What follows belongs to an exercise in optimizing a design on an open flow for small area and a short achievable clock period; a production flow would make more cautious choices.
In this exercise RTL edits were held to simulation tests only and were not proved equivalent to the original.
Some runs may be left out. An edit can pass the tests and still lose a function that they never use.

## flow/design.v in outline (module list and top-level ports)
// module dff: 16 lines
// module filter: 4920 lines
// module fa_cell: 4 lines
module filter #(parameter DATA_WIDTH = 16) (
    input clk,
    input rst_n,
    input signed [DATA_WIDTH-1:0] FilterIn,
    input ValidIn,
    output signed [32:0] data_out,
    output reg ValidOut);
  // ...
==> flow/run.sh <==
#!/bin/bash
# synth_recipe.tcl (not shown) runs the flow's synth.tcl, then flattens the netlist and writes it again
# the make line also repeats each setting of config.mk as NAME=value (left out here)
make -C /OpenROAD-flow-scripts/flow DESIGN_CONFIG=/design/flow/config.mk WORK_HOME=/design/flow/orfs CLKGATE_MAP_FILE= SYNTH_SCRIPT=/design/flow/synth_recipe.tcl finish
==> flow/config.mk <==
export PLATFORM = sky130hd
export DESIGN_NAME = filter
export DESIGN_NICKNAME = filter
export VERILOG_FILES = /design/flow/design.v
export SDC_FILE = /design/flow/constraint.sdc
export NUM_CORES = 4
export LEC_CHECK = 0
export CAP_MARGIN = 20
export CORE_MARGIN = 2
export CORE_UTILIZATION = 50
export SETUP_SLACK_MARGIN = 5
export SLEW_MARGIN = 20
export SYNTH_HIERARCHICAL = 1
==> flow/constraint.sdc <==
create_clock -name core_clock -period 10.5 [get_ports {clk}]
set_input_delay 2.1000 -clock core_clock [delete_from_list [all_inputs] [get_ports {clk}]]
set_output_delay 2.1000 -clock core_clock [all_outputs]
set_load 0.01 [all_outputs]
### Met3 routing, run 1

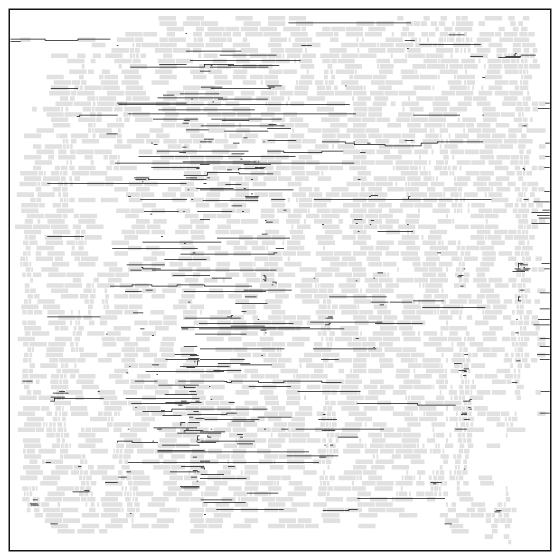
longest straight run	121 µm
wire length on this layer	4960 µm
main direction	horizontal
met3 usage: 4.31%
Via Count: 19600
final WL: 96.5 mm

### Finished layout with every layer on, run 1

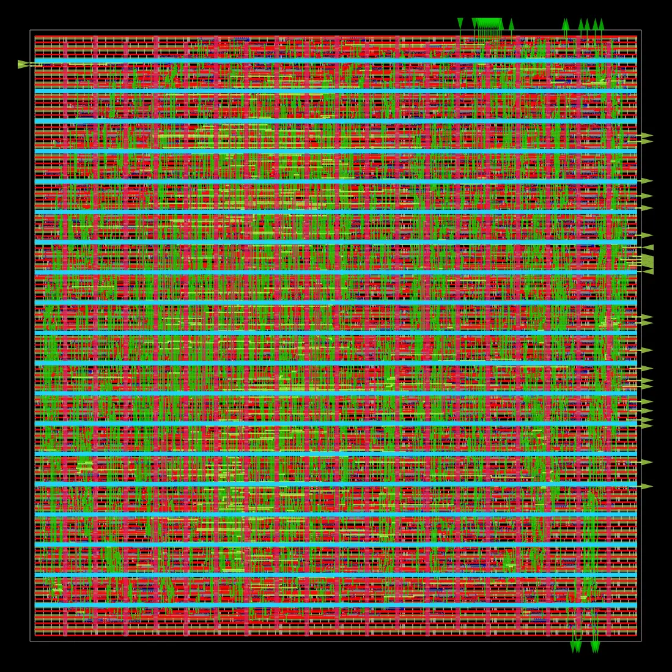
non-filler cells, final: 3534
Die Ht: 275 µm
post-route design area: 40500 µm²

### Cell density map, run 1

The bar under the picture is 100 µm long. The die is cut into 27 by 27 equal tiles; white is low, dark blue is high, 0 to 100% covered.
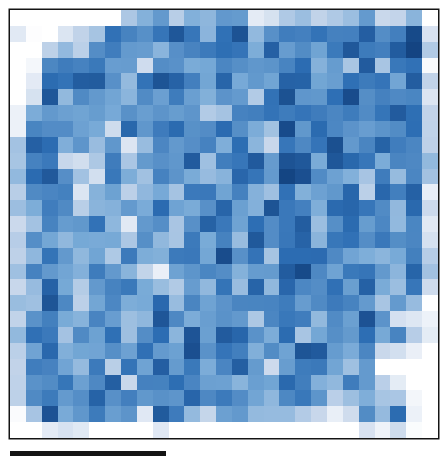
emptiest ninth of the die	bottom right
nearly empty tiles	6.0%
fullest tile	92%
tiles over 75% full	13%
mean over tiles	52%
initial core utilization: 50.4%
standard cell core area: 72800 µm²
post-layout util: 55.6%

==> impl_results.md, run 1 <==
* Run status: no timing/DRC/antenna violations
* Post-synth ARST share at 88.3%
* Crit path buf inv count at 2
* First-pass GRT wire length at 146 mm
* Final Hold Viols at 0
* Initial antenna violation count at 1
* Number of nets in the layout at 3524
* Max Transition Viols Final at 0
* Clk sinks at 523
* Non-clock inverters at 204
* H-Tree Depth at 2
* Fraction of area in multi-input gates at 56.7%
* Avg Inst Size Synth at 15.1 µm²
* Required @ worst endpoint at 8.40 ns
* Register area at 12900 µm²
* Post-Place Cells at 3406
* Inserted Diodes at 4
* Signal buf overhead at 1.80%
* Final TNS setup at 0 ns
* Total CTS buffers at 58
* FILL cells at 5818
* Met1 Routed Length at 39.7 mm
* Met2 wire len at 48.2 mm
* Fmax at 181 MHz
* Synth Area in Simple Gates at 3.05%
* Comb_multi_in at 1660
## run 1: per-stage QoR
stage	utilization [%]	hold slack [ns]	instance area, µm²
6_report	55.6	0.341	40500
5_1_grt	55.6	0.340	40500
4_1_cts	55.4	0.349	40300
3_5_place_dp	52.4	0.336	38200
3_3_place_gp	52.4	0.332	38200
2_1_floorplan	-	0.331	36700
## run 1: placed cells by master (no fill, tap or decap), types with 12 or more instances in the layout
cell,synthesis,routed
fa_1,816,815
nor2b_1,18,18
nand3_1,15,14
xor2_1,36,36
dfstp_2,56,56
and3_1,13,12
a21oi_1,88,84
buf_4,33,21
dfrtp_1,406,406
a21o_1,53,53
o21a_1,14,14
clkbuf_16,0,60
nor3_1,21,21
o21ai_0,51,51
nand2_1,62,62
o21bai_1,12,12
inv_1,204,204
nor2_1,63,63
clkdlybuf4s50_1,0,38
xnor2_1,70,70
ha_1,167,165
dfxtp_1,61,59
## run 1: timing repair
| action | 4_1_cts | 5_1_grt |
|---|---|---|
| pin swaps | 12 | 13 |
| endpoints found under the setup margin | 14 | 9 |
| buffers inserted | 10 | 4 |
| gates resized for setup | 24 | 23 |
## run 1: Yosys cell counts (all sizes together) (4+ instances only)
library cell / number
nor2b: 18
buf: 33
inv: 204
nand4: 6
and3: 16
a31o: 8
o21ai: 61
a211oi: 14
a31oi: 10
nor2: 63
nand2: 62
ha: 167
dfrtp: 406
o21bai: 12
xnor2: 70
dfxtp: 61
nor3: 21
a221oi: 6
a21oi: 90
o21a: 14
nand2b: 11
or3: 4
o211ai: 11
o31ai: 9
a21o: 56
dfstp: 56
a311oi: 4
xor2: 36
clkbuf: 9
fa: 816
nand3: 15
## run 1: kinds of logic after synthesis
kind of cell / after synthesis
adder cells (fa/ha/maj): 983
AO/OA/AOI/OAI: 335
multiplexers: 3
XOR/XNOR: 106
AND/OR/NAND/NOR: 233
buffers and inverters: 246
flip-flops: 523
### Power grid, run 1

Pins as bars on the die edge. Tap cells in grey.
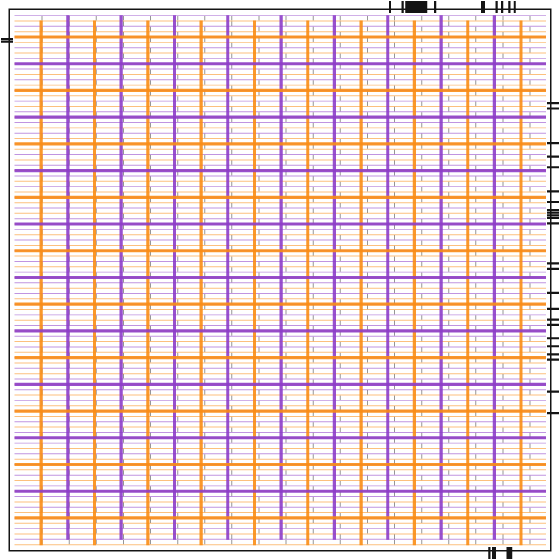

## Run 2: what changed since run 1
--- a/flow/config.mk
+++ b/flow/config.mk
@@ -7,7 +7,8 @@
 export LEC_CHECK = 0
 export CAP_MARGIN = 20
 export CORE_MARGIN = 2
-export CORE_UTILIZATION = 50
+export CORE_UTILIZATION = 65
 export SETUP_SLACK_MARGIN = 5
 export SLEW_MARGIN = 20
 export SYNTH_HIERARCHICAL = 1
+export TNS_END_PERCENT = 100
### Power grid, run 2

Pins as bars on the die edge. Tap cells in grey.
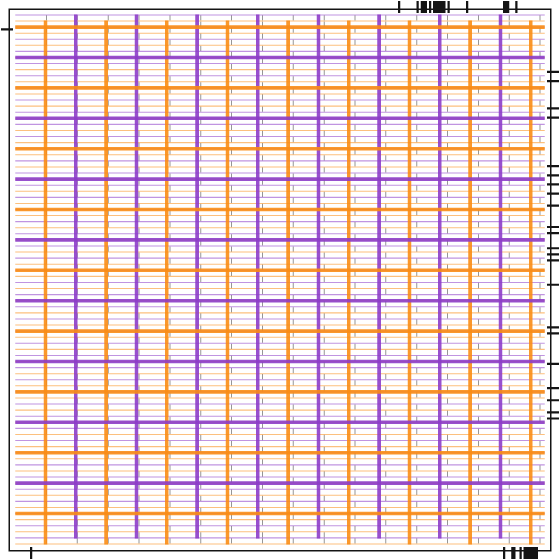
colour	net
orange	VSS
purple	VDD
met4 straps	17
met1 rails	88
tap cells	756
met5 straps	17
die width: 242 µm
standard cell core area: 56100 µm²
Die Ht: 242 µm

### Finished layout with every layer on, run 2

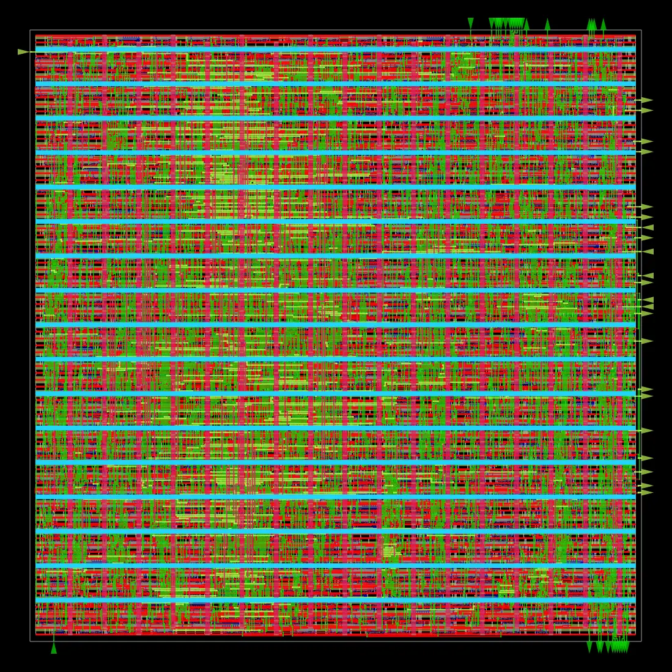
final WL: 91.6 mm
io pins: 53
post-layout util: 71.5%
non-filler cells, final: 3306

### Routed metal per tile, run 2

The bar under the picture is 50 µm long. The die is cut into 24 by 24 equal tiles; white is low, dark blue is high, scaled to the fullest tile. Values are wire area over tile area, all layers added.
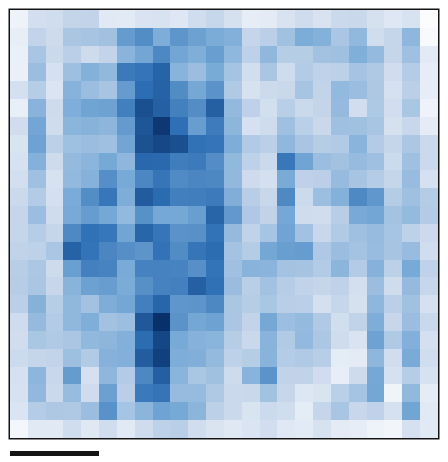
nearly empty tiles	0.20%
tiles over half the peak	24%
fullest tile	0.66
densest ninth of the die	middle
mean over tiles	0.26
drt wl/cell: 27.7 µm
Via Count: 19800
all-layer global routing usage: 33.6%

### Cell density map, run 2

The bar under the picture is 50 µm long. The die is cut into 24 by 24 equal tiles; white is low, dark blue is high, 0 to 100% covered.
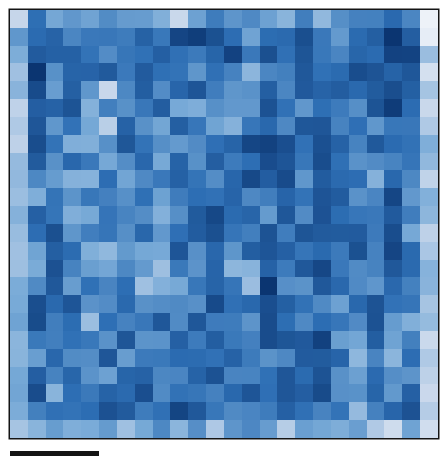
tiles over 75% full	36%
mean over tiles	67%
fullest tile	98%
initial core utilization: 65.4%

==> run 2 against run 1 <==
Still clean on timing, DRC and antenna. Design area down 1.1%. Register-to-register slack lost 0.05 ns. Via count increased by 0.82%. Flip-flop and latch count unchanged. Sequential share of layout area increased by 0.34 points. First-iteration DRC count grew 2.9%. Die area fell by 23%. Fmax up 0.97%. Global-route usage up 6.4 points. Cell count is 6.5% lower. Largest cell class unchanged. Highest routed layer unchanged.
==> impl_results.md, run 2 <==
* Post-synth top cells: fa_1 (816), dfrtp_1 (406), inv_1 (204)
* Total CTS buffers at 54 (-6.9%)
* Synth Net Count at 3431
* R2R cell count at 15
* Detail Route Antenna Nets at 0
* Post-synth ARST share at 88.3% (unchanged)
* Register area share after synthesis at 35.0%
* Number of nets in the layout at 3507 (-0.48%)
* Final TNS setup at 0 ns (unchanged)
* Max Root-Sink Buffers at 3
* Yosys Warn Count at 7
* Compound-Gate Fraction of Synth Area at 6.22%
* CTS Root Cell: clkbuf_16
* Gpl congestion at 1.04
* Yosys top cell by area: fa_1
* Count leader, synth: fa_1
* CP endpoint kind: output pin
* Synth Area in Simple Gates at 3.05% (unchanged)
* Fmax at 183 MHz (+0.97%)
* H-Tree Depth at 2 (unchanged)
* Commonest non-fill, non-tap cell in the layout: fa_1
* Avg Inst Size Synth at 15.1 µm² (unchanged)
* Setup CP Type: reg -> out
* Post-Place Cells at 3197 (-6.1%)
* Main area contributors after synthesis: fa_1 (45%), dfrtp_1 (28%), ha_1 (5.7%)
* Slew at the pin closest to its max-slew limit at 1.05 ns
* Initial DRT Pass Iterations at 7
* Layout cells sized above 1 at 8.36%
* Final Hold Viols at 0 (unchanged)
* CP arrival at 3.36 ns
* CTS tree: yes
* RSZ-0062 raised after global routing: true
* Initial antenna violation count at 1 (unchanged)
* Clock transition at the registers of the reported paths at 0.06 ns
* Synth Area in XOR/XNOR at 2.53%
* First-pass GRT wire length at 141 mm (-3.5%)
* Final Cycle Share at 52.0%
* CP Launch Type: flop
* Clk sinks at 523 (unchanged)
* DR iter-0 viols at 1401
* Max Transition Viols Final at 0 (unchanged)
* Die Footprint at 58400 µm²
* FILL cells at 3666 (-37%)
* Hpwl dp at 74.1 mm
* Register area at 12900 µm² (about the same)
* Required @ worst endpoint at 8.40 ns (about the same)
* Largest net degree at the start of global routing at 174
* Commonest cells after routing, fill and taps aside: fa_1 (815), dfrtp_1 (406), inv_1 (204)
* Run status: no timing/DRC/antenna violations
* CP Max Fanout at 4
* Core Rows at 87
-- run 2: repair_timing --
action | 4_1_cts | 5_1_grt
endpoints found under the hold margin | 0 | 0
endpoints found under the setup margin | 14 | 12
gates cloned | 0 | 0
resized for setup | 21 | 30
pin swaps | 10 | 16
setup buffers | 5 | 3
-- run 2: kinds of logic after synthesis --
kind of cell               count (synthesis)
AOI/OAI and AO/OA                        335
xor gates and xnor gates                 106
DFF                                      523
adders and majority gates                983
and+or+nand+nor                          233
muxes                                      3
buffers and inverters                    246
-- run 2: per-layer routing --
layer | wire length (µm) | vias to the layer above | share of wire, % | global-route usage [%]
met5 | 0 | - | 0 | 0
met4 | 4210 | 0 | 4.6 | 13.5
met3 | 6470 | 234 | 7.1 | 6.53
met2 | 45700 | 803 | 50 | 55.5
met1 | 35200 | 10700 | 38 | 44.6
li1 | - | 8051 | - | -
-- run 2: cell type report --
| class | count | area share (%) |
|---|---|---|
| Inverter | 204 | 1.91 |
| Multi-Input combinational cell | 1660 | 57.3 |
| Antenna cell | 1 | 0.00624 |
| Clock inverter | 32 | 1.03 |
| Sequential cell | 523 | 32.1 |
| Clock buffer | 68 | 3.78 |
| Tap cell | 756 | 2.36 |
| Timing Repair Buffer | 62 | 1.55 |
-- run 2: stage by stage --
| stage | instance area, µm² | worst slack, ns | hold WS, ns |
|---|---|---|---|
| finish | 40100 | 5.04 | 0.347 |
| CTS | 40000 | 4.90 | 0.348 |
| detailed placement | 37900 | 4.75 | 0.335 |
| global placement | 37900 | 4.89 | 0.331 |
| floorplan | 36700 | 5.82 | 0.331 |
| global route | 40100 | 4.93 | 0.349 |
-- run 2: worst max-delay path, cell delays in order, from the launching register on --
cell and delay [ns]:
dfxtp_2 0.33, ha_4 0.16, fa_2 0.37, a211oi_2 0.29
o21ai_2 0.15, a31oi_4 0.25, a21oi_4 0.11, o41a_1 0.47
a221oi_2 0.27, xor2_1 0.18, buf_2 0.15
### Met3 routing, run 2

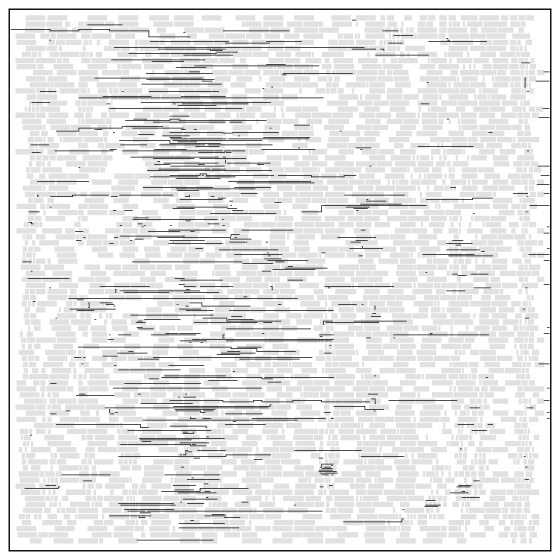

## Run 3: what changed since run 2
==> flow/flow/run.sh (new file) <==
#!/bin/bash
# Layout: the standard flow (standard.sh) unchanged, except that timing repair
# aims at a larger setup margin (a shorter period than the 10.5 ns clock) and the
# port buffers are plain buffers instead of delay cells.  make's full output goes
# to make_finish.log here; each ORFS step keeps its own log under orfs/logs/.
set -uo pipefail
bash standard.sh SETUP_SLACK_MARGIN=6.5 'BUFFER_PORTS_ARGS=-buffer_cell sky130_fd_sc_hd__buf_4' finish > make_finish.log 2>&1
status=$?
tail -n 40 make_finish.log
exit $status
==> flow/standard.sh (new file) <==
#!/bin/bash
# synth_recipe.tcl (not shown) runs the flow's synth.tcl, then flattens the netlist and writes it again
# the make line also repeats each setting of config.mk as NAME=value (left out here)
make -C /OpenROAD-flow-scripts/flow DESIGN_CONFIG=/design/flow/config.mk WORK_HOME=/design/flow/orfs CLKGATE_MAP_FILE= SYNTH_SCRIPT=/design/flow/synth_recipe.tcl "${@:-finish}"
removed: flow/run.sh
### Met3 routing, run 3

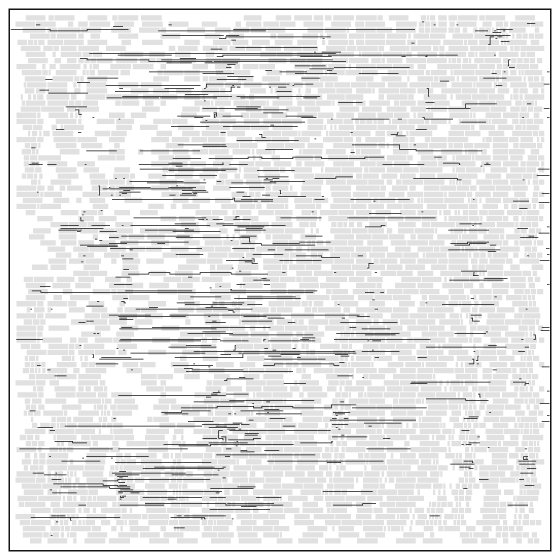
longest straight run	122 µm
nets with wire on the layer	391
share of all routed wire	7.1%
met3 usage: 5.94%
Via Count: 21400
final WL: 104 mm

### Finished layout with every layer on, run 3

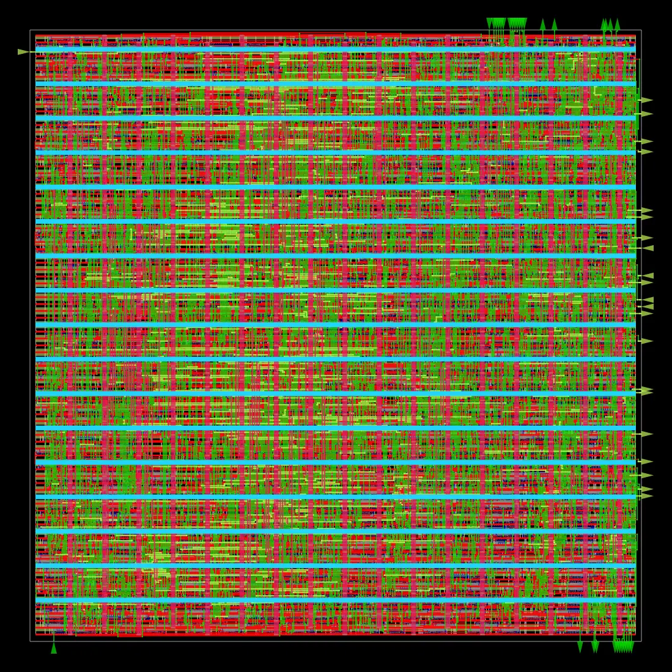
post-route design area: 43000 µm²
Die Footprint: 58400 µm²
Core Rows: 87
post-layout util: 76.6%
non-filler cells, final: 3497

==> run 3 against run 2 <==
Sequential share of layout area shrank 1.5 points. Area after synthesis unchanged. Clock skew up 0.020 ns. Register-to-register slack gained 0.48 ns. Non-clock buffer count up 190. Synthesized cell count stayed put. Largest cell class unchanged. Highest routed layer unchanged.
==> impl_results.md, run 3 <==
* Hpwl dp at 78.1 mm (+5.4%)
* Initial DRT Pass Iterations at 6 (-1)
* Io pins at 53 (unchanged)
* All-layer global routing usage at 37.1% (+3.5 points)
* Met2 wire len at 52.4 mm (+15%)
* CP arrival at 3.31 ns (-0.05 ns)
* Met3 WL post-DR at 7.38 mm (+14%)
* Gpl congestion at 1.03 (-0.41%)
* Global Route met1 Usage at 49.1% (+4.5 points)
* Required @ worst endpoint at 8.40 ns (about the same)
* CTS tree: yes
* Die Ht at 242 µm (unchanged)
* Post-synth top cells: fa_1 (816), dfrtp_1 (406), inv_1 (204)
* Fmax at 185 MHz (+0.79%)
* First-pass GRT wire length at 154 mm (+9.4%)
* Yosys Warn Count at 7 (unchanged)
* Clk sinks at 523 (unchanged)
* Count leader, synth: fa_1
* Run status: no timing/DRC/antenna violations
* Main area contributors after synthesis: fa_1 (45%), dfrtp_1 (28%), ha_1 (5.7%)
* CTS Root Cell: clkbuf_16
* Final Hold Viols at 0 (unchanged)
* Critical-path cell list: ha_4, fa_2, a211oi_4, o21ai_2, a31oi_4, a21oi_4, o41a_1, a221oi_2, xor2_1, buf_4
* Drt wl/cell at 29.7 µm (+7.2%)
* Clock transition at the registers of the reported paths at 0.07 ns (about the same)
* Standard cell core area at 56100 µm² (unchanged)
* CP endpoint kind: output pin
* Largest net degree at the start of global routing at 79 (-55%)
* GRT busiest layer: met2
* Post-DP Area at 37900 µm² (about the same)
* H-Tree Depth at 2 (unchanged)
* R2R cell count at 15 (unchanged)
* Commonest non-fill, non-tap cell in the layout: fa_1
* Number of nets in the layout at 3698 (+5.4%)
* RSZ-0062 raised after global routing: true
* Final TNS setup at 0 ns (unchanged)
* Max Transition Viols Final at 0 (unchanged)
### Cell density map, run 3

The bar under the picture is 50 µm long. The die is cut into 24 by 24 equal tiles; white is low, dark blue is high, 0 to 100% covered.
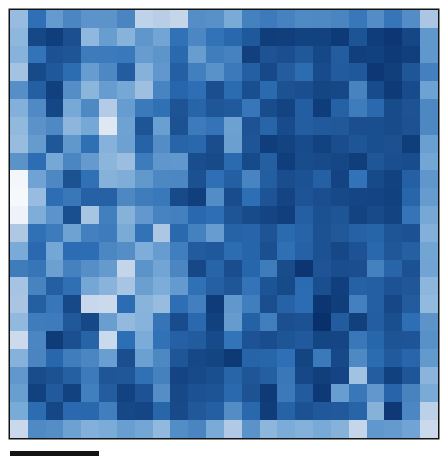
fullest tile	100%
mean over tiles	72%
tiles over 75% full	52%

### Power grid, run 3

Pins as bars on the die edge. Tap cells in grey.
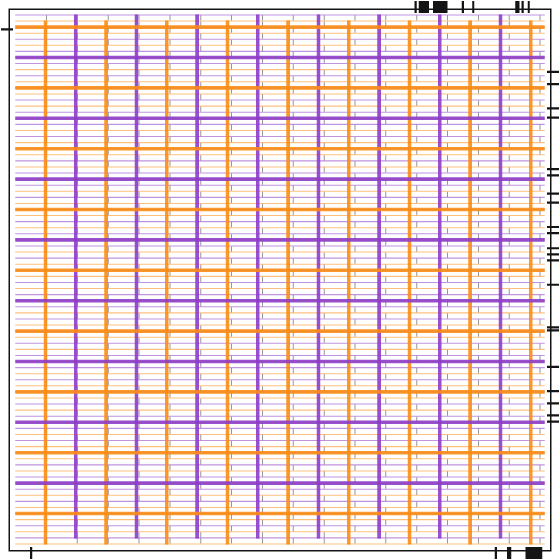

==> run 3: cell count changes in the layout (fill, tap and decap cells not counted), moves of 40 or more <==
cell             previous run  this run
clkdlybuf4s50_1            40         0
dfrtp_2                     0        91
fa_1                      815       588
fa_2                        1       228
dfrtp_1                   406       277
buf_4                       8       198
==> run 3: through the flow <==
step	hold WS (ns)	std cells	setup WS, ns
4_1_cts	0.347	3421	5.06
3_5_place_dp	0.335	3201	5.71
5_1_grt	0.347	3495	4.98
2_1_floorplan	0.331	2429	6.03
3_3_place_gp	0.332	3201	5.73
6_report	0.339	3497	5.09
==> run 3: final cells by class <==
| type | count | area (µm²) |
|---|---|---|
| fillers | 3265 | 13100 |
| flip-flops and latches | 523 | 13100 |
| repair buffers | 252 | 2230 |
| diodes | 2 | 5.00 |
| clock inverters | 32 | 402 |
| inverters | 204 | 787 |
| well taps | 756 | 946 |
| clock buffers | 68 | 1480 |
| multi-input cells | 1660 | 24000 |
==> run 3: timing repair <==
| item | 4_1_cts | 5_1_grt |
|---|---|---|
| hold endpoints to repair | 0 | 0 |
| gates resized for setup | 396 | 139 |
| setup endpoints to repair | 103 | 132 |
| setup buffers | 120 | 74 |
| pin swaps | 128 | 114 |
==> run 3: worst max-delay path: cells and delay by family, from the launching register on <==
kind                     cells  cell delay [ns]
AO/OA/AOI/OAI                6             1.49
adder cells (fa/ha/maj)      2             0.54
flip-flops                   1             0.33
XOR/XNOR                     1             0.18
buffers and inverters        1             0.15
==> run 3: kinds of logic (layout without fill, tap and decap cells) <==
| family | count (synthesis) | count (layout) | share of synthesized area, % |
|---|---|---|---|
| other | 0 | 2 | 0 |
| XOR/XNOR | 106 | 106 | 2.53 |
| multiplexers | 3 | 3 | 0.0819 |
| flip-flops | 523 | 523 | 35.0 |
| adder cells (fa/ha/maj) | 983 | 983 | 50.2 |
| AO/OA/AOI/OAI | 335 | 335 | 6.22 |
| AND/OR/NAND/NOR | 233 | 233 | 3.05 |
| buffers and inverters | 246 | 556 | 2.85 |
### Routed metal per tile, run 3

The bar under the picture is 50 µm long. The die is cut into 24 by 24 equal tiles; white is low, dark blue is high, scaled to the fullest tile. Values are wire area over tile area, all layers added.
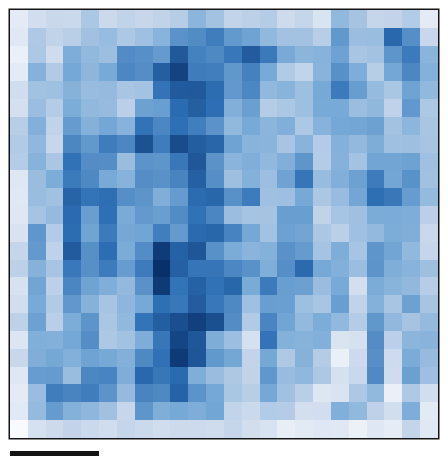

## Run 4: what changed since run 3
==> flow/flow/run.sh (replaced) <==
#!/bin/bash
# Layout: the standard flow (standard.sh) unchanged, except that timing repair
# aims at a larger setup margin (a shorter period than the 10.5 ns clock) and the
# port buffers are plain buffers instead of delay cells.  make's full output goes
# to make_finish.log here; each ORFS step keeps its own log under orfs/logs/.
set -uo pipefail
bash standard.sh SETUP_SLACK_MARGIN=6.0 'BUFFER_PORTS_ARGS=-buffer_cell sky130_fd_sc_hd__buf_4' finish > make_finish.log 2>&1
status=$?
tail -n 40 make_finish.log
exit $status
### Routed metal per tile, run 4

The bar under the picture is 50 µm long. The die is cut into 24 by 24 equal tiles; white is low, dark blue is high, scaled to the fullest tile. Values are wire area over tile area, all layers added.
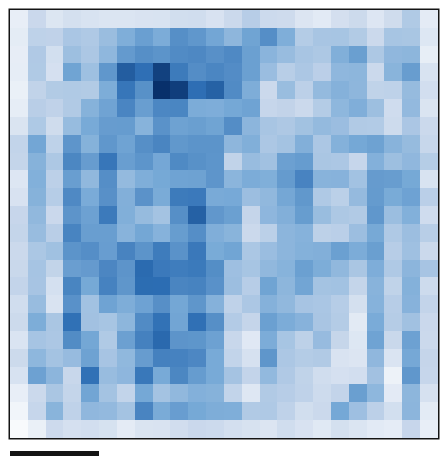
Via Count: 20400
all-layer global routing usage: 35.4%
drt wl/cell: 29.3 µm
final WL: 97.6 mm

### Finished layout with every layer on, run 4

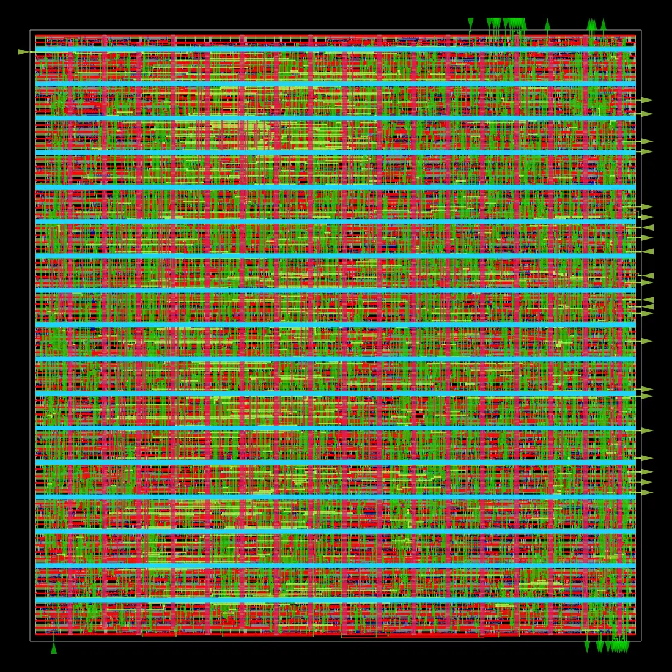
post-layout util: 72.0%
post-route design area: 40400 µm²
non-filler cells, final: 3336

==> run 4 against run 3 <==
Largest cell class unchanged. Count of clock-buffer cells in the layout grew 12. Critical endpoint unchanged. Via count shrank 5.0%. Fmax grew 2.6%. Global-route usage shrank 1.6 points. Wire length shrank 6.0%. Synthesized cell count is the same. Non-clock buffer count shrank 162.
==> impl_results.md, run 4 <==
* Run status: no timing/DRC/antenna violations
* Met3 WL post-DR at 7.45 mm (+0.87%)
* Fmax at 190 MHz (+2.6%)
* Io pins at 53 (unchanged)
* Count leader, synth: fa_1
* Die Ht at 242 µm (unchanged)
* CP arrival at 3.18 ns (-0.13 ns)
* CP endpoint kind: output pin
* Final WS setup at 5.22 ns (+0.139 ns)
* Core Rows at 87 (unchanged)
* Number of nets in the layout at 3536 (-4.4%)
* H-Tree Depth at 2 (unchanged)
* Final Hold Viols at 0 (unchanged)
* Post-Place Worst Slack at 5.61 ns (-0.0967 ns)
* CTS tree: yes
* Post-synth top cells: fa_1 (816), dfrtp_1 (406), inv_1 (204)
* Critical-path cell list: ha_4, fa_2, a211oi_4, o21ai_4, a31oi_4, a21oi_4, o41a_1, a221oi_2, xor2_1, buf_4
* Final TNS setup at 0 ns (unchanged)
* RSZ-0062 raised after global routing: true
* Hpwl dp at 76.8 mm (-1.7%)
* Gpl congestion at 0.998 (-3.4%)
* Die Footprint at 58400 µm² (unchanged)
* Main area contributors after synthesis: fa_1 (45%), dfrtp_1 (28%), ha_1 (5.7%)
* Met2 wire len at 49.1 mm (-6.4%)
* FILL cells at 3587 (+9.9%)
* First-pass GRT wire length at 148 mm (-4.2%)
### Cell density map, run 4

The bar under the picture is 50 µm long. The die is cut into 24 by 24 equal tiles; white is low, dark blue is high, 0 to 100% covered.
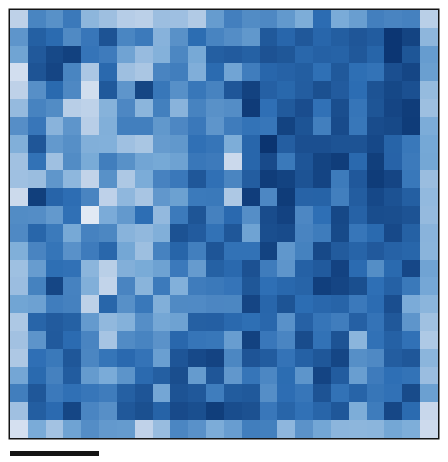
fullest tile	98%
tiles over 75% full	39%
mean over tiles	68%

### Power grid, run 4

Pins as bars on the die edge. Tap cells in grey.
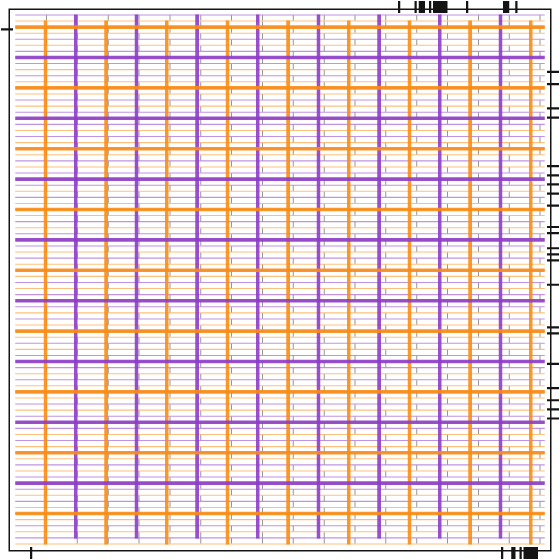
colour	net
orange	VSS
purple	VDD
rows	87
signal pins	53
met4 straps	17
met5 straps	17

[run 4: worst max-delay path: cells and delay by family, from the launching register on]
family          cells  cell delay [ns]
buf+inv             1             0.14
fa+ha+maj           2             0.55
flops               1             0.33
compound gates      6             1.36
xor+xnor            1             0.17
[run 4: repair_timing]
| action | CTS | global route |
|---|---|---|
| endpoints found under the setup margin | 41 | 58 |
| resized for setup | 59 | 50 |
| hold buffers | 0 | 0 |
| setup buffers | 19 | 15 |
| pin swaps | 31 | 35 |
[run 4: per-stage QoR]
step	instance area [µm²]	hold slack (ns)	util [%]
detailed placement	37800	0.335	67.4
global route	40400	0.354	72.0
finish	40400	0.345	72.0
floorplan	36700	0.331	-
CTS	40100	0.348	71.5
global placement	37800	0.331	67.4
[run 4: area by class of cell]
cell class	count	share of cell area, %
clock buffers	80	4.10
inverters	204	1.90
diodes	2	0.0124
flip-flops and latches	523	31.9
clock inverters	21	0.437
well taps	756	2.34
repair buffers	90	1.81
multi-input cells	1660	57.5
[run 4: routing by layer]
layer / track usage (%) / vias to the layer above
met4: 13.1 / 0
li1: - / 8109
met1: 47.7 / 11100
met5: 0 / -
met3: 6.85 / 232
met2: 58.6 / 897
[run 4: cell families (layout without fill, tap and decap cells)]
family	after synthesis	count (layout)	share of synthesized area, %
AND/OR/NAND/NOR	233	233	3.05
flip-flops	523	523	35.0
AO/OA/AOI/OAI	335	335	6.22
multiplexers	3	3	0.0819
buffers and inverters	246	395	2.85
XOR/XNOR	106	106	2.53
adder cells (fa/ha/maj)	983	983	50.2
other	0	2	0
### Met3 routing, run 4

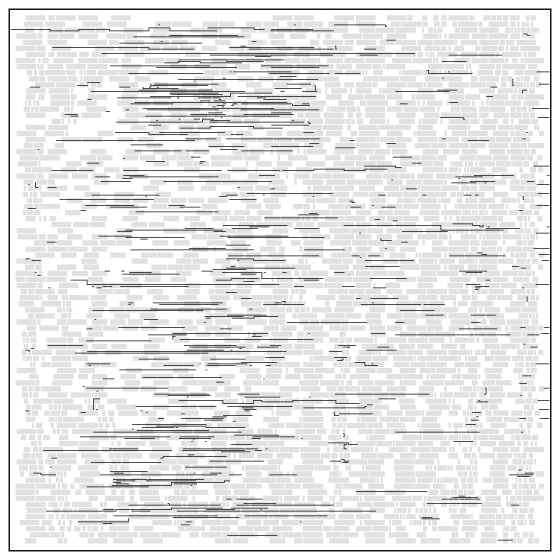

--- run 5: outline of the changes from run 4 ---
flow/design.v: 4940 -> 4846 lines; modules unchanged: 2
  filter: edited, 4920 -> 4826 lines
### Met3 routing, run 5

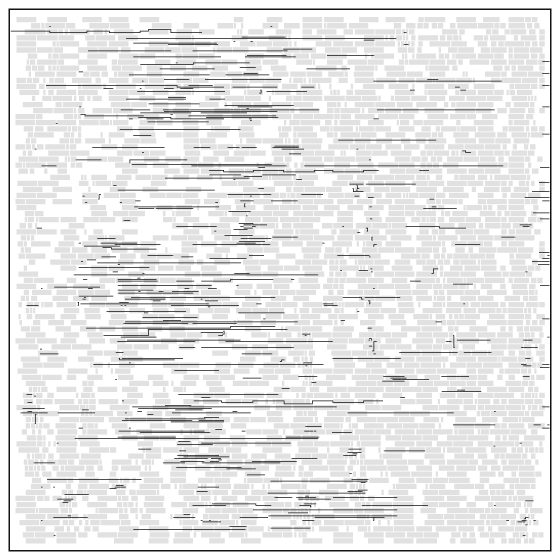
nets with wire on the layer	295
wire length on this layer	6260 µm
share of all routed wire	6.5%
longest straight run	121 µm
Via Count: 19800
met3 usage: 6.57%
final WL: 96.0 mm

### Finished layout with every layer on, run 5

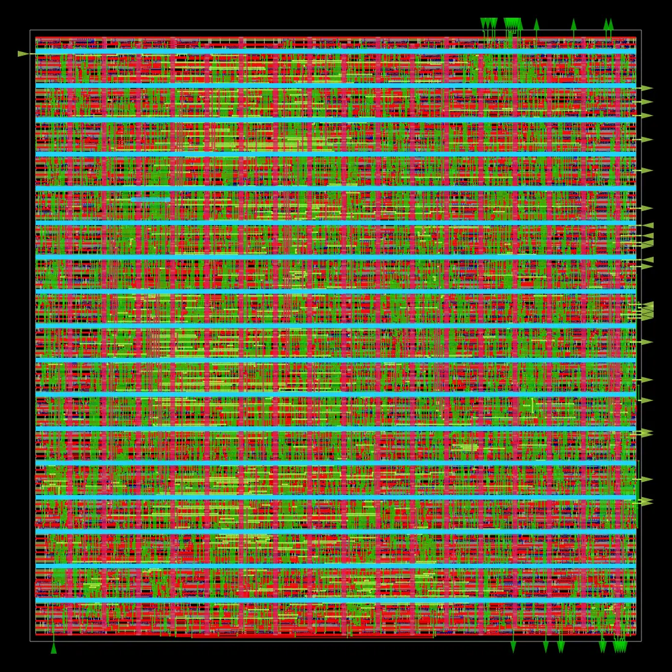
post-layout util: 72.6%
die width: 242 µm
non-filler cells, final: 3299

==> run 5 against run 4 <==
Clock skew up 0.0072 ns. Count of clock-buffer cells in the layout up 4. Global-route usage down 0.65 points. Register-to-register slack worse by 0.15 ns.
==> impl_results.md, run 5 <==
* CTS Root Cell: clkbuf_16
* CP arrival at 2.61 ns (-0.57 ns)
* Final worst clock skew at 0.0243 ns
* Commonest cells after routing, fill and taps aside: fa_1 (806), dfrtp_1 (386), inv_1 (178)
* Total CTS buffers at 57
* Remaining DRCs at 0
* Run status: no timing/DRC/antenna violations
* Post-synth top cells: fa_1 (816), dfrtp_1 (406), inv_1 (193)
* Die Footprint at 58700 µm² (+0.65%)
* H-Tree Depth at 2 (unchanged)
* Total gr overflow at 0
* Hold_buf cts at 0 (unchanged)
* Fmax at 213 MHz (+12%)
* Final WS setup at 5.79 ns (+0.570 ns)
* First-pass GRT wire length at 146 mm (-1.6%)
* Vias in the first global route at 23200
* Hpwl dp at 76.4 mm (-0.49%)
* DR top layer: met5
* Register area share after synthesis at 36.6%
* RSZ-0062 raised after global routing: true
* Layout cells sized above 1 at 14.3%
* CP endpoint kind: output pin
* Final Cycle Share at 44.8%
* CTS tree: yes
* Initial antenna violation count at 1
* Setup violators final at 0
* Count leader, synth: fa_1
* Fin crit period at 4.71 ns
* Gpl congestion at 0.986 (-1.2%)
* Post-synth ARST share at 83.1%
* All-layer global routing usage at 34.8% (-0.65 points)
* Clock transition at the registers of the reported paths at 0.06 ns
* Inserted Diodes at 0 (-2)
* Main area contributors after synthesis: fa_1 (44%), dfrtp_1 (28%), ha_1 (5.7%)
* Core Rows at 87 (unchanged)
* Seq cells post-synth at 556
* Synth Net Count at 3390
* Syn Inst Count at 2387
* Io pins at 53 (unchanged)
* Drt wl/cell at 29.1 µm (-0.55%)
* Number of nets in the layout at 3500 (-1.0%)
* Slew headroom at 35.3%
* Met3 WL post-DR at 6.26 mm (-16%)
* Yosys top cell by area: fa_1
* Final TNS setup at 0 ns (unchanged)
* Met2 wire len at 47.4 mm (-3.3%)
* Max Root-Sink Buffers at 3
* Final Hold Viols at 0 (unchanged)
* DR iter-0 viols at 1515
* Setup CP Type: reg -> out
* Post-Place Worst Slack at 5.58 ns (-0.0275 ns)
### Cell density map, run 5

The bar under the picture is 50 µm long. The die is cut into 24 by 24 equal tiles; white is low, dark blue is high, 0 to 100% covered.
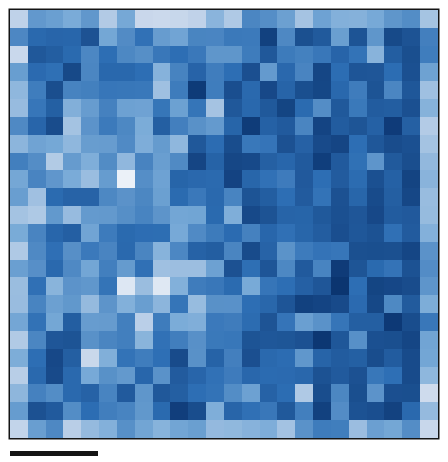
fullest tile	98%
tiles over 75% full	41%
mean over tiles	68%
initial core utilization: 65.6%
standard cell core area: 56300 µm²

### Power grid, run 5

Pins as bars on the die edge. Tap cells in grey.
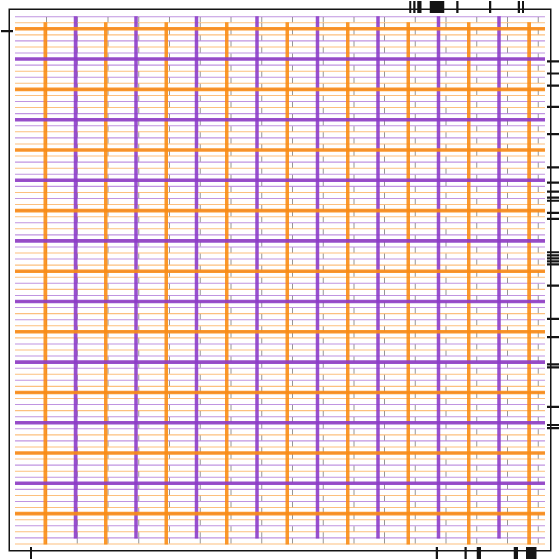
Die Ht: 242 µm

run 5: stage by stage:
stage          hold WS [ns]  util [%]  instance area, µm²  std cells
4_1_cts               0.348      71.9               40500       3288
6_report              0.347      72.6               40800       3299
3_5_place_dp          0.335      67.7               38100       3162
2_1_floorplan         0.331         -               37000       2387
5_1_grt               0.353      72.6               40800       3299
3_3_place_gp          0.332      67.7               38100       3162
run 5: logic make-up (layout without fill, tap and decap cells):
family | Yosys count | count (layout) | share of synthesized area (%)
multiplexers | 3 | 3 | 0.0813
adder cells (fa/ha/maj) | 984 | 984 | 49.9
AO/OA/AOI/OAI | 274 | 274 | 5.01
flip-flops | 556 | 556 | 36.6
buffers and inverters | 229 | 385 | 2.66
AND/OR/NAND/NOR | 236 | 236 | 3.23
XOR/XNOR | 105 | 105 | 2.49
run 5: area by class of cell:
cell class / count / area (µm²)
Clock inverter: 21 / 218
Multi-Input combinational cell: 1602 / 23000
Timing Repair Buffer: 87 / 718
Fill cell: 3551 / 15400
Clock buffer: 84 / 1680
Inverter: 193 / 739
Sequential cell: 556 / 13500
Tap cell: 756 / 946
run 5: critical path, cell delays in order (launching register included):
cell and delay [ns]:
dfxtp_2 0.32, a21o_1 0.17, a21o_4 0.24, a21oi_4 0.18, o21ai_4 0.10, a211o_1 0.33
o31a_1 0.30, xor2_1 0.19, buf_4 0.15
run 5: repair_timing:
item,in CTS,in global routing
endpoints found under the hold margin,0,0
resized for setup,54,62
gates cloned,0,0
endpoints found under the setup margin,41,61
pin swaps,45,50
setup buffers,21,11
run 5: routing by layer:
metal	track usage (%)	vias to the layer above
li1	-	7879
met1	48.7	11000
met2	56.3	772
met3	6.57	194
met4	11.4	2
met5	0	-
### Routed metal per tile, run 5

The bar under the picture is 50 µm long. The die is cut into 24 by 24 equal tiles; white is low, dark blue is high, scaled to the fullest tile. Values are wire area over tile area, all layers added.
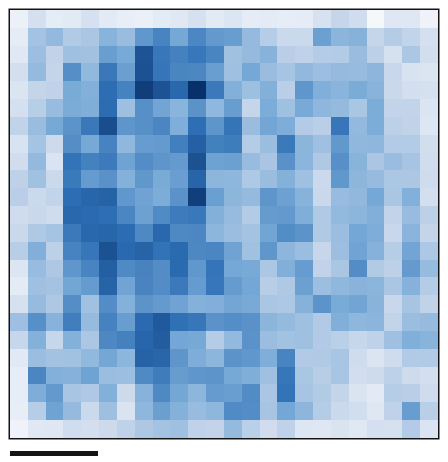

## Run 6: what changed since run 5
--- a/flow/design.v
+++ b/flow/design.v
@@ -258,8 +258,6 @@
 reg rg_30;
 reg rg_31;
 reg rg_32;
-reg rq_2;
-reg rq_3;
 reg rq_4;
 reg rq_5;
 reg rq_6;
@@ -4037,196 +4035,196 @@
 assign g2106 = g2015 & r1_30_0;
 assign g2107 = 1'b1 & g2016;
 assign g2108 = 1'b1 & g2015;
-assign g2109 = rq_2 & rg_0;
-assign g2110 = rg_2 | g2109;
-assign g2111 = rq_2 & g1955;
-assign g2112 = rq_3 & rg_1;
-assign g2113 = rg_3 | g2112;
-assign g2114 = rq_3 & g2019;
-assign g2115 = rq_4 & rg_2;
-assign g2116 = rg_4 | g2115;
-assign g2117 = rq_4 & rq_2;
-assign g2118 = rq_5 & rg_3;
-assign g2119 = rg_5 | g2118;
-assign g2120 = rq_5 & rq_3;
-assign g2121 = rq_6 & rg_4;
-assign g2122 = rg_6 | g2121;
-assign g2123 = rq_6 & rq_4;
-assign g2124 = rq_7 & rg_5;
-assign g2125 = rg_7 | g2124;
-assign g2126 = rq_7 & rq_5;
-assign g2127 = rq_8 & rg_6;
-assign g2128 = rg_8 | g2127;
-assign g2129 = rq_8 & rq_6;
-assign g2130 = rq_9 & rg_7;
-assign g2131 = rg_9 | g2130;
-assign g2132 = rq_9 & rq_7;
-assign g2133 = rq_10 & rg_8;
-assign g2134 = rg_10 | g2133;
-assign g2135 = rq_10 & rq_8;
-assign g2136 = rq_11 & rg_9;
-assign g2137 = rg_11 | g2136;
-assign g2138 = rq_11 & rq_9;
-assign g2139 = rq_12 & rg_10;
-assign g2140 = rg_12 | g2139;
-assign g2141 = rq_12 & rq_10;
-assign g2142 = rq_13 & rg_11;
-assign g2143 = rg_13 | g2142;
-assign g2144 = rq_13 & rq_11;
-assign g2145 = rq_14 & rg_12;
-assign g2146 = rg_14 | g2145;
-assign g2147 = rq_14 & rq_12;
-assign g2148 = rq_15 & rg_13;
-assign g2149 = rg_15 | g2148;
-assign g2150 = rq_15 & rq_13;
-assign g2151 = rq_16 & rg_14;
-assign g2152 = rg_16 | g2151;
-assign g2153 = rq_16 & rq_14;
-assign g2154 = rq_17 & rg_15;
-assign g2155 = rg_17 | g2154;
-assign g2156 = rq_17 & rq_15;
-assign g2157 = rq_18 & rg_16;
-assign g2158 = rg_18 | g2157;
-assign g2159 = rq_18 & rq_16;
-assign g2160 = rq_19 & rg_17;
-assign g2161 = rg_19 | g2160;
-assign g2162 = rq_19 & rq_17;
-assign g2163 = rq_20 & rg_18;
-assign g2164 = rg_20 | g2163;
-assign g2165 = rq_20 & rq_18;
-assign g2166 = rq_21 & rg_19;
-assign g2167 = rg_21 | g2166;
-assign g2168 = rq_21 & rq_19;
-assign g2169 = rq_22 & rg_20;
-assign g2170 = rg_22 | g2169;
-assign g2171 = rq_22 & rq_20;
-assign g2172 = rq_23 & rg_21;
-assign g2173 = rg_23 | g2172;
-assign g2174 = rq_23 & rq_21;
-assign g2175 = rq_24 & rg_22;
-assign g2176 = rg_24 | g2175;
-assign g2177 = rq_24 & rq_22;
-assign g2178 = rq_25 & rg_23;
-assign g2179 = rg_25 | g2178;
-assign g2180 = rq_25 & rq_23;
-assign g2181 = rq_26 & rg_24;
-assign g2182 = rg_26 | g2181;
-assign g2183 = rq_26 & rq_24;
-assign g2184 = rq_27 & rg_25;
-assign g2185 = rg_27 | g2184;
-assign g2186 = rq_27 & rq_25;
-assign g2187 = rq_28 & rg_26;
-assign g2188 = rg_28 | g2187;
-assign g2189 = rq_28 & rq_26;
-assign g2190 = rq_29 & rg_27;
-assign g2191 = rg_29 | g2190;
-assign g2192 = rq_29 & rq_27;
-assign g2193 = rq_30 & rg_28;
-assign g2194 = rg_30 | g2193;
-assign g2195 = rq_30 & rq_28;
-assign g2196 = rq_31 & rg_29;
-assign g2197 = rg_31 | g2196;
-assign g2198 = rq_31 & rq_29;
-assign g2199 = rq_32 & rg_30;
-assign g2200 = rg_32 | g2199;
-assign g2201 = rq_32 & rq_30;
-assign g2202 = g2117 & rg_0;
-assign g2203 = g2116 | g2202;
-assign g2204 = g2117 & g1955;
-assign g2205 = g2120 & rg_1;
-assign g2206 = g2119 | g2205;
-assign g2207 = g2120 & g2019;
-assign g2208 = g2123 & g2110;
-assign g2209 = g2122 | g2208;
-assign g2210 = g2123 & g2111;
-assign g2211 = g2126 & g2113;
-assign g2212 = g2125 | g2211;
-assign g2213 = g2126 & g2114;
-assign g2214 = g2129 & g2116;
-assign g2215 = g2128 | g2214;
-assign g2216 = g2129 & g2117;
-assign g2217 = g2132 & g2119;
-assign g2218 = g2131 | g2217;
-assign g2219 = g2132 & g2120;
-assign g2220 = g2135 & g2122;
-assign g2221 = g2134 | g2220;
-assign g2222 = g2135 & g2123;
-assign g2223 = g2138 & g2125;
-assign g2224 = g2137 | g2223;
-assign g2225 = g2138 & g2126;
-assign g2226 = g2141 & g2128;
-assign g2227 = g2140 | g2226;
-assign g2228 = g2141 & g2129;
-assign g2229 = g2144 & g2131;
-assign g2230 = g2143 | g2229;
-assign g2231 = g2144 & g2132;
-assign g2232 = g2147 & g2134;
-assign g2233 = g2146 | g2232;
-assign g2234 = g2147 & g2135;
-assign g2235 = g2150 & g2137;
-assign g2236 = g2149 | g2235;
-assign g2237 = g2150 & g2138;
-assign g2238 = g2153 & g2140;
-assign g2239 = g2152 | g2238;
-assign g2240 = g2153 & g2141;
-assign g2241 = g2156 & g2143;
-assign g2242 = g2155 | g2241;
-assign g2243 = g2156 & g2144;
-assign g2244 = g2159 & g2146;
-assign g2245 = g2158 | g2244;
-assign g2246 = g2159 & g2147;
-assign g2247 = g2162 & g2149;
-assign g2248 = g2161 | g2247;
-assign g2249 = g2162 & g2150;
-assign g2250 = g2165 & g2152;
-assign g2251 = g2164 | g2250;
-assign g2252 = g2165 & g2153;
-assign g2253 = g2168 & g2155;
-assign g2254 = g2167 | g2253;
-assign g2255 = g2168 & g2156;
-assign g2256 = g2171 & g2158;
-assign g2257 = g2170 | g2256;
-assign g2258 = g2171 & g2159;
-assign g2259 = g2174 & g2161;
-assign g2260 = g2173 | g2259;
-assign g2261 = g2174 & g2162;
-assign g2262 = g2177 & g2164;
-assign g2263 = g2176 | g2262;
-assign g2264 = g2177 & g2165;
-assign g2265 = g2180 & g2167;
-assign g2266 = g2179 | g2265;
-assign g2267 = g2180 & g2168;
-assign g2268 = g2183 & g2170;
-assign g2269 = g2182 | g2268;
-assign g2270 = g2183 & g2171;
-assign g2271 = g2186 & g2173;
-assign g2272 = g2185 | g2271;
-assign g2273 = g2186 & g2174;
-assign g2274 = g2189 & g2176;
-assign g2275 = g2188 | g2274;
-assign g2276 = g2189 & g2177;
-assign g2277 = g2192 & g2179;
-assign g2278 = g2191 | g2277;
-assign g2279 = g2192 & g2180;
-assign g2280 = g2195 & g2182;
-assign g2281 = g2194 | g2280;
-assign g2282 = g2195 & g2183;
-assign g2283 = g2198 & g2185;
-assign g2284 = g2197 | g2283;
-assign g2285 = g2198 & g2186;
-assign g2286 = g2201 & g2188;
-assign g2287 = g2200 | g2286;
-assign g2288 = g2201 & g2189;
+assign g2109 = g2022 & g1956;
+assign g2110 = g2021 | g2109;
+assign g2111 = g2022 & g1955;
+assign g2112 = g2025 & g2018;
+assign g2113 = g2024 | g2112;
+assign g2114 = g2025 & g2019;
+assign g2115 = g2028 & g2021;
+assign g2116 = g2027 | g2115;
+assign g2117 = g2028 & g2022;
+assign g2118 = g2031 & g2024;
+assign g2119 = g2030 | g2118;
+assign g2120 = g2031 & g2025;
+assign g2121 = g2034 & g2027;
+assign g2122 = g2033 | g2121;
+assign g2123 = g2034 & g2028;
+assign g2124 = g2037 & g2030;
+assign g2125 = g2036 | g2124;
+assign g2126 = g2037 & g2031;
+assign g2127 = g2040 & g2033;
+assign g2128 = g2039 | g2127;
+assign g2129 = g2040 & g2034;
+assign g2130 = g2043 & g2036;
+assign g2131 = g2042 | g2130;
+assign g2132 = g2043 & g2037;
+assign g2133 = g2046 & g2039;
+assign g2134 = g2045 | g2133;
+assign g2135 = g2046 & g2040;
+assign g2136 = g2049 & g2042;
+assign g2137 = g2048 | g2136;
+assign g2138 = g2049 & g2043;
+assign g2139 = g2052 & g2045;
+assign g2140 = g2051 | g2139;
+assign g2141 = g2052 & g2046;
+assign g2142 = g2055 & g2048;
+assign g2143 = g2054 | g2142;
+assign g2144 = g2055 & g2049;
+assign g2145 = g2058 & g2051;
+assign g2146 = g2057 | g2145;
+assign g2147 = g2058 & g2052;
+assign g2148 = g2061 & g2054;
+assign g2149 = g2060 | g2148;
+assign g2150 = g2061 & g2055;
+assign g2151 = g2064 & g2057;
+assign g2152 = g2063 | g2151;
+assign g2153 = g2064 & g2058;
+assign g2154 = g2067 & g2060;
+assign g2155 = g2066 | g2154;
+assign g2156 = g2067 & g2061;
+assign g2157 = g2070 & g2063;
+assign g2158 = g2069 | g2157;
+assign g2159 = g2070 & g2064;
+assign g2160 = g2073 & g2066;
+assign g2161 = g2072 | g2160;
+assign g2162 = g2073 & g2067;
+assign g2163 = g2076 & g2069;
+assign g2164 = g2075 | g2163;
+assign g2165 = g2076 & g2070;
+assign g2166 = g2079 & g2072;
+assign g2167 = g2078 | g2166;
+assign g2168 = g2079 & g2073;
+assign g2169 = g2082 & g2075;
+assign g2170 = g2081 | g2169;
+assign g2171 = g2082 & g2076;
+assign g2172 = g2085 & g2078;
+assign g2173 = g2084 | g2172;
+assign g2174 = g2085 & g2079;
+assign g2175 = g2088 & g2081;
+assign g2176 = g2087 | g2175;
+assign g2177 = g2088 & g2082;
+assign g2178 = g2091 & g2084;
+assign g2179 = g2090 | g2178;
+assign g2180 = g2091 & g2085;
+assign g2181 = g2094 & g2087;
+assign g2182 = g2093 | g2181;
+assign g2183 = g2094 & g2088;
+assign g2184 = g2097 & g2090;
+assign g2185 = g2096 | g2184;
+assign g2186 = g2097 & g2091;
+assign g2187 = g2100 & g2093;
+assign g2188 = g2099 | g2187;
+assign g2189 = g2100 & g2094;
+assign g2190 = g2103 & g2096;
+assign g2191 = g2102 | g2190;
+assign g2192 = g2103 & g2097;
+assign g2193 = g2105 & g2099;
+assign g2194 = g2104 | g2193;
+assign g2195 = g2105 & g2100;
+assign g2196 = g2106 & g2102;
+assign g2197 = g2016 | g2196;
+assign g2198 = g2106 & g2103;
+assign g2199 = g2108 & g2104;
+assign g2200 = g2107 | g2199;
+assign g2201 = g2108 & g2105;
+assign g2202 = rq_4 & rg_0;
+assign g2203 = rg_4 | g2202;
+assign g2204 = rq_4 & g1955;
+assign g2205 = rq_5 & rg_1;
+assign g2206 = rg_5 | g2205;
+assign g2207 = rq_5 & g2019;
+assign g2208 = rq_6 & rg_2;
+assign g2209 = rg_6 | g2208;
+assign g2210 = rq_6 & g2111;
+assign g2211 = rq_7 & rg_3;
+assign g2212 = rg_7 | g2211;
+assign g2213 = rq_7 & g2114;
+assign g2214 = rq_8 & rg_4;
+assign g2215 = rg_8 | g2214;
+assign g2216 = rq_8 & rq_4;
+assign g2217 = rq_9 & rg_5;
+assign g2218 = rg_9 | g2217;
+assign g2219 = rq_9 & rq_5;
+assign g2220 = rq_10 & rg_6;
+assign g2221 = rg_10 | g2220;
+assign g2222 = rq_10 & rq_6;
+assign g2223 = rq_11 & rg_7;
+assign g2224 = rg_11 | g2223;
+assign g2225 = rq_11 & rq_7;
+assign g2226 = rq_12 & rg_8;
+assign g2227 = rg_12 | g2226;
+assign g2228 = rq_12 & rq_8;
+assign g2229 = rq_13 & rg_9;
+assign g2230 = rg_13 | g2229;
+assign g2231 = rq_13 & rq_9;
+assign g2232 = rq_14 & rg_10;
+assign g2233 = rg_14 | g2232;
+assign g2234 = rq_14 & rq_10;
+assign g2235 = rq_15 & rg_11;
+assign g2236 = rg_15 | g2235;
+assign g2237 = rq_15 & rq_11;
+assign g2238 = rq_16 & rg_12;
+assign g2239 = rg_16 | g2238;
+assign g2240 = rq_16 & rq_12;
+assign g2241 = rq_17 & rg_13;
+assign g2242 = rg_17 | g2241;
+assign g2243 = rq_17 & rq_13;
+assign g2244 = rq_18 & rg_14;
+assign g2245 = rg_18 | g2244;
+assign g2246 = rq_18 & rq_14;
+assign g2247 = rq_19 & rg_15;
+assign g2248 = rg_19 | g2247;
+assign g2249 = rq_19 & rq_15;
+assign g2250 = rq_20 & rg_16;
+assign g2251 = rg_20 | g2250;
+assign g2252 = rq_20 & rq_16;
+assign g2253 = rq_21 & rg_17;
+assign g2254 = rg_21 | g2253;
+assign g2255 = rq_21 & rq_17;
+assign g2256 = rq_22 & rg_18;
+assign g2257 = rg_22 | g2256;
+assign g2258 = rq_22 & rq_18;
+assign g2259 = rq_23 & rg_19;
+assign g2260 = rg_23 | g2259;
+assign g2261 = rq_23 & rq_19;
+assign g2262 = rq_24 & rg_20;
+assign g2263 = rg_24 | g2262;
+assign g2264 = rq_24 & rq_20;
+assign g2265 = rq_25 & rg_21;
+assign g2266 = rg_25 | g2265;
+assign g2267 = rq_25 & rq_21;
+assign g2268 = rq_26 & rg_22;
+assign g2269 = rg_26 | g2268;
+assign g2270 = rq_26 & rq_22;
+assign g2271 = rq_27 & rg_23;
+assign g2272 = rg_27 | g2271;
+assign g2273 = rq_27 & rq_23;
+assign g2274 = rq_28 & rg_24;
+assign g2275 = rg_28 | g2274;
+assign g2276 = rq_28 & rq_24;
+assign g2277 = rq_29 & rg_25;
+assign g2278 = rg_29 | g2277;
+assign g2279 = rq_29 & rq_25;
+assign g2280 = rq_30 & rg_26;
+assign g2281 = rg_30 | g2280;
+assign g2282 = rq_30 & rq_26;
+assign g2283 = rq_31 & rg_27;
+assign g2284 = rg_31 | g2283;
+assign g2285 = rq_31 & rq_27;
+assign g2286 = rq_32 & rg_28;
+assign g2287 = rg_32 | g2286;
+assign g2288 = rq_32 & rq_28;
 assign g2289 = g2216 & rg_0;
 assign g2290 = g2215 | g2289;
 assign g2291 = g2216 & g1955;
 assign g2292 = g2219 & rg_1;
 assign g2293 = g2218 | g2292;
 assign g2294 = g2219 & g2019;
-assign g2295 = g2222 & g2110;
+assign g2295 = g2222 & rg_2;
 assign g2296 = g2221 | g2295;
 assign g2297 = g2222 & g2111;
-assign g2298 = g2225 & g2113;
+assign g2298 = g2225 & rg_3;
 assign g2299 = g2224 | g2298;
 assign g2300 = g2225 & g2114;
 assign g2301 = g2228 & g2203;
@@ -4298,10 +4296,10 @@
 assign g2367 = g2318 & rg_1;
 assign g2368 = g2317 | g2367;
 assign g2369 = g2318 & g2019;
-assign g2370 = g2321 & g2110;
+assign g2370 = g2321 & rg_2;
 assign g2371 = g2320 | g2370;
 assign g2372 = g2321 & g2111;
-assign g2373 = g2324 & g2113;
+assign g2373 = g2324 & rg_3;
 assign g2374 = g2323 | g2373;
 assign g2375 = g2324 & g2114;
 assign g2376 = g2327 & g2203;
@@ -4348,8 +4346,8 @@
 assign g2417 = g2414 & g1955;
 assign g2418 = rp_1 ^ rg_0;
 assign g2419 = rp_2 ^ rg_1;
-assign g2420 = rp_3 ^ g2110;
-assign g2421 = rp_4 ^ g2113;
+assign g2420 = rp_3 ^ rg_2;
+assign g2421 = rp_4 ^ rg_3;
 assign g2422 = rp_5 ^ g2203;
 assign g2423 = rp_6 ^ g2206;
 assign g2424 = rp_7 ^ g2209;
@@ -4760,68 +4758,66 @@
   rp_31 <= g2015;
   rg_0 <= g1956;
   rg_1 <= g2018;
-  rg_2 <= g2021;
-  rg_3 <= g2024;
-  rg_4 <= g2027;
-  rg_5 <= g2030;
-  rg_6 <= g2033;
-  rg_7 <= g2036;
-  rg_8 <= g2039;
-  rg_9 <= g2042;
-  rg_10 <= g2045;
-  rg_11 <= g2048;
-  rg_12 <= g2051;
-  rg_13 <= g2054;
-  rg_14 <= g2057;
-  rg_15 <= g2060;
-  rg_16 <= g2063;
-  rg_17 <= g2066;
-  rg_18 <= g2069;
-  rg_19 <= g2072;
-  rg_20 <= g2075;
-  rg_21 <= g2078;
-  rg_22 <= g2081;
-  rg_23 <= g2084;
-  rg_24 <= g2087;
-  rg_25 <= g2090;
-  rg_26 <= g2093;
-  rg_27 <= g2096;
-  rg_28 <= g2099;
-  rg_29 <= g2102;
-  rg_30 <= g2104;
-  rg_31 <= g2016;
-  rg_32 <= g2107;
-  rq_2 <= g2022;
-  rq_3 <= g2025;
-  rq_4 <= g2028;
-  rq_5 <= g2031;
-  rq_6 <= g2034;
-  rq_7 <= g2037;
-  rq_8 <= g2040;
-  rq_9 <= g2043;
-  rq_10 <= g2046;
-  rq_11 <= g2049;
-  rq_12 <= g2052;
-  rq_13 <= g2055;
-  rq_14 <= g2058;
-  rq_15 <= g2061;
-  rq_16 <= g2064;
-  rq_17 <= g2067;
-  rq_18 <= g2070;
-  rq_19 <= g2073;
-  rq_20 <= g2076;
-  rq_21 <= g2079;
-  rq_22 <= g2082;
-  rq_23 <= g2085;
-  rq_24 <= g2088;
-  rq_25 <= g2091;
-  rq_26 <= g2094;
-  rq_27 <= g2097;
-  rq_28 <= g2100;
-  rq_29 <= g2103;
-  rq_30 <= g2105;
-  rq_31 <= g2106;
-  rq_32 <= g2108;
+  rg_2 <= g2110;
+  rg_3 <= g2113;
+  rg_4 <= g2116;
+  rg_5 <= g2119;
+  rg_6 <= g2122;
+  rg_7 <= g2125;
+  rg_8 <= g2128;
+  rg_9 <= g2131;
+  rg_10 <= g2134;
+  rg_11 <= g2137;
+  rg_12 <= g2140;
+  rg_13 <= g2143;
+  rg_14 <= g2146;
+  rg_15 <= g2149;
+  rg_16 <= g2152;
+  rg_17 <= g2155;
+  rg_18 <= g2158;
+  rg_19 <= g2161;
+  rg_20 <= g2164;
+  rg_21 <= g2167;
+  rg_22 <= g2170;
+  rg_23 <= g2173;
+  rg_24 <= g2176;
+  rg_25 <= g2179;
+  rg_26 <= g2182;
+  rg_27 <= g2185;
+  rg_28 <= g2188;
+  rg_29 <= g2191;
+  rg_30 <= g2194;
+  rg_31 <= g2197;
+  rg_32 <= g2200;
+  rq_4 <= g2117;
+  rq_5 <= g2120;
+  rq_6 <= g2123;
+  rq_7 <= g2126;
+  rq_8 <= g2129;
+  rq_9 <= g2132;
+  rq_10 <= g2135;
+  rq_11 <= g2138;
+  rq_12 <= g2141;
+  rq_13 <= g2144;
+  rq_14 <= g2147;
+  rq_15 <= g2150;
+  rq_16 <= g2153;
+  rq_17 <= g2156;
+  rq_18 <= g2159;
+  rq_19 <= g2162;
+  rq_20 <= g2165;
+  rq_21 <= g2168;
+  rq_22 <= g2171;
+  rq_23 <= g2174;
+  rq_24 <= g2177;
+  rq_25 <= g2180;
+  rq_26 <= g2183;
+  rq_27 <= g2186;
+  rq_28 <= g2189;
+  rq_29 <= g2192;
+  rq_30 <= g2195;
+  rq_31 <= g2198;
+  rq_32 <= g2201;
 end
 assign data_out = {g2449, g2448, g2447, g2446, g2445, g2444, g2443, g2442, g2441, g2440, g2439, g2438, g2437, g2436, g2435, g2434, g2433, g2432, g2431, g2430, g2429, g2428, g2427, g2426, g2425, g2424, g2423, g2422, g2421, g2420, g2419, g2418, rp_0};
 reg [4:0] num_taps_and_delay;
### Routed metal per tile, run 6

The bar under the picture is 50 µm long. The die is cut into 24 by 24 equal tiles; white is low, dark blue is high, scaled to the fullest tile. Values are wire area over tile area, all layers added.
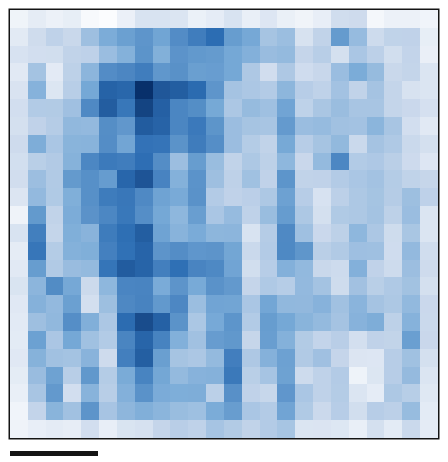
mean over tiles	0.27
nearly empty tiles	0.20%
tiles over half the peak	28%
fullest tile	0.69
Via Count: 20100
drt wl/cell: 28.9 µm

### Power grid, run 6

Pins as bars on the die edge. Tap cells in grey.
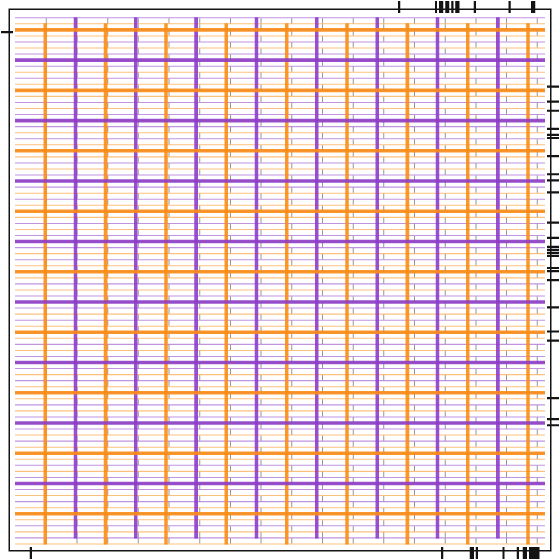
standard cell core area: 56400 µm²
die width: 243 µm
Die Ht: 243 µm

==> run 6 against run 5 <==
Design area about the same. Area after synthesis grew 0.43%. Fmax rose by 3.7%. Flip-flop and latch count shrank 2. Register-to-register slack improved by 0.08 ns. Still clean. Utilization down 0.20 points. Die area up 0.42%. Cell count rose by 1.4%. Via count grew 1.6%. Highest routed layer is now met4. Critical path type is now reg -> reg. Critical path depth rose by 6.
==> impl_results.md, run 6 <==
* Register area share after synthesis at 36.3% (-0.26 points)
* Slowest-stage cell, CP: dfstp_2
* Layout cells sized above 1 at 13.6% (-0.71 points)
* DR iter-0 viols at 1401 (-7.5%)
* Total gr overflow at 0 (unchanged)
* Final Hold Viols at 0 (unchanged)
* Synth Net Count at 3456 (+1.9%)
* RSZ-0062 raised after global routing: true
* Post-Place Cells at 3227 (+2.1%)
* CP arrival at 5.10 ns (+2.49 ns)
* Yosys top cell by area: fa_1
* First-pass GRT wire length at 147 mm (+0.92%)
* Run status: no timing/DRC/antenna violations
* Post-synth ARST share at 83.4% (+0.30 points)
* Total CTS buffers at 57 (unchanged)
* CTS Root Cell: clkbuf_16
* Number of nets in the layout at 3545 (+1.3%)
* Met3 usage at 8.08% (+1.5 points)
* CTS tree: yes
* Setup CP Type: reg -> reg
* Max-capacitance violation count at 0
* Final Cycle Share at 43.2% (-1.6 points)
* Fin crit period at 4.54 ns (-0.169 ns)
* GRT busiest layer: met2
* Clock transition at the registers of the reported paths at 0.06 ns (about the same)
* Cell repeated most along the worst path: fa_1
* Post-synth top cells: fa_1 (816), dfrtp_1 (406), inv_1 (193)
* Main area contributors after synthesis: fa_1 (44%), dfrtp_1 (27%), ha_1 (5.7%)
* FILL cells at 3659 (+3.0%)
* Setup violators final at 0 (unchanged)
* Fmax at 220 MHz (+3.7%)
* Hpwl dp at 78.8 mm (+3.1%)
* Critical-path cell list: fa_1, fa_1, fa_2, a21o_1, a221oi_4, o21bai_2, a21oi_2, xnor2_1, ha_1, fa_1, fa_1, ha_4, nand2_1, o21ai_1
* Final worst clock skew at 0.0212 ns (-0.00310 ns)
* Vias in the first global route at 23300 (+0.63%)
* Core Rows at 87 (unchanged)
* Avg Inst Size Synth at 15.1 µm²
* Io pins at 53 (unchanged)
* Met2 usage at 57.5% (+1.2 points)
* Seq cells post-synth at 554 (-0.36%)
* Syn Inst Count at 2453 (+2.8%)
* Slowest stage delay, CP at 0.53 ns (+0.20 ns)
* Slew headroom at 38.1% (+2.8 points)
* CP delay by family, top: adder cells
* Global Route met1 Usage at 46.4% (-2.3 points)
* Slew at the pin closest to its max-slew limit at 0.928 ns
* Count leader, synth: fa_1
* All-layer global routing usage at 35.1% (+0.33 points)
* Initial antenna violation count at 6 (+5)
* Gpl congestion at 1.01 (+2.8%)
* H-Tree Depth at 2 (unchanged)
* Total stage count of the critical path at 14 (+6)
* Remaining DRCs at 0 (unchanged)
* Commonest cells after routing, fill and taps aside: fa_1 (809), dfrtp_1 (368), inv_1 (177)
* Final TNS setup at 0 ns (unchanged)
* Max Root-Sink Buffers at 3 (unchanged)
* CP endpoint kind: flop
* Crit path buf inv count at 0 (-1)
### Cell density map, run 6

The bar under the picture is 50 µm long. The die is cut into 24 by 24 equal tiles; white is low, dark blue is high, 0 to 100% covered.
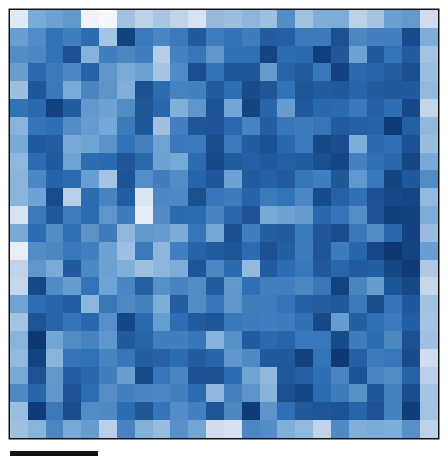
fullest tile	97%
mean over tiles	68%
tiles over 75% full	40%
initial core utilization: 65.8%
post-layout util: 72.4%

### Finished layout with every layer on, run 6

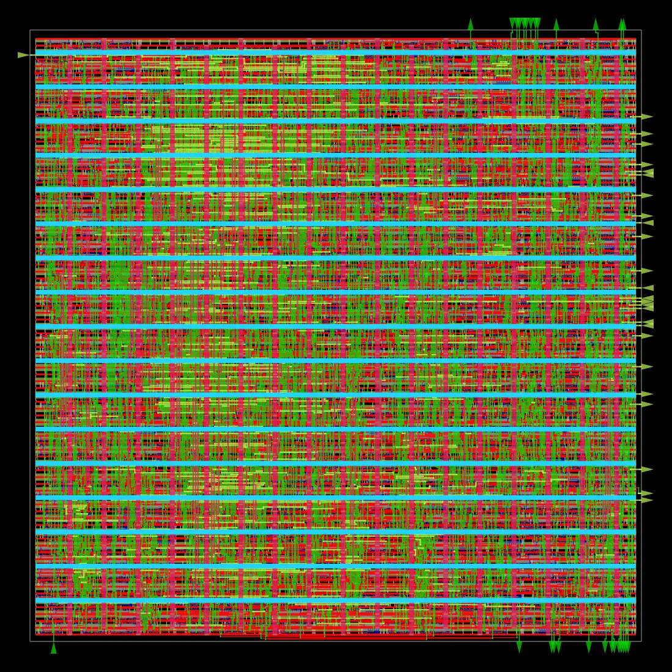
final WL: 96.8 mm
non-filler cells, final: 3346
Die Footprint: 59000 µm²
post-route design area: 40800 µm²

==> run 6: changes by cell type after synthesis, sizes merged, moves of 6 or more <==
cell / delta
and2: -30
nor2: +26
xnor2: -10
a21oi: +35
nand3: -6
o21bai: -8
a21o: -10
nand2: +33
o21ai: +29
a31oi: +6
xor2: +9
==> run 6: routing by layer <==
| layer | wire [µm] | share of wire (%) |
|---|---|---|
| met5 | 0 | 0 |
| met4 | 4550 | 4.7 |
| met3 | 7540 | 7.8 |
| met2 | 48100 | 50 |
| met1 | 36600 | 38 |
==> run 6: per-stage QoR <==
stage	util [%]	instance area [µm²]	hold slack, ns	setup WS, ns
CTS	72.0	40600	0.348	5.95
detailed placement	68.2	38400	0.335	5.31
finish	72.4	40800	0.347	5.96
floorplan	-	37400	0.331	5.95
global route	72.3	40800	0.351	5.81
global placement	68.2	38400	0.332	5.39
==> run 6: cells by family after synthesis <==
kind of cell / synth area share [%]
buffers and inverters: 2.69
flip-flops: 36.3
multiplexers: 0.0810
XOR/XNOR: 2.46
AO/OA/AOI/OAI: 5.50
AND/OR/NAND/NOR: 3.23
adder cells (fa/ha/maj): 49.7
==> run 6: final cells by class <==
class | count | area, µm² | area share, %
Clock buffer | 81 | 1640 | 4.02
Multi-Input combinational cell | 1668 | 23100 | 56.6
Sequential cell | 554 | 13500 | 33.1
Antenna cell | 2 | 5.00 | 0.0123
Timing Repair Buffer | 68 | 538 | 1.32
Tap cell | 756 | 946 | 2.32
Clock inverter | 24 | 312 | 0.764
Inverter | 193 | 754 | 1.85
==> run 6: repair_timing <==
item                       in CTS  in global routing
buffers inserted                8                  4
hold buffers                    0                  0
hold endpoints to repair        0                  0
resized for setup              38                 62
setup endpoints to repair      45                 42
pin swaps                      13                 26
### Met3 routing, run 6

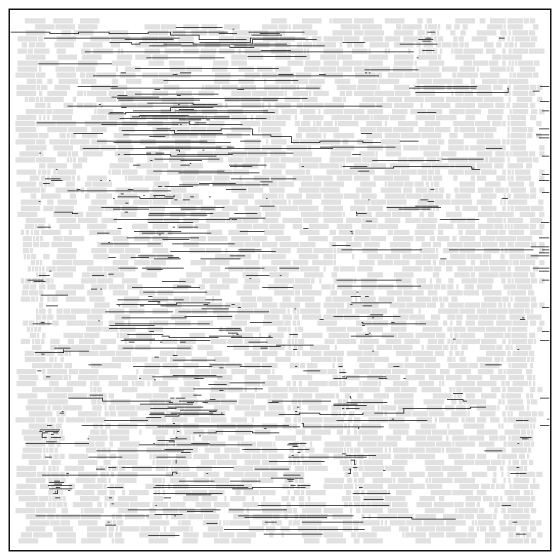

## Run 7: what changed since run 6
--- a/flow/config.mk
+++ b/flow/config.mk
@@ -8,6 +8,8 @@
 export CAP_MARGIN = 20
 export CORE_MARGIN = 2
 export CORE_UTILIZATION = 65
+export CTS_BUF_LIST = sky130_fd_sc_hd__clkbuf_4 sky130_fd_sc_hd__clkbuf_8
+export CTS_CLUSTER_SIZE = 24
 export SETUP_SLACK_MARGIN = 5
 export SLEW_MARGIN = 20
 export SYNTH_HIERARCHICAL = 1
### Met3 routing, run 7

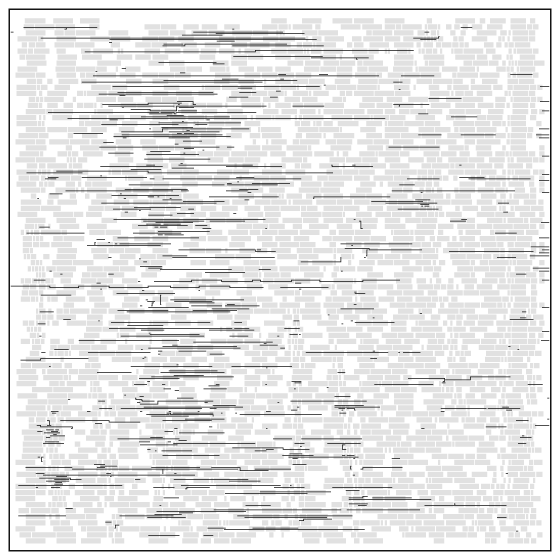
longest straight run	143 µm
nets with wire on the layer	307
wire length on this layer	7630 µm
share of all routed wire	7.8%
main direction	horizontal
final WL: 97.5 mm
Via Count: 20400

### Cell density map, run 7

The bar under the picture is 50 µm long. The die is cut into 24 by 24 equal tiles; white is low, dark blue is high, 0 to 100% covered.
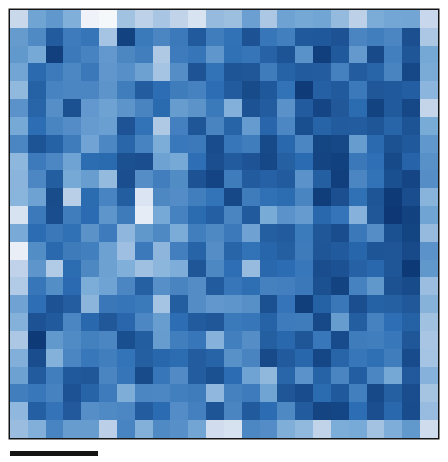
fullest tile	97%
mean over tiles	68%
tiles over 75% full	40%
post-layout util: 72.8%

### Finished layout with every layer on, run 7

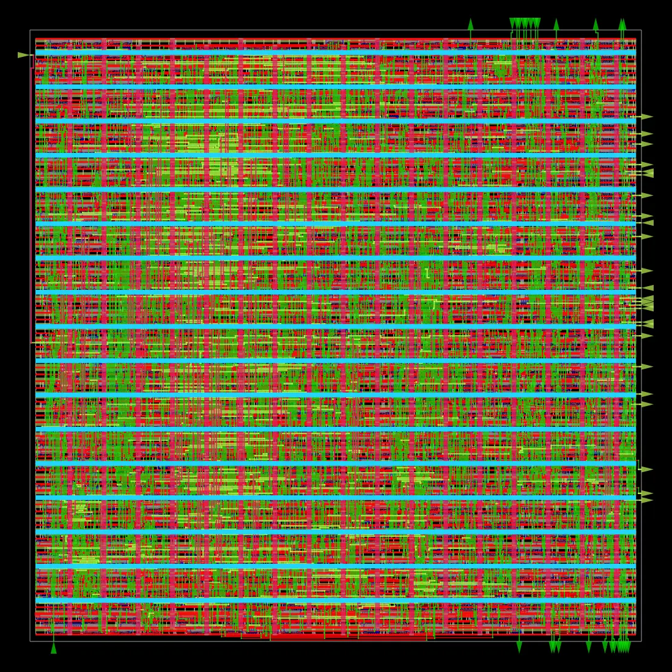
post-route design area: 41000 µm²
non-filler cells, final: 3416

### Routed metal per tile, run 7

The bar under the picture is 50 µm long. The die is cut into 24 by 24 equal tiles; white is low, dark blue is high, scaled to the fullest tile. Values are wire area over tile area, all layers added.
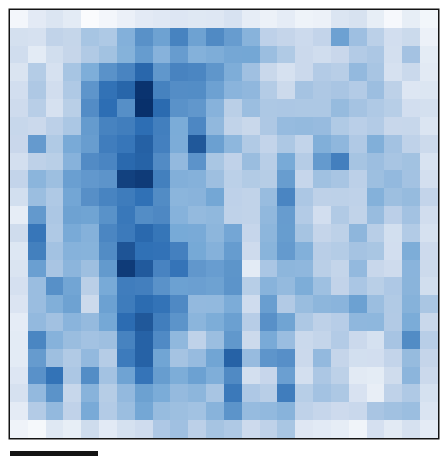
all-layer global routing usage: 35.4%
drt wl/cell: 28.5 µm

==> run 7 against run 6 <==
Count of clock-buffer cells in the layout grew 53.
==> impl_results.md, run 7 <==
* Run status: no timing/DRC/antenna violations
* Count leader, synth: fa_1
* Main area contributors after synthesis: fa_1 (44%), dfrtp_1 (27%), ha_1 (5.7%)
* Initial antenna violation count at 5 (-1)
* Setup CP Type: reg -> reg
* Total gr overflow at 0 (unchanged)
* Initial core utilization at 65.8% (unchanged)
* CTS tree: yes
* Synth Area in Simple Gates at 3.23% (unchanged)
* Die Footprint at 59000 µm² (unchanged)
* Slew headroom at 37.2% (-0.86 points)
* Setup violators final at 0 (unchanged)
* Post-synthesis adder-cell area fraction at 49.7% (unchanged)
* Cell repeated most along the worst path: fa_1
* Slowest-stage cell, CP: dfstp_2
* Post-Place Worst Slack at 5.31 ns (unchanged)
* Vias in the first global route at 23800 (+1.8%)
* Hold_buf cts at 0 (unchanged)
* Yosys top cell by area: fa_1
* Syn Inst Count at 2453 (unchanged)
* FILL cells at 3651 (-0.22%)
* Io pins at 53 (unchanged)
* Compound-Gate Fraction of Synth Area at 5.50% (unchanged)
* Post-synth ARST share at 83.4% (unchanged)
* Slowest stage delay, CP at 0.53 ns (about the same)
* Hpwl dp at 78.8 mm (unchanged)
* H-Tree Depth at 3 (+1)
* Max Root-Sink Buffers at 3 (unchanged)
* Total CTS buffers at 88 (+54%)
* Total stage count of the critical path at 14 (unchanged)
* Synth Net Count at 3456 (unchanged)
* RSZ-0062 raised after global routing: true
* Final Hold Viols at 0 (unchanged)
* Die Ht at 243 µm (unchanged)
* First-pass GRT wire length at 148 mm (+0.71%)
* CTS Root Cell: clkbuf_8
* Fin crit period at 4.58 ns (+0.0455 ns)
[run 7: layer usage]
layer	routed length, µm	vias to the layer above	part of all wire, %	global-route usage, %
met5	0	-	0	0
li1	-	8200	-	-
met4	4700	0	4.8	15.6
met2	47900	855	49	57.3
met1	37300	11000	38	46.2
met3	7630	274	7.8	8.78
[run 7: layout make-up]
class / instances / area [µm²] / share of cell area (%)
clock buffers: 134 / 1670 / 4.07
flip-flops and latches: 554 / 13500 / 32.9
diodes: 1 / 2.50 / 0.00610
well taps: 756 / 946 / 2.31
clock inverters: 27 / 322 / 0.784
repair buffers: 83 / 654 / 1.59
multi-input cells: 1668 / 23200 / 56.5
inverters: 193 / 754 / 1.84
[run 7: per-stage QoR]
stage,std cells,cell area [µm²]
after floorplan,2453,37400
after global placement,3227,38400
after detailed placement,3227,38400
after CTS,3407,40800
after global routing,3416,41000
final,3416,41000
[run 7: worst register-to-register path, delay by kind of cell (launching register included)]
family,cells,cell delay [ns]
flip-flops,1,0.53
XOR/XNOR,1,0.13
adder cells (fa/ha/maj),7,2.81
AO/OA/AOI/OAI,6,1.00
[run 7: cells by family (layout without fill, tap and decap cells)]
logic type / count (synthesis) / after routing
buffers and inverters: 231 / 437
adder cells (fa/ha/maj): 984 / 984
multiplexers: 3 / 3
AND/OR/NAND/NOR: 256 / 256
other: 0 / 1
flip-flops: 554 / 554
XOR/XNOR: 104 / 104
AO/OA/AOI/OAI: 321 / 321
[run 7: repair_timing]
action / CTS / global route
endpoints found under the setup margin: 46 / 48
resized for setup: 47 / 69
pin swaps: 36 / 30
cloned: 0 / 0
setup buffers: 19 / 8
## Run 8: large edit since run 7, in outline
flow/design.v: 4842 -> 5155 lines; modules unchanged: 2
  filter: edited, 4822 -> 5135 lines
--- a/flow/flow/run.sh
+++ b/flow/flow/run.sh
@@ -5,5 +5,5 @@
 # to make_finish.log here; each ORFS step keeps its own log under orfs/logs/.
 set -uo pipefail
-bash standard.sh SETUP_SLACK_MARGIN=6.0 'BUFFER_PORTS_ARGS=-buffer_cell sky130_fd_sc_hd__buf_4' finish > make_finish.log 2>&1
+bash standard.sh SETUP_SLACK_MARGIN=6.2 'BUFFER_PORTS_ARGS=-buffer_cell sky130_fd_sc_hd__buf_4' finish > make_finish.log 2>&1
 status=$?
 tail -n 40 make_finish.log
--- a/flow/config.mk
+++ b/flow/config.mk
@@ -9,6 +9,4 @@
 export CORE_MARGIN = 2
 export CORE_UTILIZATION = 65
-export CTS_BUF_LIST = sky130_fd_sc_hd__clkbuf_4 sky130_fd_sc_hd__clkbuf_8
-export CTS_CLUSTER_SIZE = 24
 export SETUP_SLACK_MARGIN = 5
 export SLEW_MARGIN = 20
### Finished layout with every layer on, run 8

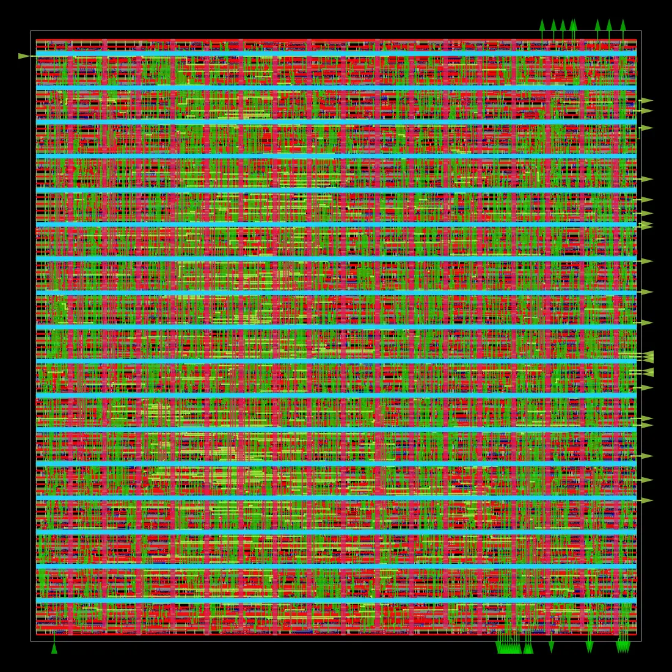
post-layout util: 74.0%
final WL: 96.5 mm

### Cell density map, run 8

The bar under the picture is 50 µm long. The die is cut into 24 by 24 equal tiles; white is low, dark blue is high, 0 to 100% covered.
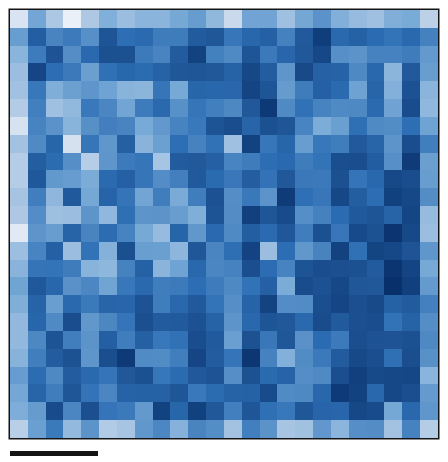
tiles over 75% full	43%
mean over tiles	69%
fullest tile	100%
standard cell core area: 56500 µm²
initial core utilization: 65.8%

==> run 8 against run 7 <==
Area after synthesis up 0.17%. Largest cell class unchanged. Critical path type is now reg -> out. Still clean on timing, DRC and antenna.
==> impl_results.md, run 8 <==
* Setup CP Type: reg -> out
* Vias in the first global route at 24200 (+1.9%)
* H-Tree Depth at 2 (-1)
* Count leader, synth: fa_1
* Slowest-stage cell, CP: or3_4
* Register area at 13900 µm² (+2.6%)
* Slowest stage delay, CP at 0.41 ns (-0.12 ns)
* First-pass GRT wire length at 149 mm (+0.42%)
* Io pins at 53 (unchanged)
* Main area contributors after synthesis: fa_1 (40%), dfrtp_1 (28%), ha_1 (6.8%)
* Run status: no timing/DRC/antenna violations
* Total stage count of the critical path at 7 (-7)
* FILL cells at 3539 (-3.1%)
* Die Footprint at 59100 µm² (+0.16%)
* Post-Place Cells at 3358 (+4.1%)
* Total CTS buffers at 57 (-35%)
* Syn Inst Count at 2589 (+5.5%)
* Setup violators final at 0 (unchanged)
* Initial antenna violation count at 1 (-4)
* Hpwl dp at 77.0 mm (-2.3%)
* Fin crit period at 4.52 ns (-0.0619 ns)
* Slew headroom at 38.6% (+1.3 points)
* Yosys top cell by area: fa_1
* RSZ-0062 raised after global routing: true
* Inserted Diodes at 0 (-1)
* Area occupied by multi-input gates at 23100 µm² (-0.18%)
* Max Root-Sink Buffers at 3 (unchanged)
### Met3 routing, run 8

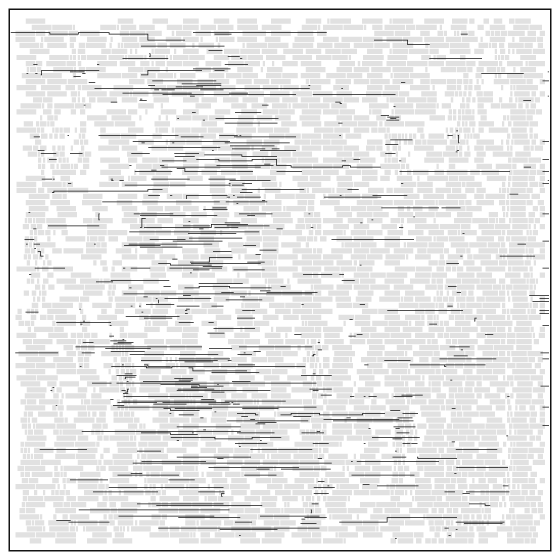
Via Count: 20900
met3 usage: 6.48%

### Routed metal per tile, run 8

The bar under the picture is 50 µm long. The die is cut into 24 by 24 equal tiles; white is low, dark blue is high, scaled to the fullest tile. Values are wire area over tile area, all layers added.
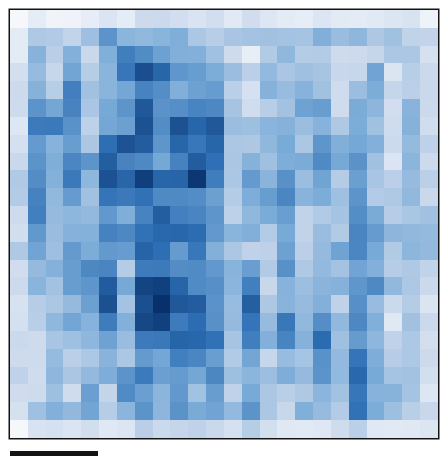
mean over tiles	0.27
emptiest ninth of the die	top right
tiles over half the peak	35%
fullest tile	0.60
all-layer global routing usage: 35.0%
drt wl/cell: 27.4 µm

-- run 8: changes by cell type after synthesis, moves of 11 or more --
cell,before,now
fa_1,816,740
ha_1,168,203
o21ai_0,65,90
nor2_1,77,100
nand2_1,83,105
inv_1,193,214
a21oi_1,109,125
o21a_1,8,24
a211oi_1,5,18
xnor2_1,59,71
dfrtp_1,406,417
-- run 8: worst reg2reg max path, delay by kind of cell (launching register included) --
family | cells | cell delay (ns)
simple gates | 2 | 0.20
buf+inv | 1 | 0.14
compound gates | 5 | 1.04
fa+ha+maj | 5 | 1.99
flops | 1 | 0.53
xor+xnor | 1 | 0.20
-- run 8: metal layers --
metal  share of wire, %  wire, µm  track usage [%]
met1                 38     36400             44.4
met2                 50     48500             58.8
met3                6.2      5980             6.48
met4                5.8      5560             16.9
met5                  0         0                0
-- run 8: repair_timing --
| action | CTS | global route |
|---|---|---|
| pin swaps | 66 | 42 |
| gates cloned | 2 | 0 |
| setup endpoints to repair | 79 | 67 |
| resized for setup | 126 | 69 |
| buffers inserted | 40 | 15 |
-- run 8: cell type report --
class	instances	share of cell area [%]
Clock buffer	74	3.93
Multi-Input combinational cell	1765	55.3
Sequential cell	567	33.2
Clock inverter	34	0.963
Tap cell	756	2.26
Inverter	214	2.11
Timing Repair Buffer	113	2.28
-- run 8: per-stage QoR --
step | setup slack (ns) | hold WS [ns] | util (%)
final | 5.98 | 0.344 | 74.0
after detailed placement | 4.89 | 0.335 | 68.4
after floorplan | 5.52 | 0.331 | -
after global placement | 4.91 | 0.331 | 68.4
after CTS | 5.90 | 0.349 | 73.5
after global routing | 5.90 | 0.350 | 74.0
-- run 8: logic make-up (layout without fill, tap and decap cells) --
group                      count (synthesis)  count (layout)  share of synthesized area (%)
adders and majority gates                943             943                           46.7
buffers and inverters                    257             435                           2.93
DFF                                      567             567                           37.2
xor gates and xnor gates                 109             109                           2.57
AOI/OAI and AO/OA                        393             393                           6.62
and+or+nand+nor                          319             319                           3.98
muxes                                      1               1                         0.0269
### Power grid, run 8

Pins as bars on the die edge. Tap cells in grey.
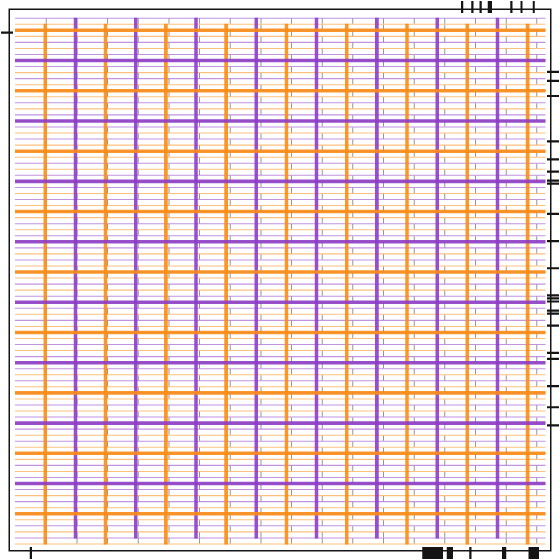

## Run 9: what changed since run 8
==> flow/flow/run.sh (replaced) <==
#!/bin/bash
# Layout: the standard flow (standard.sh) unchanged, except that timing repair
# aims at a larger setup margin (a shorter period than the 10.5 ns clock) and the
# port buffers are plain buffers instead of delay cells.  make's full output goes
# to make_finish.log here; each ORFS step keeps its own log under orfs/logs/.
set -uo pipefail
bash standard.sh SETUP_SLACK_MARGIN=6.0 'BUFFER_PORTS_ARGS=-buffer_cell sky130_fd_sc_hd__buf_4' finish > make_finish.log 2>&1
status=$?
tail -n 40 make_finish.log
exit $status
--- a/flow/config.mk
+++ b/flow/config.mk
@@ -8,6 +8,8 @@
 export CAP_MARGIN = 20
 export CORE_MARGIN = 2
 export CORE_UTILIZATION = 65
+export CTS_BUF_LIST = sky130_fd_sc_hd__clkbuf_4 sky130_fd_sc_hd__clkbuf_8
+export CTS_CLUSTER_SIZE = 24
 export SETUP_SLACK_MARGIN = 5
 export SLEW_MARGIN = 20
 export SYNTH_HIERARCHICAL = 1
### Power grid, run 9

Pins as bars on the die edge. Tap cells in grey.
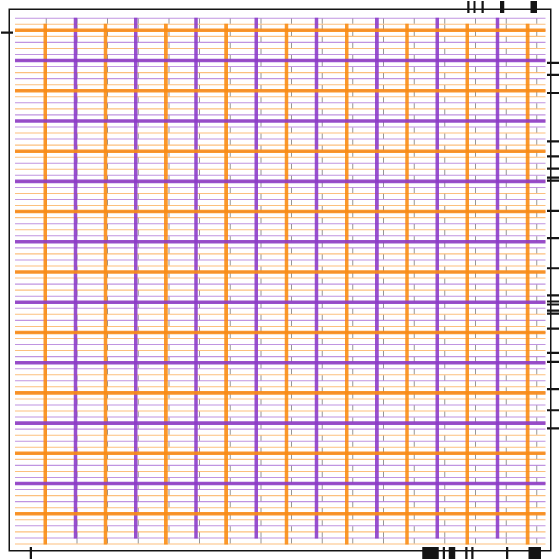
die width: 243 µm
Die Ht: 243 µm

### Routed metal per tile, run 9

The bar under the picture is 50 µm long. The die is cut into 24 by 24 equal tiles; white is low, dark blue is high, scaled to the fullest tile. Values are wire area over tile area, all layers added.
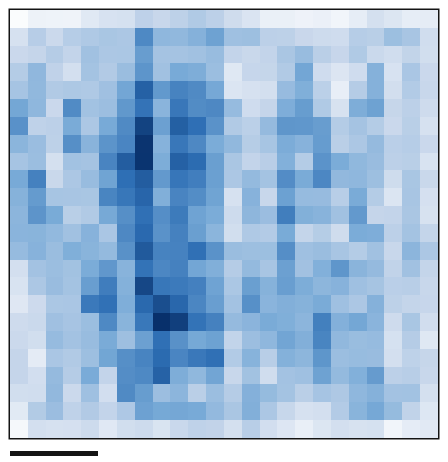
fullest tile	0.66
emptiest ninth of the die	top right
tiles over half the peak	25%
Via Count: 21100
drt wl/cell: 27.1 µm

==> run 9 against run 8 <==
Worst hold slack got worse by 0.0041 ns. Non-clock buffer count decreased by 35. Critical endpoint unchanged. Highest routed layer unchanged. First-iteration DRC count decreased by 5.8%. Fmax decreased by 2.6%. Clock skew increased by 0.0079 ns.
==> impl_results.md, run 9 <==
* All-layer global routing usage at 34.9% (-0.053 points)
* H-Tree Depth at 3 (+1)
* Fin crit period at 4.64 ns (+0.121 ns)
* Io pins at 53 (unchanged)
* Gpl congestion at 0.973
* FILL cells at 3631 (+2.6%)
* DR iter-0 viols at 1440
* Setup CP Type: reg -> out
* CP arrival at 2.54 ns
* Max Root-Sink Buffers at 3 (unchanged)
* Total CTS buffers at 94 (+65%)
* Routed vias/inst at 5.94
* Yosys top cell by area: fa_1
* First-pass GRT wire length at 148 mm (-0.63%)
* Syn Inst Count at 2589 (unchanged)
* Count leader, synth: fa_1
* Setup violators final at 0 (unchanged)
* Standard cell core area at 56500 µm² (unchanged)
* PortBufs at 52
* Initial core utilization at 65.8% (unchanged)
* Main area contributors after synthesis: fa_1 (40%), dfrtp_1 (28%), ha_1 (6.8%)
* Run status: no timing/DRC/antenna violations
* Initial antenna violation count at 2 (+1)
* Post-synth top cells: fa_1 (740), dfrtp_1 (417), inv_1 (214)
* RSZ-0062 raised after global routing: true
* Die Footprint at 59100 µm² (unchanged)
* Slew headroom at 37.1% (-1.5 points)
### Met3 routing, run 9

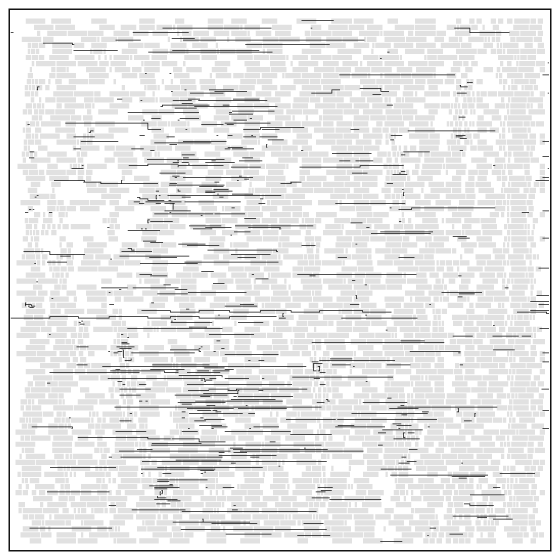
final WL: 96.4 mm
met3 usage: 6.09%

### Cell density map, run 9

The bar under the picture is 50 µm long. The die is cut into 24 by 24 equal tiles; white is low, dark blue is high, 0 to 100% covered.
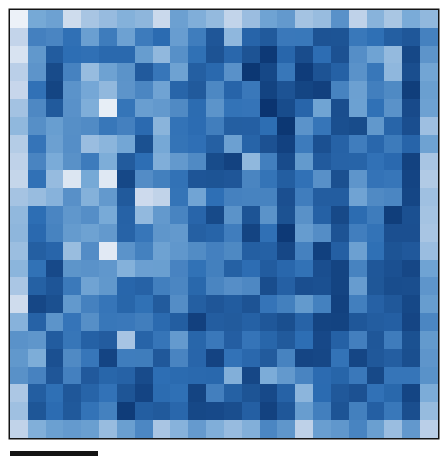
tiles over 75% full	41%
mean over tiles	68%
fullest tile	98%
post-layout util: 72.9%

-- run 9: cell counts after synthesis --
Identical to the previous run, type by type.
-- run 9: what timing repair did --
item,in CTS,in global routing
buffers inserted,7,13
endpoints found under the setup margin,45,24
cloned,1,1
pin swaps,9,11
resized for setup,29,28
-- run 9: layout make-up --
| type | instances | area [µm²] | area share, % |
|---|---|---|---|
| clock buffer | 133 | 1710 | 4.16 |
| antenna | 2 | 5.00 | 0.0122 |
| inverter | 214 | 852 | 2.07 |
| sequential | 567 | 13800 | 33.5 |
| timing repair buffer | 78 | 676 | 1.64 |
| tap | 756 | 946 | 2.30 |
| clock inverter | 37 | 429 | 1.04 |
| multi-input combinational | 1765 | 22800 | 55.3 |
-- run 9: cell families after synthesis --
| group | synth area share, % |
|---|---|
| adder cells (fa/ha/maj) | 46.7 |
| flip-flops | 37.2 |
| AO/OA/AOI/OAI | 6.62 |
| AND/OR/NAND/NOR | 3.98 |
| buffers and inverters | 2.93 |
| XOR/XNOR | 2.57 |
| multiplexers | 0.0269 |
-- run 9: critical path, cell delays in order, from the launching register on --
cell and delay, ns:
dfxtp_1 0.32, a21o_1 0.21, a21oi_4 0.17, o211ai_1 0.23, or3_4 0.41, a31oi_4 0.19
xnor2_1 0.15, buf_4 0.15
-- run 9: per-layer routing --
metal / vias to the layer above / routed length (µm) / global-route usage [%]
met5: - / 0 / 0
met4: 0 / 4980 / 17.0
met3: 250 / 5800 / 6.09
met2: 846 / 49100 / 59.5
met1: 11300 / 36500 / 43.8
li1: 8739 / - / -
-- run 9: metrics by stage --
stage / hold slack, ns / cell area (µm²) / worst slack (ns)
2_1_floorplan: 0.331 / 37500 / 5.52
3_3_place_gp: 0.332 / 38600 / 4.91
3_5_place_dp: 0.335 / 38600 / 4.81
4_1_cts: 0.323 / 40900 / 5.74
5_1_grt: 0.337 / 41200 / 5.76
6_report: 0.340 / 41200 / 5.86
### Finished layout with every layer on, run 9

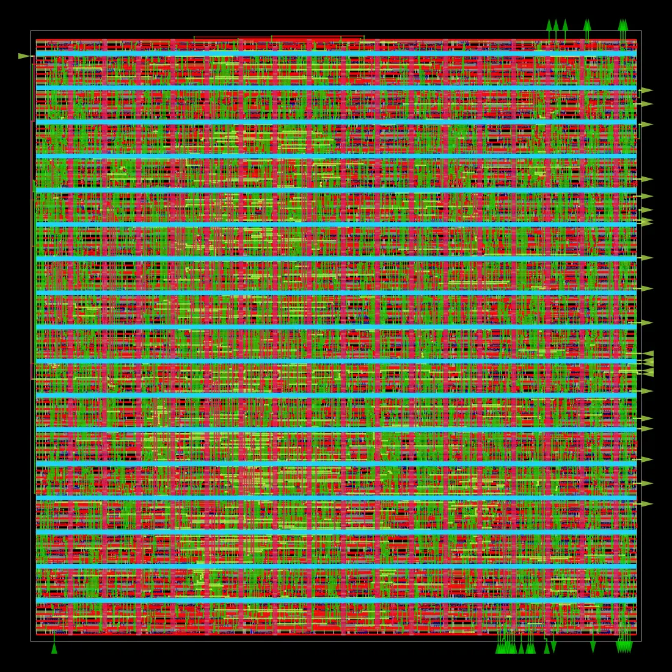

==> run 10: too many edits to list; what changed since run 9 <==
flow/design.v: 5155 -> 5147 lines; modules unchanged: 2
  filter: edited, 5135 -> 5127 lines
--- a/flow/flow/run.sh
+++ b/flow/flow/run.sh
@@ -5,5 +5,5 @@
 # to make_finish.log here; each ORFS step keeps its own log under orfs/logs/.
 set -uo pipefail
-bash standard.sh SETUP_SLACK_MARGIN=6.0 'BUFFER_PORTS_ARGS=-buffer_cell sky130_fd_sc_hd__buf_4' finish > make_finish.log 2>&1
+bash standard.sh SETUP_SLACK_MARGIN=6.2 'BUFFER_PORTS_ARGS=-buffer_cell sky130_fd_sc_hd__buf_4' finish > make_finish.log 2>&1
 status=$?
 tail -n 40 make_finish.log
--- a/flow/config.mk
+++ b/flow/config.mk
@@ -9,6 +9,4 @@
 export CORE_MARGIN = 2
 export CORE_UTILIZATION = 65
-export CTS_BUF_LIST = sky130_fd_sc_hd__clkbuf_4 sky130_fd_sc_hd__clkbuf_8
-export CTS_CLUSTER_SIZE = 24
 export SETUP_SLACK_MARGIN = 5
 export SLEW_MARGIN = 20
### Finished layout with every layer on, run 10

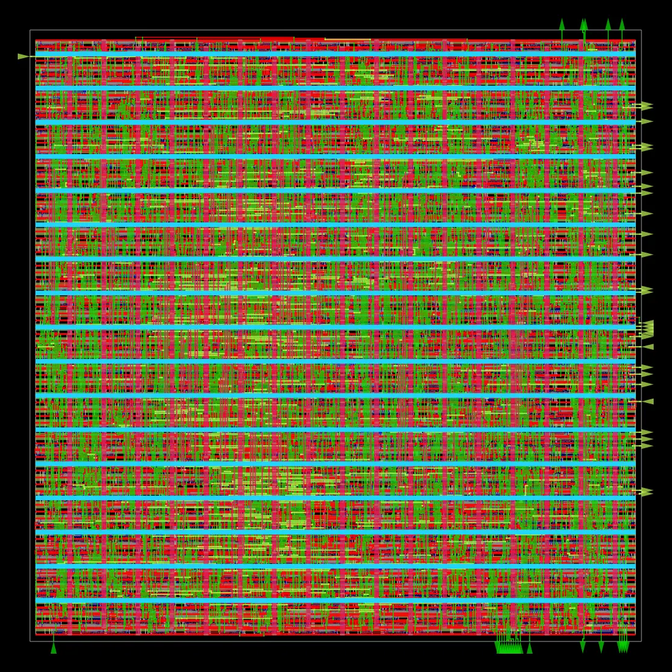
Die Ht: 243 µm
die width: 243 µm
post-layout util: 74.7%
Die Footprint: 59300 µm²
post-route design area: 42200 µm²

### Cell density map, run 10

The bar under the picture is 50 µm long. The die is cut into 24 by 24 equal tiles; white is low, dark blue is high, 0 to 100% covered.
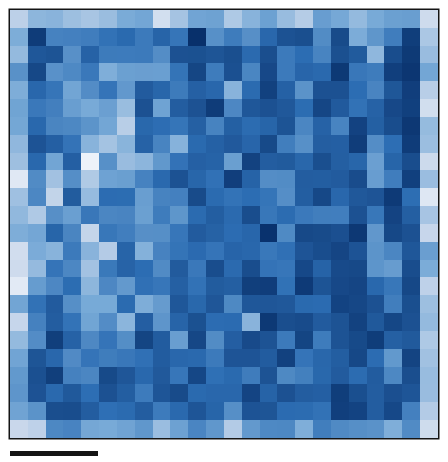
fullest tile	100%
emptiest ninth of the die	left middle
mean over tiles	70%
tiles over 75% full	48%
initial core utilization: 66.0%

### Met3 routing, run 10

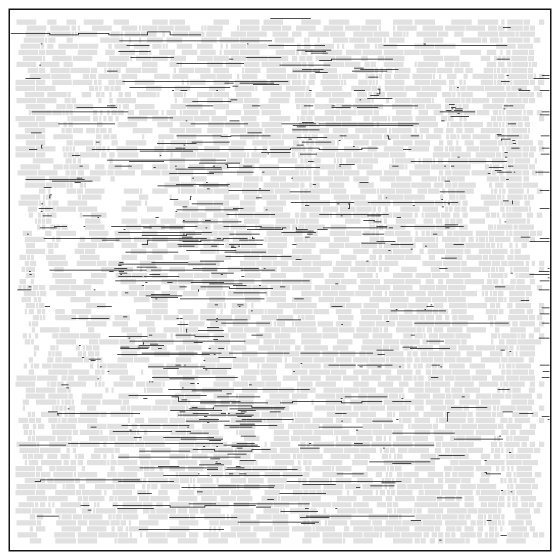
met3 usage: 6.16%
final WL: 99.8 mm
Via Count: 21400

### Power grid, run 10

Pins as bars on the die edge. Tap cells in grey.
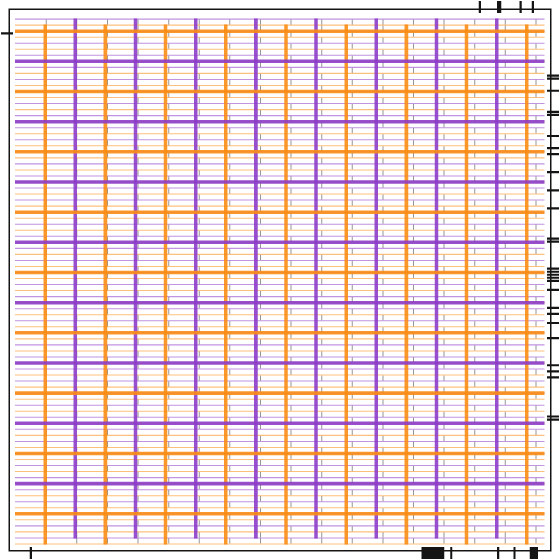

==> run 10 against run 9 <==
Sequential share of layout area fell by 0.90 points. Largest cell class unchanged. Worst setup slack improved by 0.058 ns. Worst hold slack got worse by 0.028 ns. Wire length rose by 3.5%. Clock skew rose by 0.013 ns. Critical path depth rose by 4. Synthesized cell count barely moved. Flip-flop and latch count fell by 4. Highest routed layer unchanged.
==> impl_results.md, run 10 <==
* First-pass GRT wire length at 153 mm (+3.4%)
* FILL cells at 3411 (-6.1%)
* CP endpoint kind: flop
* Post-DP Area at 39100 µm² (+1.3%)
* Register area at 13800 µm² (-0.22%)
* Slew headroom at 27.9% (-9.1 points)
* GRT busiest layer: met2
* PortBufs at 52 (unchanged)
* Netlist cell types at 67
* Main area contributors after synthesis: fa_1 (40%), dfrtp_1 (28%), ha_1 (6.8%)
* Final TNS setup at 0 ns
* H-Tree Depth at 2 (-1)
* Drt wl/cell at 28.3 µm (+4.3%)
* Fin crit period at 4.58 ns (-0.0580 ns)
* Max Root-Sink Buffers at 3 (unchanged)
* All-layer global routing usage at 35.9% (+1.0 points)
* Largest net degree at the start of global routing at 169
* Met2 usage at 62.0% (+2.4 points)
* Post-synth top cells: fa_1 (740), dfrtp_1 (417), inv_1 (216)
* Inserted Diodes at 0 (-2)
* Gpl congestion at 0.984 (+1.1%)
* Slew at the pin closest to its max-slew limit at 1.07 ns
* Count leader, synth: fa_1
* CP arrival at 5.17 ns (+2.63 ns)
* Setup CP Type: in -> reg
* RSZ-0062 raised after global routing: true
* Run status: no timing/DRC/antenna violations
* Syn Inst Count at 2587 (-0.077%)
* DR iter-0 viols at 1285 (-11%)
* Total CTS buffers at 59 (-37%)
* Standard cell core area at 56500 µm² (unchanged)
* Io pins at 53 (unchanged)
* Initial antenna violation count at 3 (+1)
* Setup violators final at 0 (unchanged)
* Yosys top cell by area: fa_1
* Total gr overflow at 0
* Area occupied by multi-input gates at 23600 µm² (+3.5%)
* CP Launch Type: primary input
* Routed vias/inst at 6.06 (+2.0%)
[run 10: changes by cell type in the layout (fill, tap and decap cells not counted), moves of 28 or more]
cell	before	now
buf_4	71	108
clkbuf_8	114	11
dfrtp_1	417	374
o21ai_0	89	45
dfrtp_2	0	43
clkbuf_16	1	62
ha_1	193	165
[run 10: worst max-delay path: stages]
cell,delay (ns)
buf_16,0.15
nand2_8,0.10
inv_8,0.05
fa_1,0.54
fa_1,0.43
fa_1,0.53
fa_1,0.45
ha_4,0.36
nand4_1,0.18
buf_4,0.18
nor2_1,0.09
[run 10: final cells by class]
type,instances,share of cell area (%)
Inverter,216,2.18
Sequential cell,563,32.6
Clock inverter,26,0.723
Clock buffer,83,4.12
Timing Repair Buffer,117,2.33
Tap cell,756,2.24
Multi-Input combinational cell,1764,55.8
[run 10: repair_timing]
action / in CTS / in global routing
buffers inserted: 29 / 29
pin swaps: 52 / 60
setup endpoints to repair: 83 / 62
cloned: 2 / 0
resized for setup: 86 / 88
hold buffers: 0 / 0
[run 10: per-layer routing]
| layer | part of all wire (%) | up-vias | wire length (µm) |
|---|---|---|---|
| met2 | 51 | 886 | 50800 |
| li1 | - | 8763 | - |
| met4 | 6.6 | 0 | 6540 |
| met5 | 0 | - | 0 |
| met3 | 6.2 | 347 | 6180 |
| met1 | 36 | 11400 | 36200 |
[run 10: kinds of logic after synthesis]
kind of cell    after synthesis  synth area share [%]
compound gates              394                  6.92
xor+xnor                    118                  2.77
fa+ha+maj                   944                  46.6
buf+inv                     260                  2.95
flops                       563                  36.8
mux                           3                0.0806
simple gates                305                  3.88
[run 10: metrics by stage]
step	hold slack, ns	util [%]	std cells	worst slack (ns)
CTS	0.324	73.8	3496	5.94
finish	0.313	74.7	3525	5.92
floorplan	0.331	-	2587	5.33
detailed placement	0.335	69.1	3356	4.52
global placement	0.331	69.1	3356	4.59
global route	0.336	74.7	3525	5.84
### Routed metal per tile, run 10

The bar under the picture is 50 µm long. The die is cut into 24 by 24 equal tiles; white is low, dark blue is high, scaled to the fullest tile. Values are wire area over tile area, all layers added.
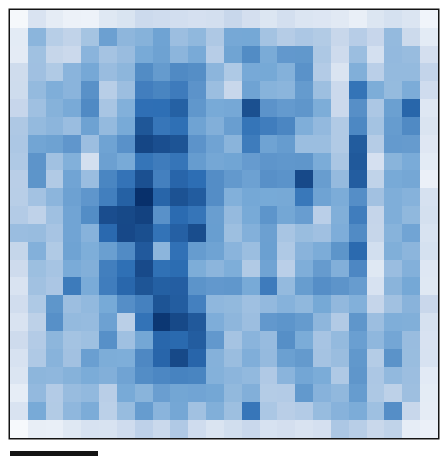

## Run 11: large edit since run 10, in outline
flow/design.v: 5147 -> 5012 lines; modules unchanged: 2
  filter: edited, 5127 -> 4992 lines
--- a/flow/flow/run.sh
+++ b/flow/flow/run.sh
@@ -5,5 +5,5 @@
 # to make_finish.log here; each ORFS step keeps its own log under orfs/logs/.
 set -uo pipefail
-bash standard.sh SETUP_SLACK_MARGIN=6.2 'BUFFER_PORTS_ARGS=-buffer_cell sky130_fd_sc_hd__buf_4' finish > make_finish.log 2>&1
+bash standard.sh SETUP_SLACK_MARGIN=6.0 'BUFFER_PORTS_ARGS=-buffer_cell sky130_fd_sc_hd__buf_4' finish > make_finish.log 2>&1
 status=$?
 tail -n 40 make_finish.log
### Routed metal per tile, run 11

The bar under the picture is 50 µm long. The die is cut into 24 by 24 equal tiles; white is low, dark blue is high, scaled to the fullest tile. Values are wire area over tile area, all layers added.
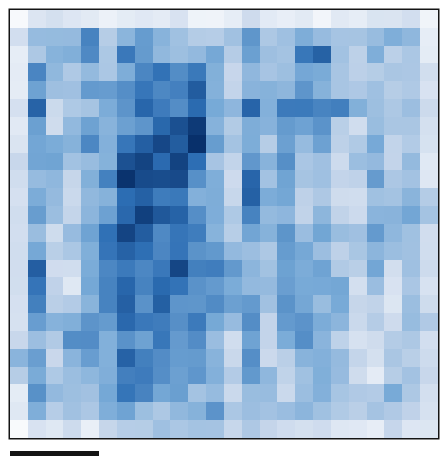
densest ninth of the die	middle
tiles over half the peak	34%
mean over tiles	0.25
drt wl/cell: 26.7 µm
Via Count: 19900
all-layer global routing usage: 33.3%
final WL: 90.2 mm

### Met3 routing, run 11

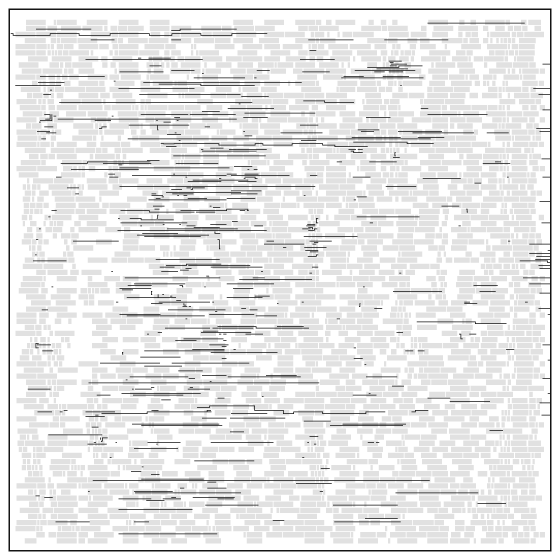
wire length on this layer	5530 µm
nets with wire on the layer	274
longest straight run	150 µm
main direction	horizontal
met3 usage: 6.03%

### Power grid, run 11

Pins as bars on the die edge. Tap cells in grey.
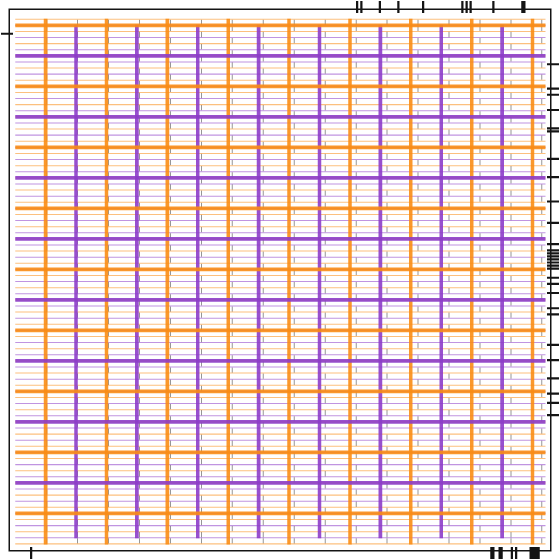
colour	net
purple	VDD
orange	VSS
signal pins	53
tap cells	748
met5 straps	17
rows	86
die width: 241 µm
standard cell core area: 55300 µm²

### Finished layout with every layer on, run 11

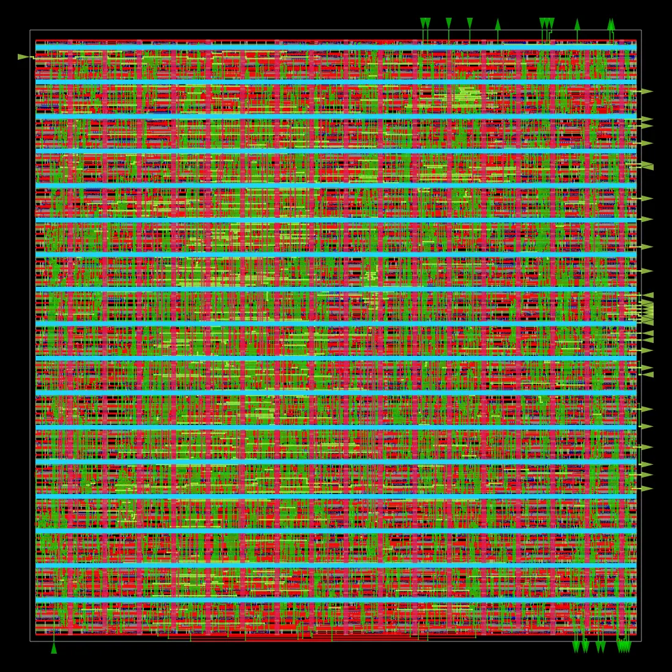
Core Rows: 86
Die Ht: 241 µm
post-route design area: 40200 µm²

==> run 11 against run 10 <==
Fmax grew 2.8%. Non-clock buffer count shrank 45. Worst hold slack gained 0.030 ns. Sequential share of layout area grew 1.1 points. Register-to-register slack lost 0.11 ns. Die area shrank 2.2%.
==> impl_results.md, run 11 <==
* Cell repeated most along the worst path: fa_1
* Critical-path cell list: fa_1, fa_1, fa_1, fa_1, fa_1, fa_1, fa_1
* Slowest stage delay, CP at 0.79 ns (+0.25 ns)
* Count leader, synth: fa_1
* Setup CP Type: reg -> reg
* RSZ-0062 raised after global routing: false
* Netlist cell types at 63 (-6.0%)
* Post-Place Cells at 3254 (-3.0%)
* Post-synth top cells: fa_1 (744), dfrtp_1 (405), inv_1 (201)
* Final WS setup at 6.04 ns (+0.126 ns)
* Synth Net Count at 3453
* Setup violators final at 0 (unchanged)
* Total CTS buffers at 57 (-3.4%)
* Total stage count of the critical path at 7 (-4)
* Crit path buf inv count at 0 (-3)
* DR iter-0 viols at 1373 (+6.8%)
* Post-DP Area at 37800 µm² (-3.1%)
* Final TNS setup at 0 ns (unchanged)
* FILL cells at 3614 (+6.0%)
* Io pins at 53 (unchanged)
* Initial core utilization at 65.9% (-0.095 points)
* Main area contributors after synthesis: fa_1 (41%), dfrtp_1 (28%), ha_1 (6.8%)
* CP arrival at 4.93 ns (-0.24 ns)
* First-pass GRT wire length at 137 mm (-10%)
* Slew at the pin closest to its max-slew limit at 0.919 ns (-0.148 ns)
* Post-Place Worst Slack at 5.10 ns (+0.580 ns)
* CP endpoint kind: flop
* Yosys top cell by area: fa_1
* Max Root-Sink Buffers at 3 (unchanged)
* Non-filler cells, final at 3376 (-4.2%)
* CP delay by family, top: adder cells
* Initial antenna violation count at 2 (-1)
* Routed vias/inst at 5.91 (-2.5%)
* Post-synth EDFFs at 0
* Gpl congestion at 0.991 (+0.74%)
* H-Tree Depth at 2 (unchanged)
* Syn Inst Count at 2491 (-3.7%)
* Commonest cells after routing, fill and taps aside: fa_1 (741), dfrtp_1 (398), ha_1 (188)
* PortBufs at 52 (unchanged)
* Run status: no timing/DRC/antenna violations
* Largest net degree at the start of global routing at 109 (-36%)
run 11: cell type report:
| class | count | area [µm²] | share of cell area [%] |
|---|---|---|---|
| clock inverters | 30 | 369 | 0.918 |
| multi-input cells | 1690 | 22300 | 55.5 |
| diodes | 1 | 2.50 | 0.00622 |
| well taps | 748 | 936 | 2.33 |
| repair buffers | 72 | 563 | 1.40 |
| inverters | 201 | 781 | 1.94 |
| clock buffers | 77 | 1680 | 4.17 |
| flip-flops and latches | 557 | 13600 | 33.7 |
run 11: repair_timing:
| item | 4_1_cts | 5_1_grt |
|---|---|---|
| hold buffers | 0 | 0 |
| cloned | 0 | 0 |
| buffers inserted | 5 | 9 |
| pin swaps | 17 | 17 |
| resized for setup | 28 | 35 |
| setup endpoints to repair | 39 | 29 |
run 11: cell families after synthesis:
family / after synthesis / synth area share [%]
AO/OA/AOI/OAI: 340 / 5.73
XOR/XNOR: 114 / 2.74
adder cells (fa/ha/maj): 944 / 47.7
buffers and inverters: 244 / 2.87
flip-flops: 557 / 37.2
multiplexers: 4 / 0.110
AND/OR/NAND/NOR: 288 / 3.64
run 11: metal layers:
layer	GRT usage, %	vias to the layer above	part of all wire (%)
met5	0	-	0
met4	12.6	0	4.3
met3	6.03	207	6.1
met2	55.0	724	49
met1	45.0	10800	40
li1	-	8258	-
run 11: through the flow:
| step | util, % |
|---|---|
| after floorplan | - |
| after detailed placement | 68.4 |
| final | 72.7 |
| after global routing | 72.7 |
| after CTS | 72.4 |
| after global placement | 68.4 |

-- what the ideal ports hide --
In the flow no input, the clock included, has a driving cell. The finished layouts below were timed again as built, in two steps.
Step 1: set_driving_cell puts a clkbuf_16 on clk and a buf_2 on each other input, an assumption about the parent block.
Step 2 times the ports against the registers' clock, not the clock port: input delays grow and output delays shrink by t, the midpoint of the rising clock arrivals with the driver on.
Three values: no drivers, after step 1, after step 2; two values: the first two.
run	t (ns)	setup slack, ns	cell pins on the clock port's net
run 1	0.686	4.990 / 4.925 / 4.890	1
run 2	0.675	5.043 / 4.977 / 4.772	1
run 3	0.682	5.086 / 5.022 / 5.704	1
run 4	0.675	5.225 / 5.161 / 5.769	1
run 5	0.689	5.795 / 5.729 / 5.540	1
run 6	0.683	5.964 / 5.964 / 5.444	1
run 7	0.746	5.918 / 5.918 / 5.417	1
run 8	0.690	5.980 / 5.878 / 5.189	1
run 9	0.752	5.860 / 5.797 / 5.209	1
run 10	0.704	5.918 / 5.751 / 5.047	1
run 11	0.689	6.044 / 6.023 / 5.454	1
After both steps setup and hold are still met in every run listed. For run 10, which loses most, drivers alone change the setup slack by -0.167 ns; drivers and shift together by -0.871 ns.
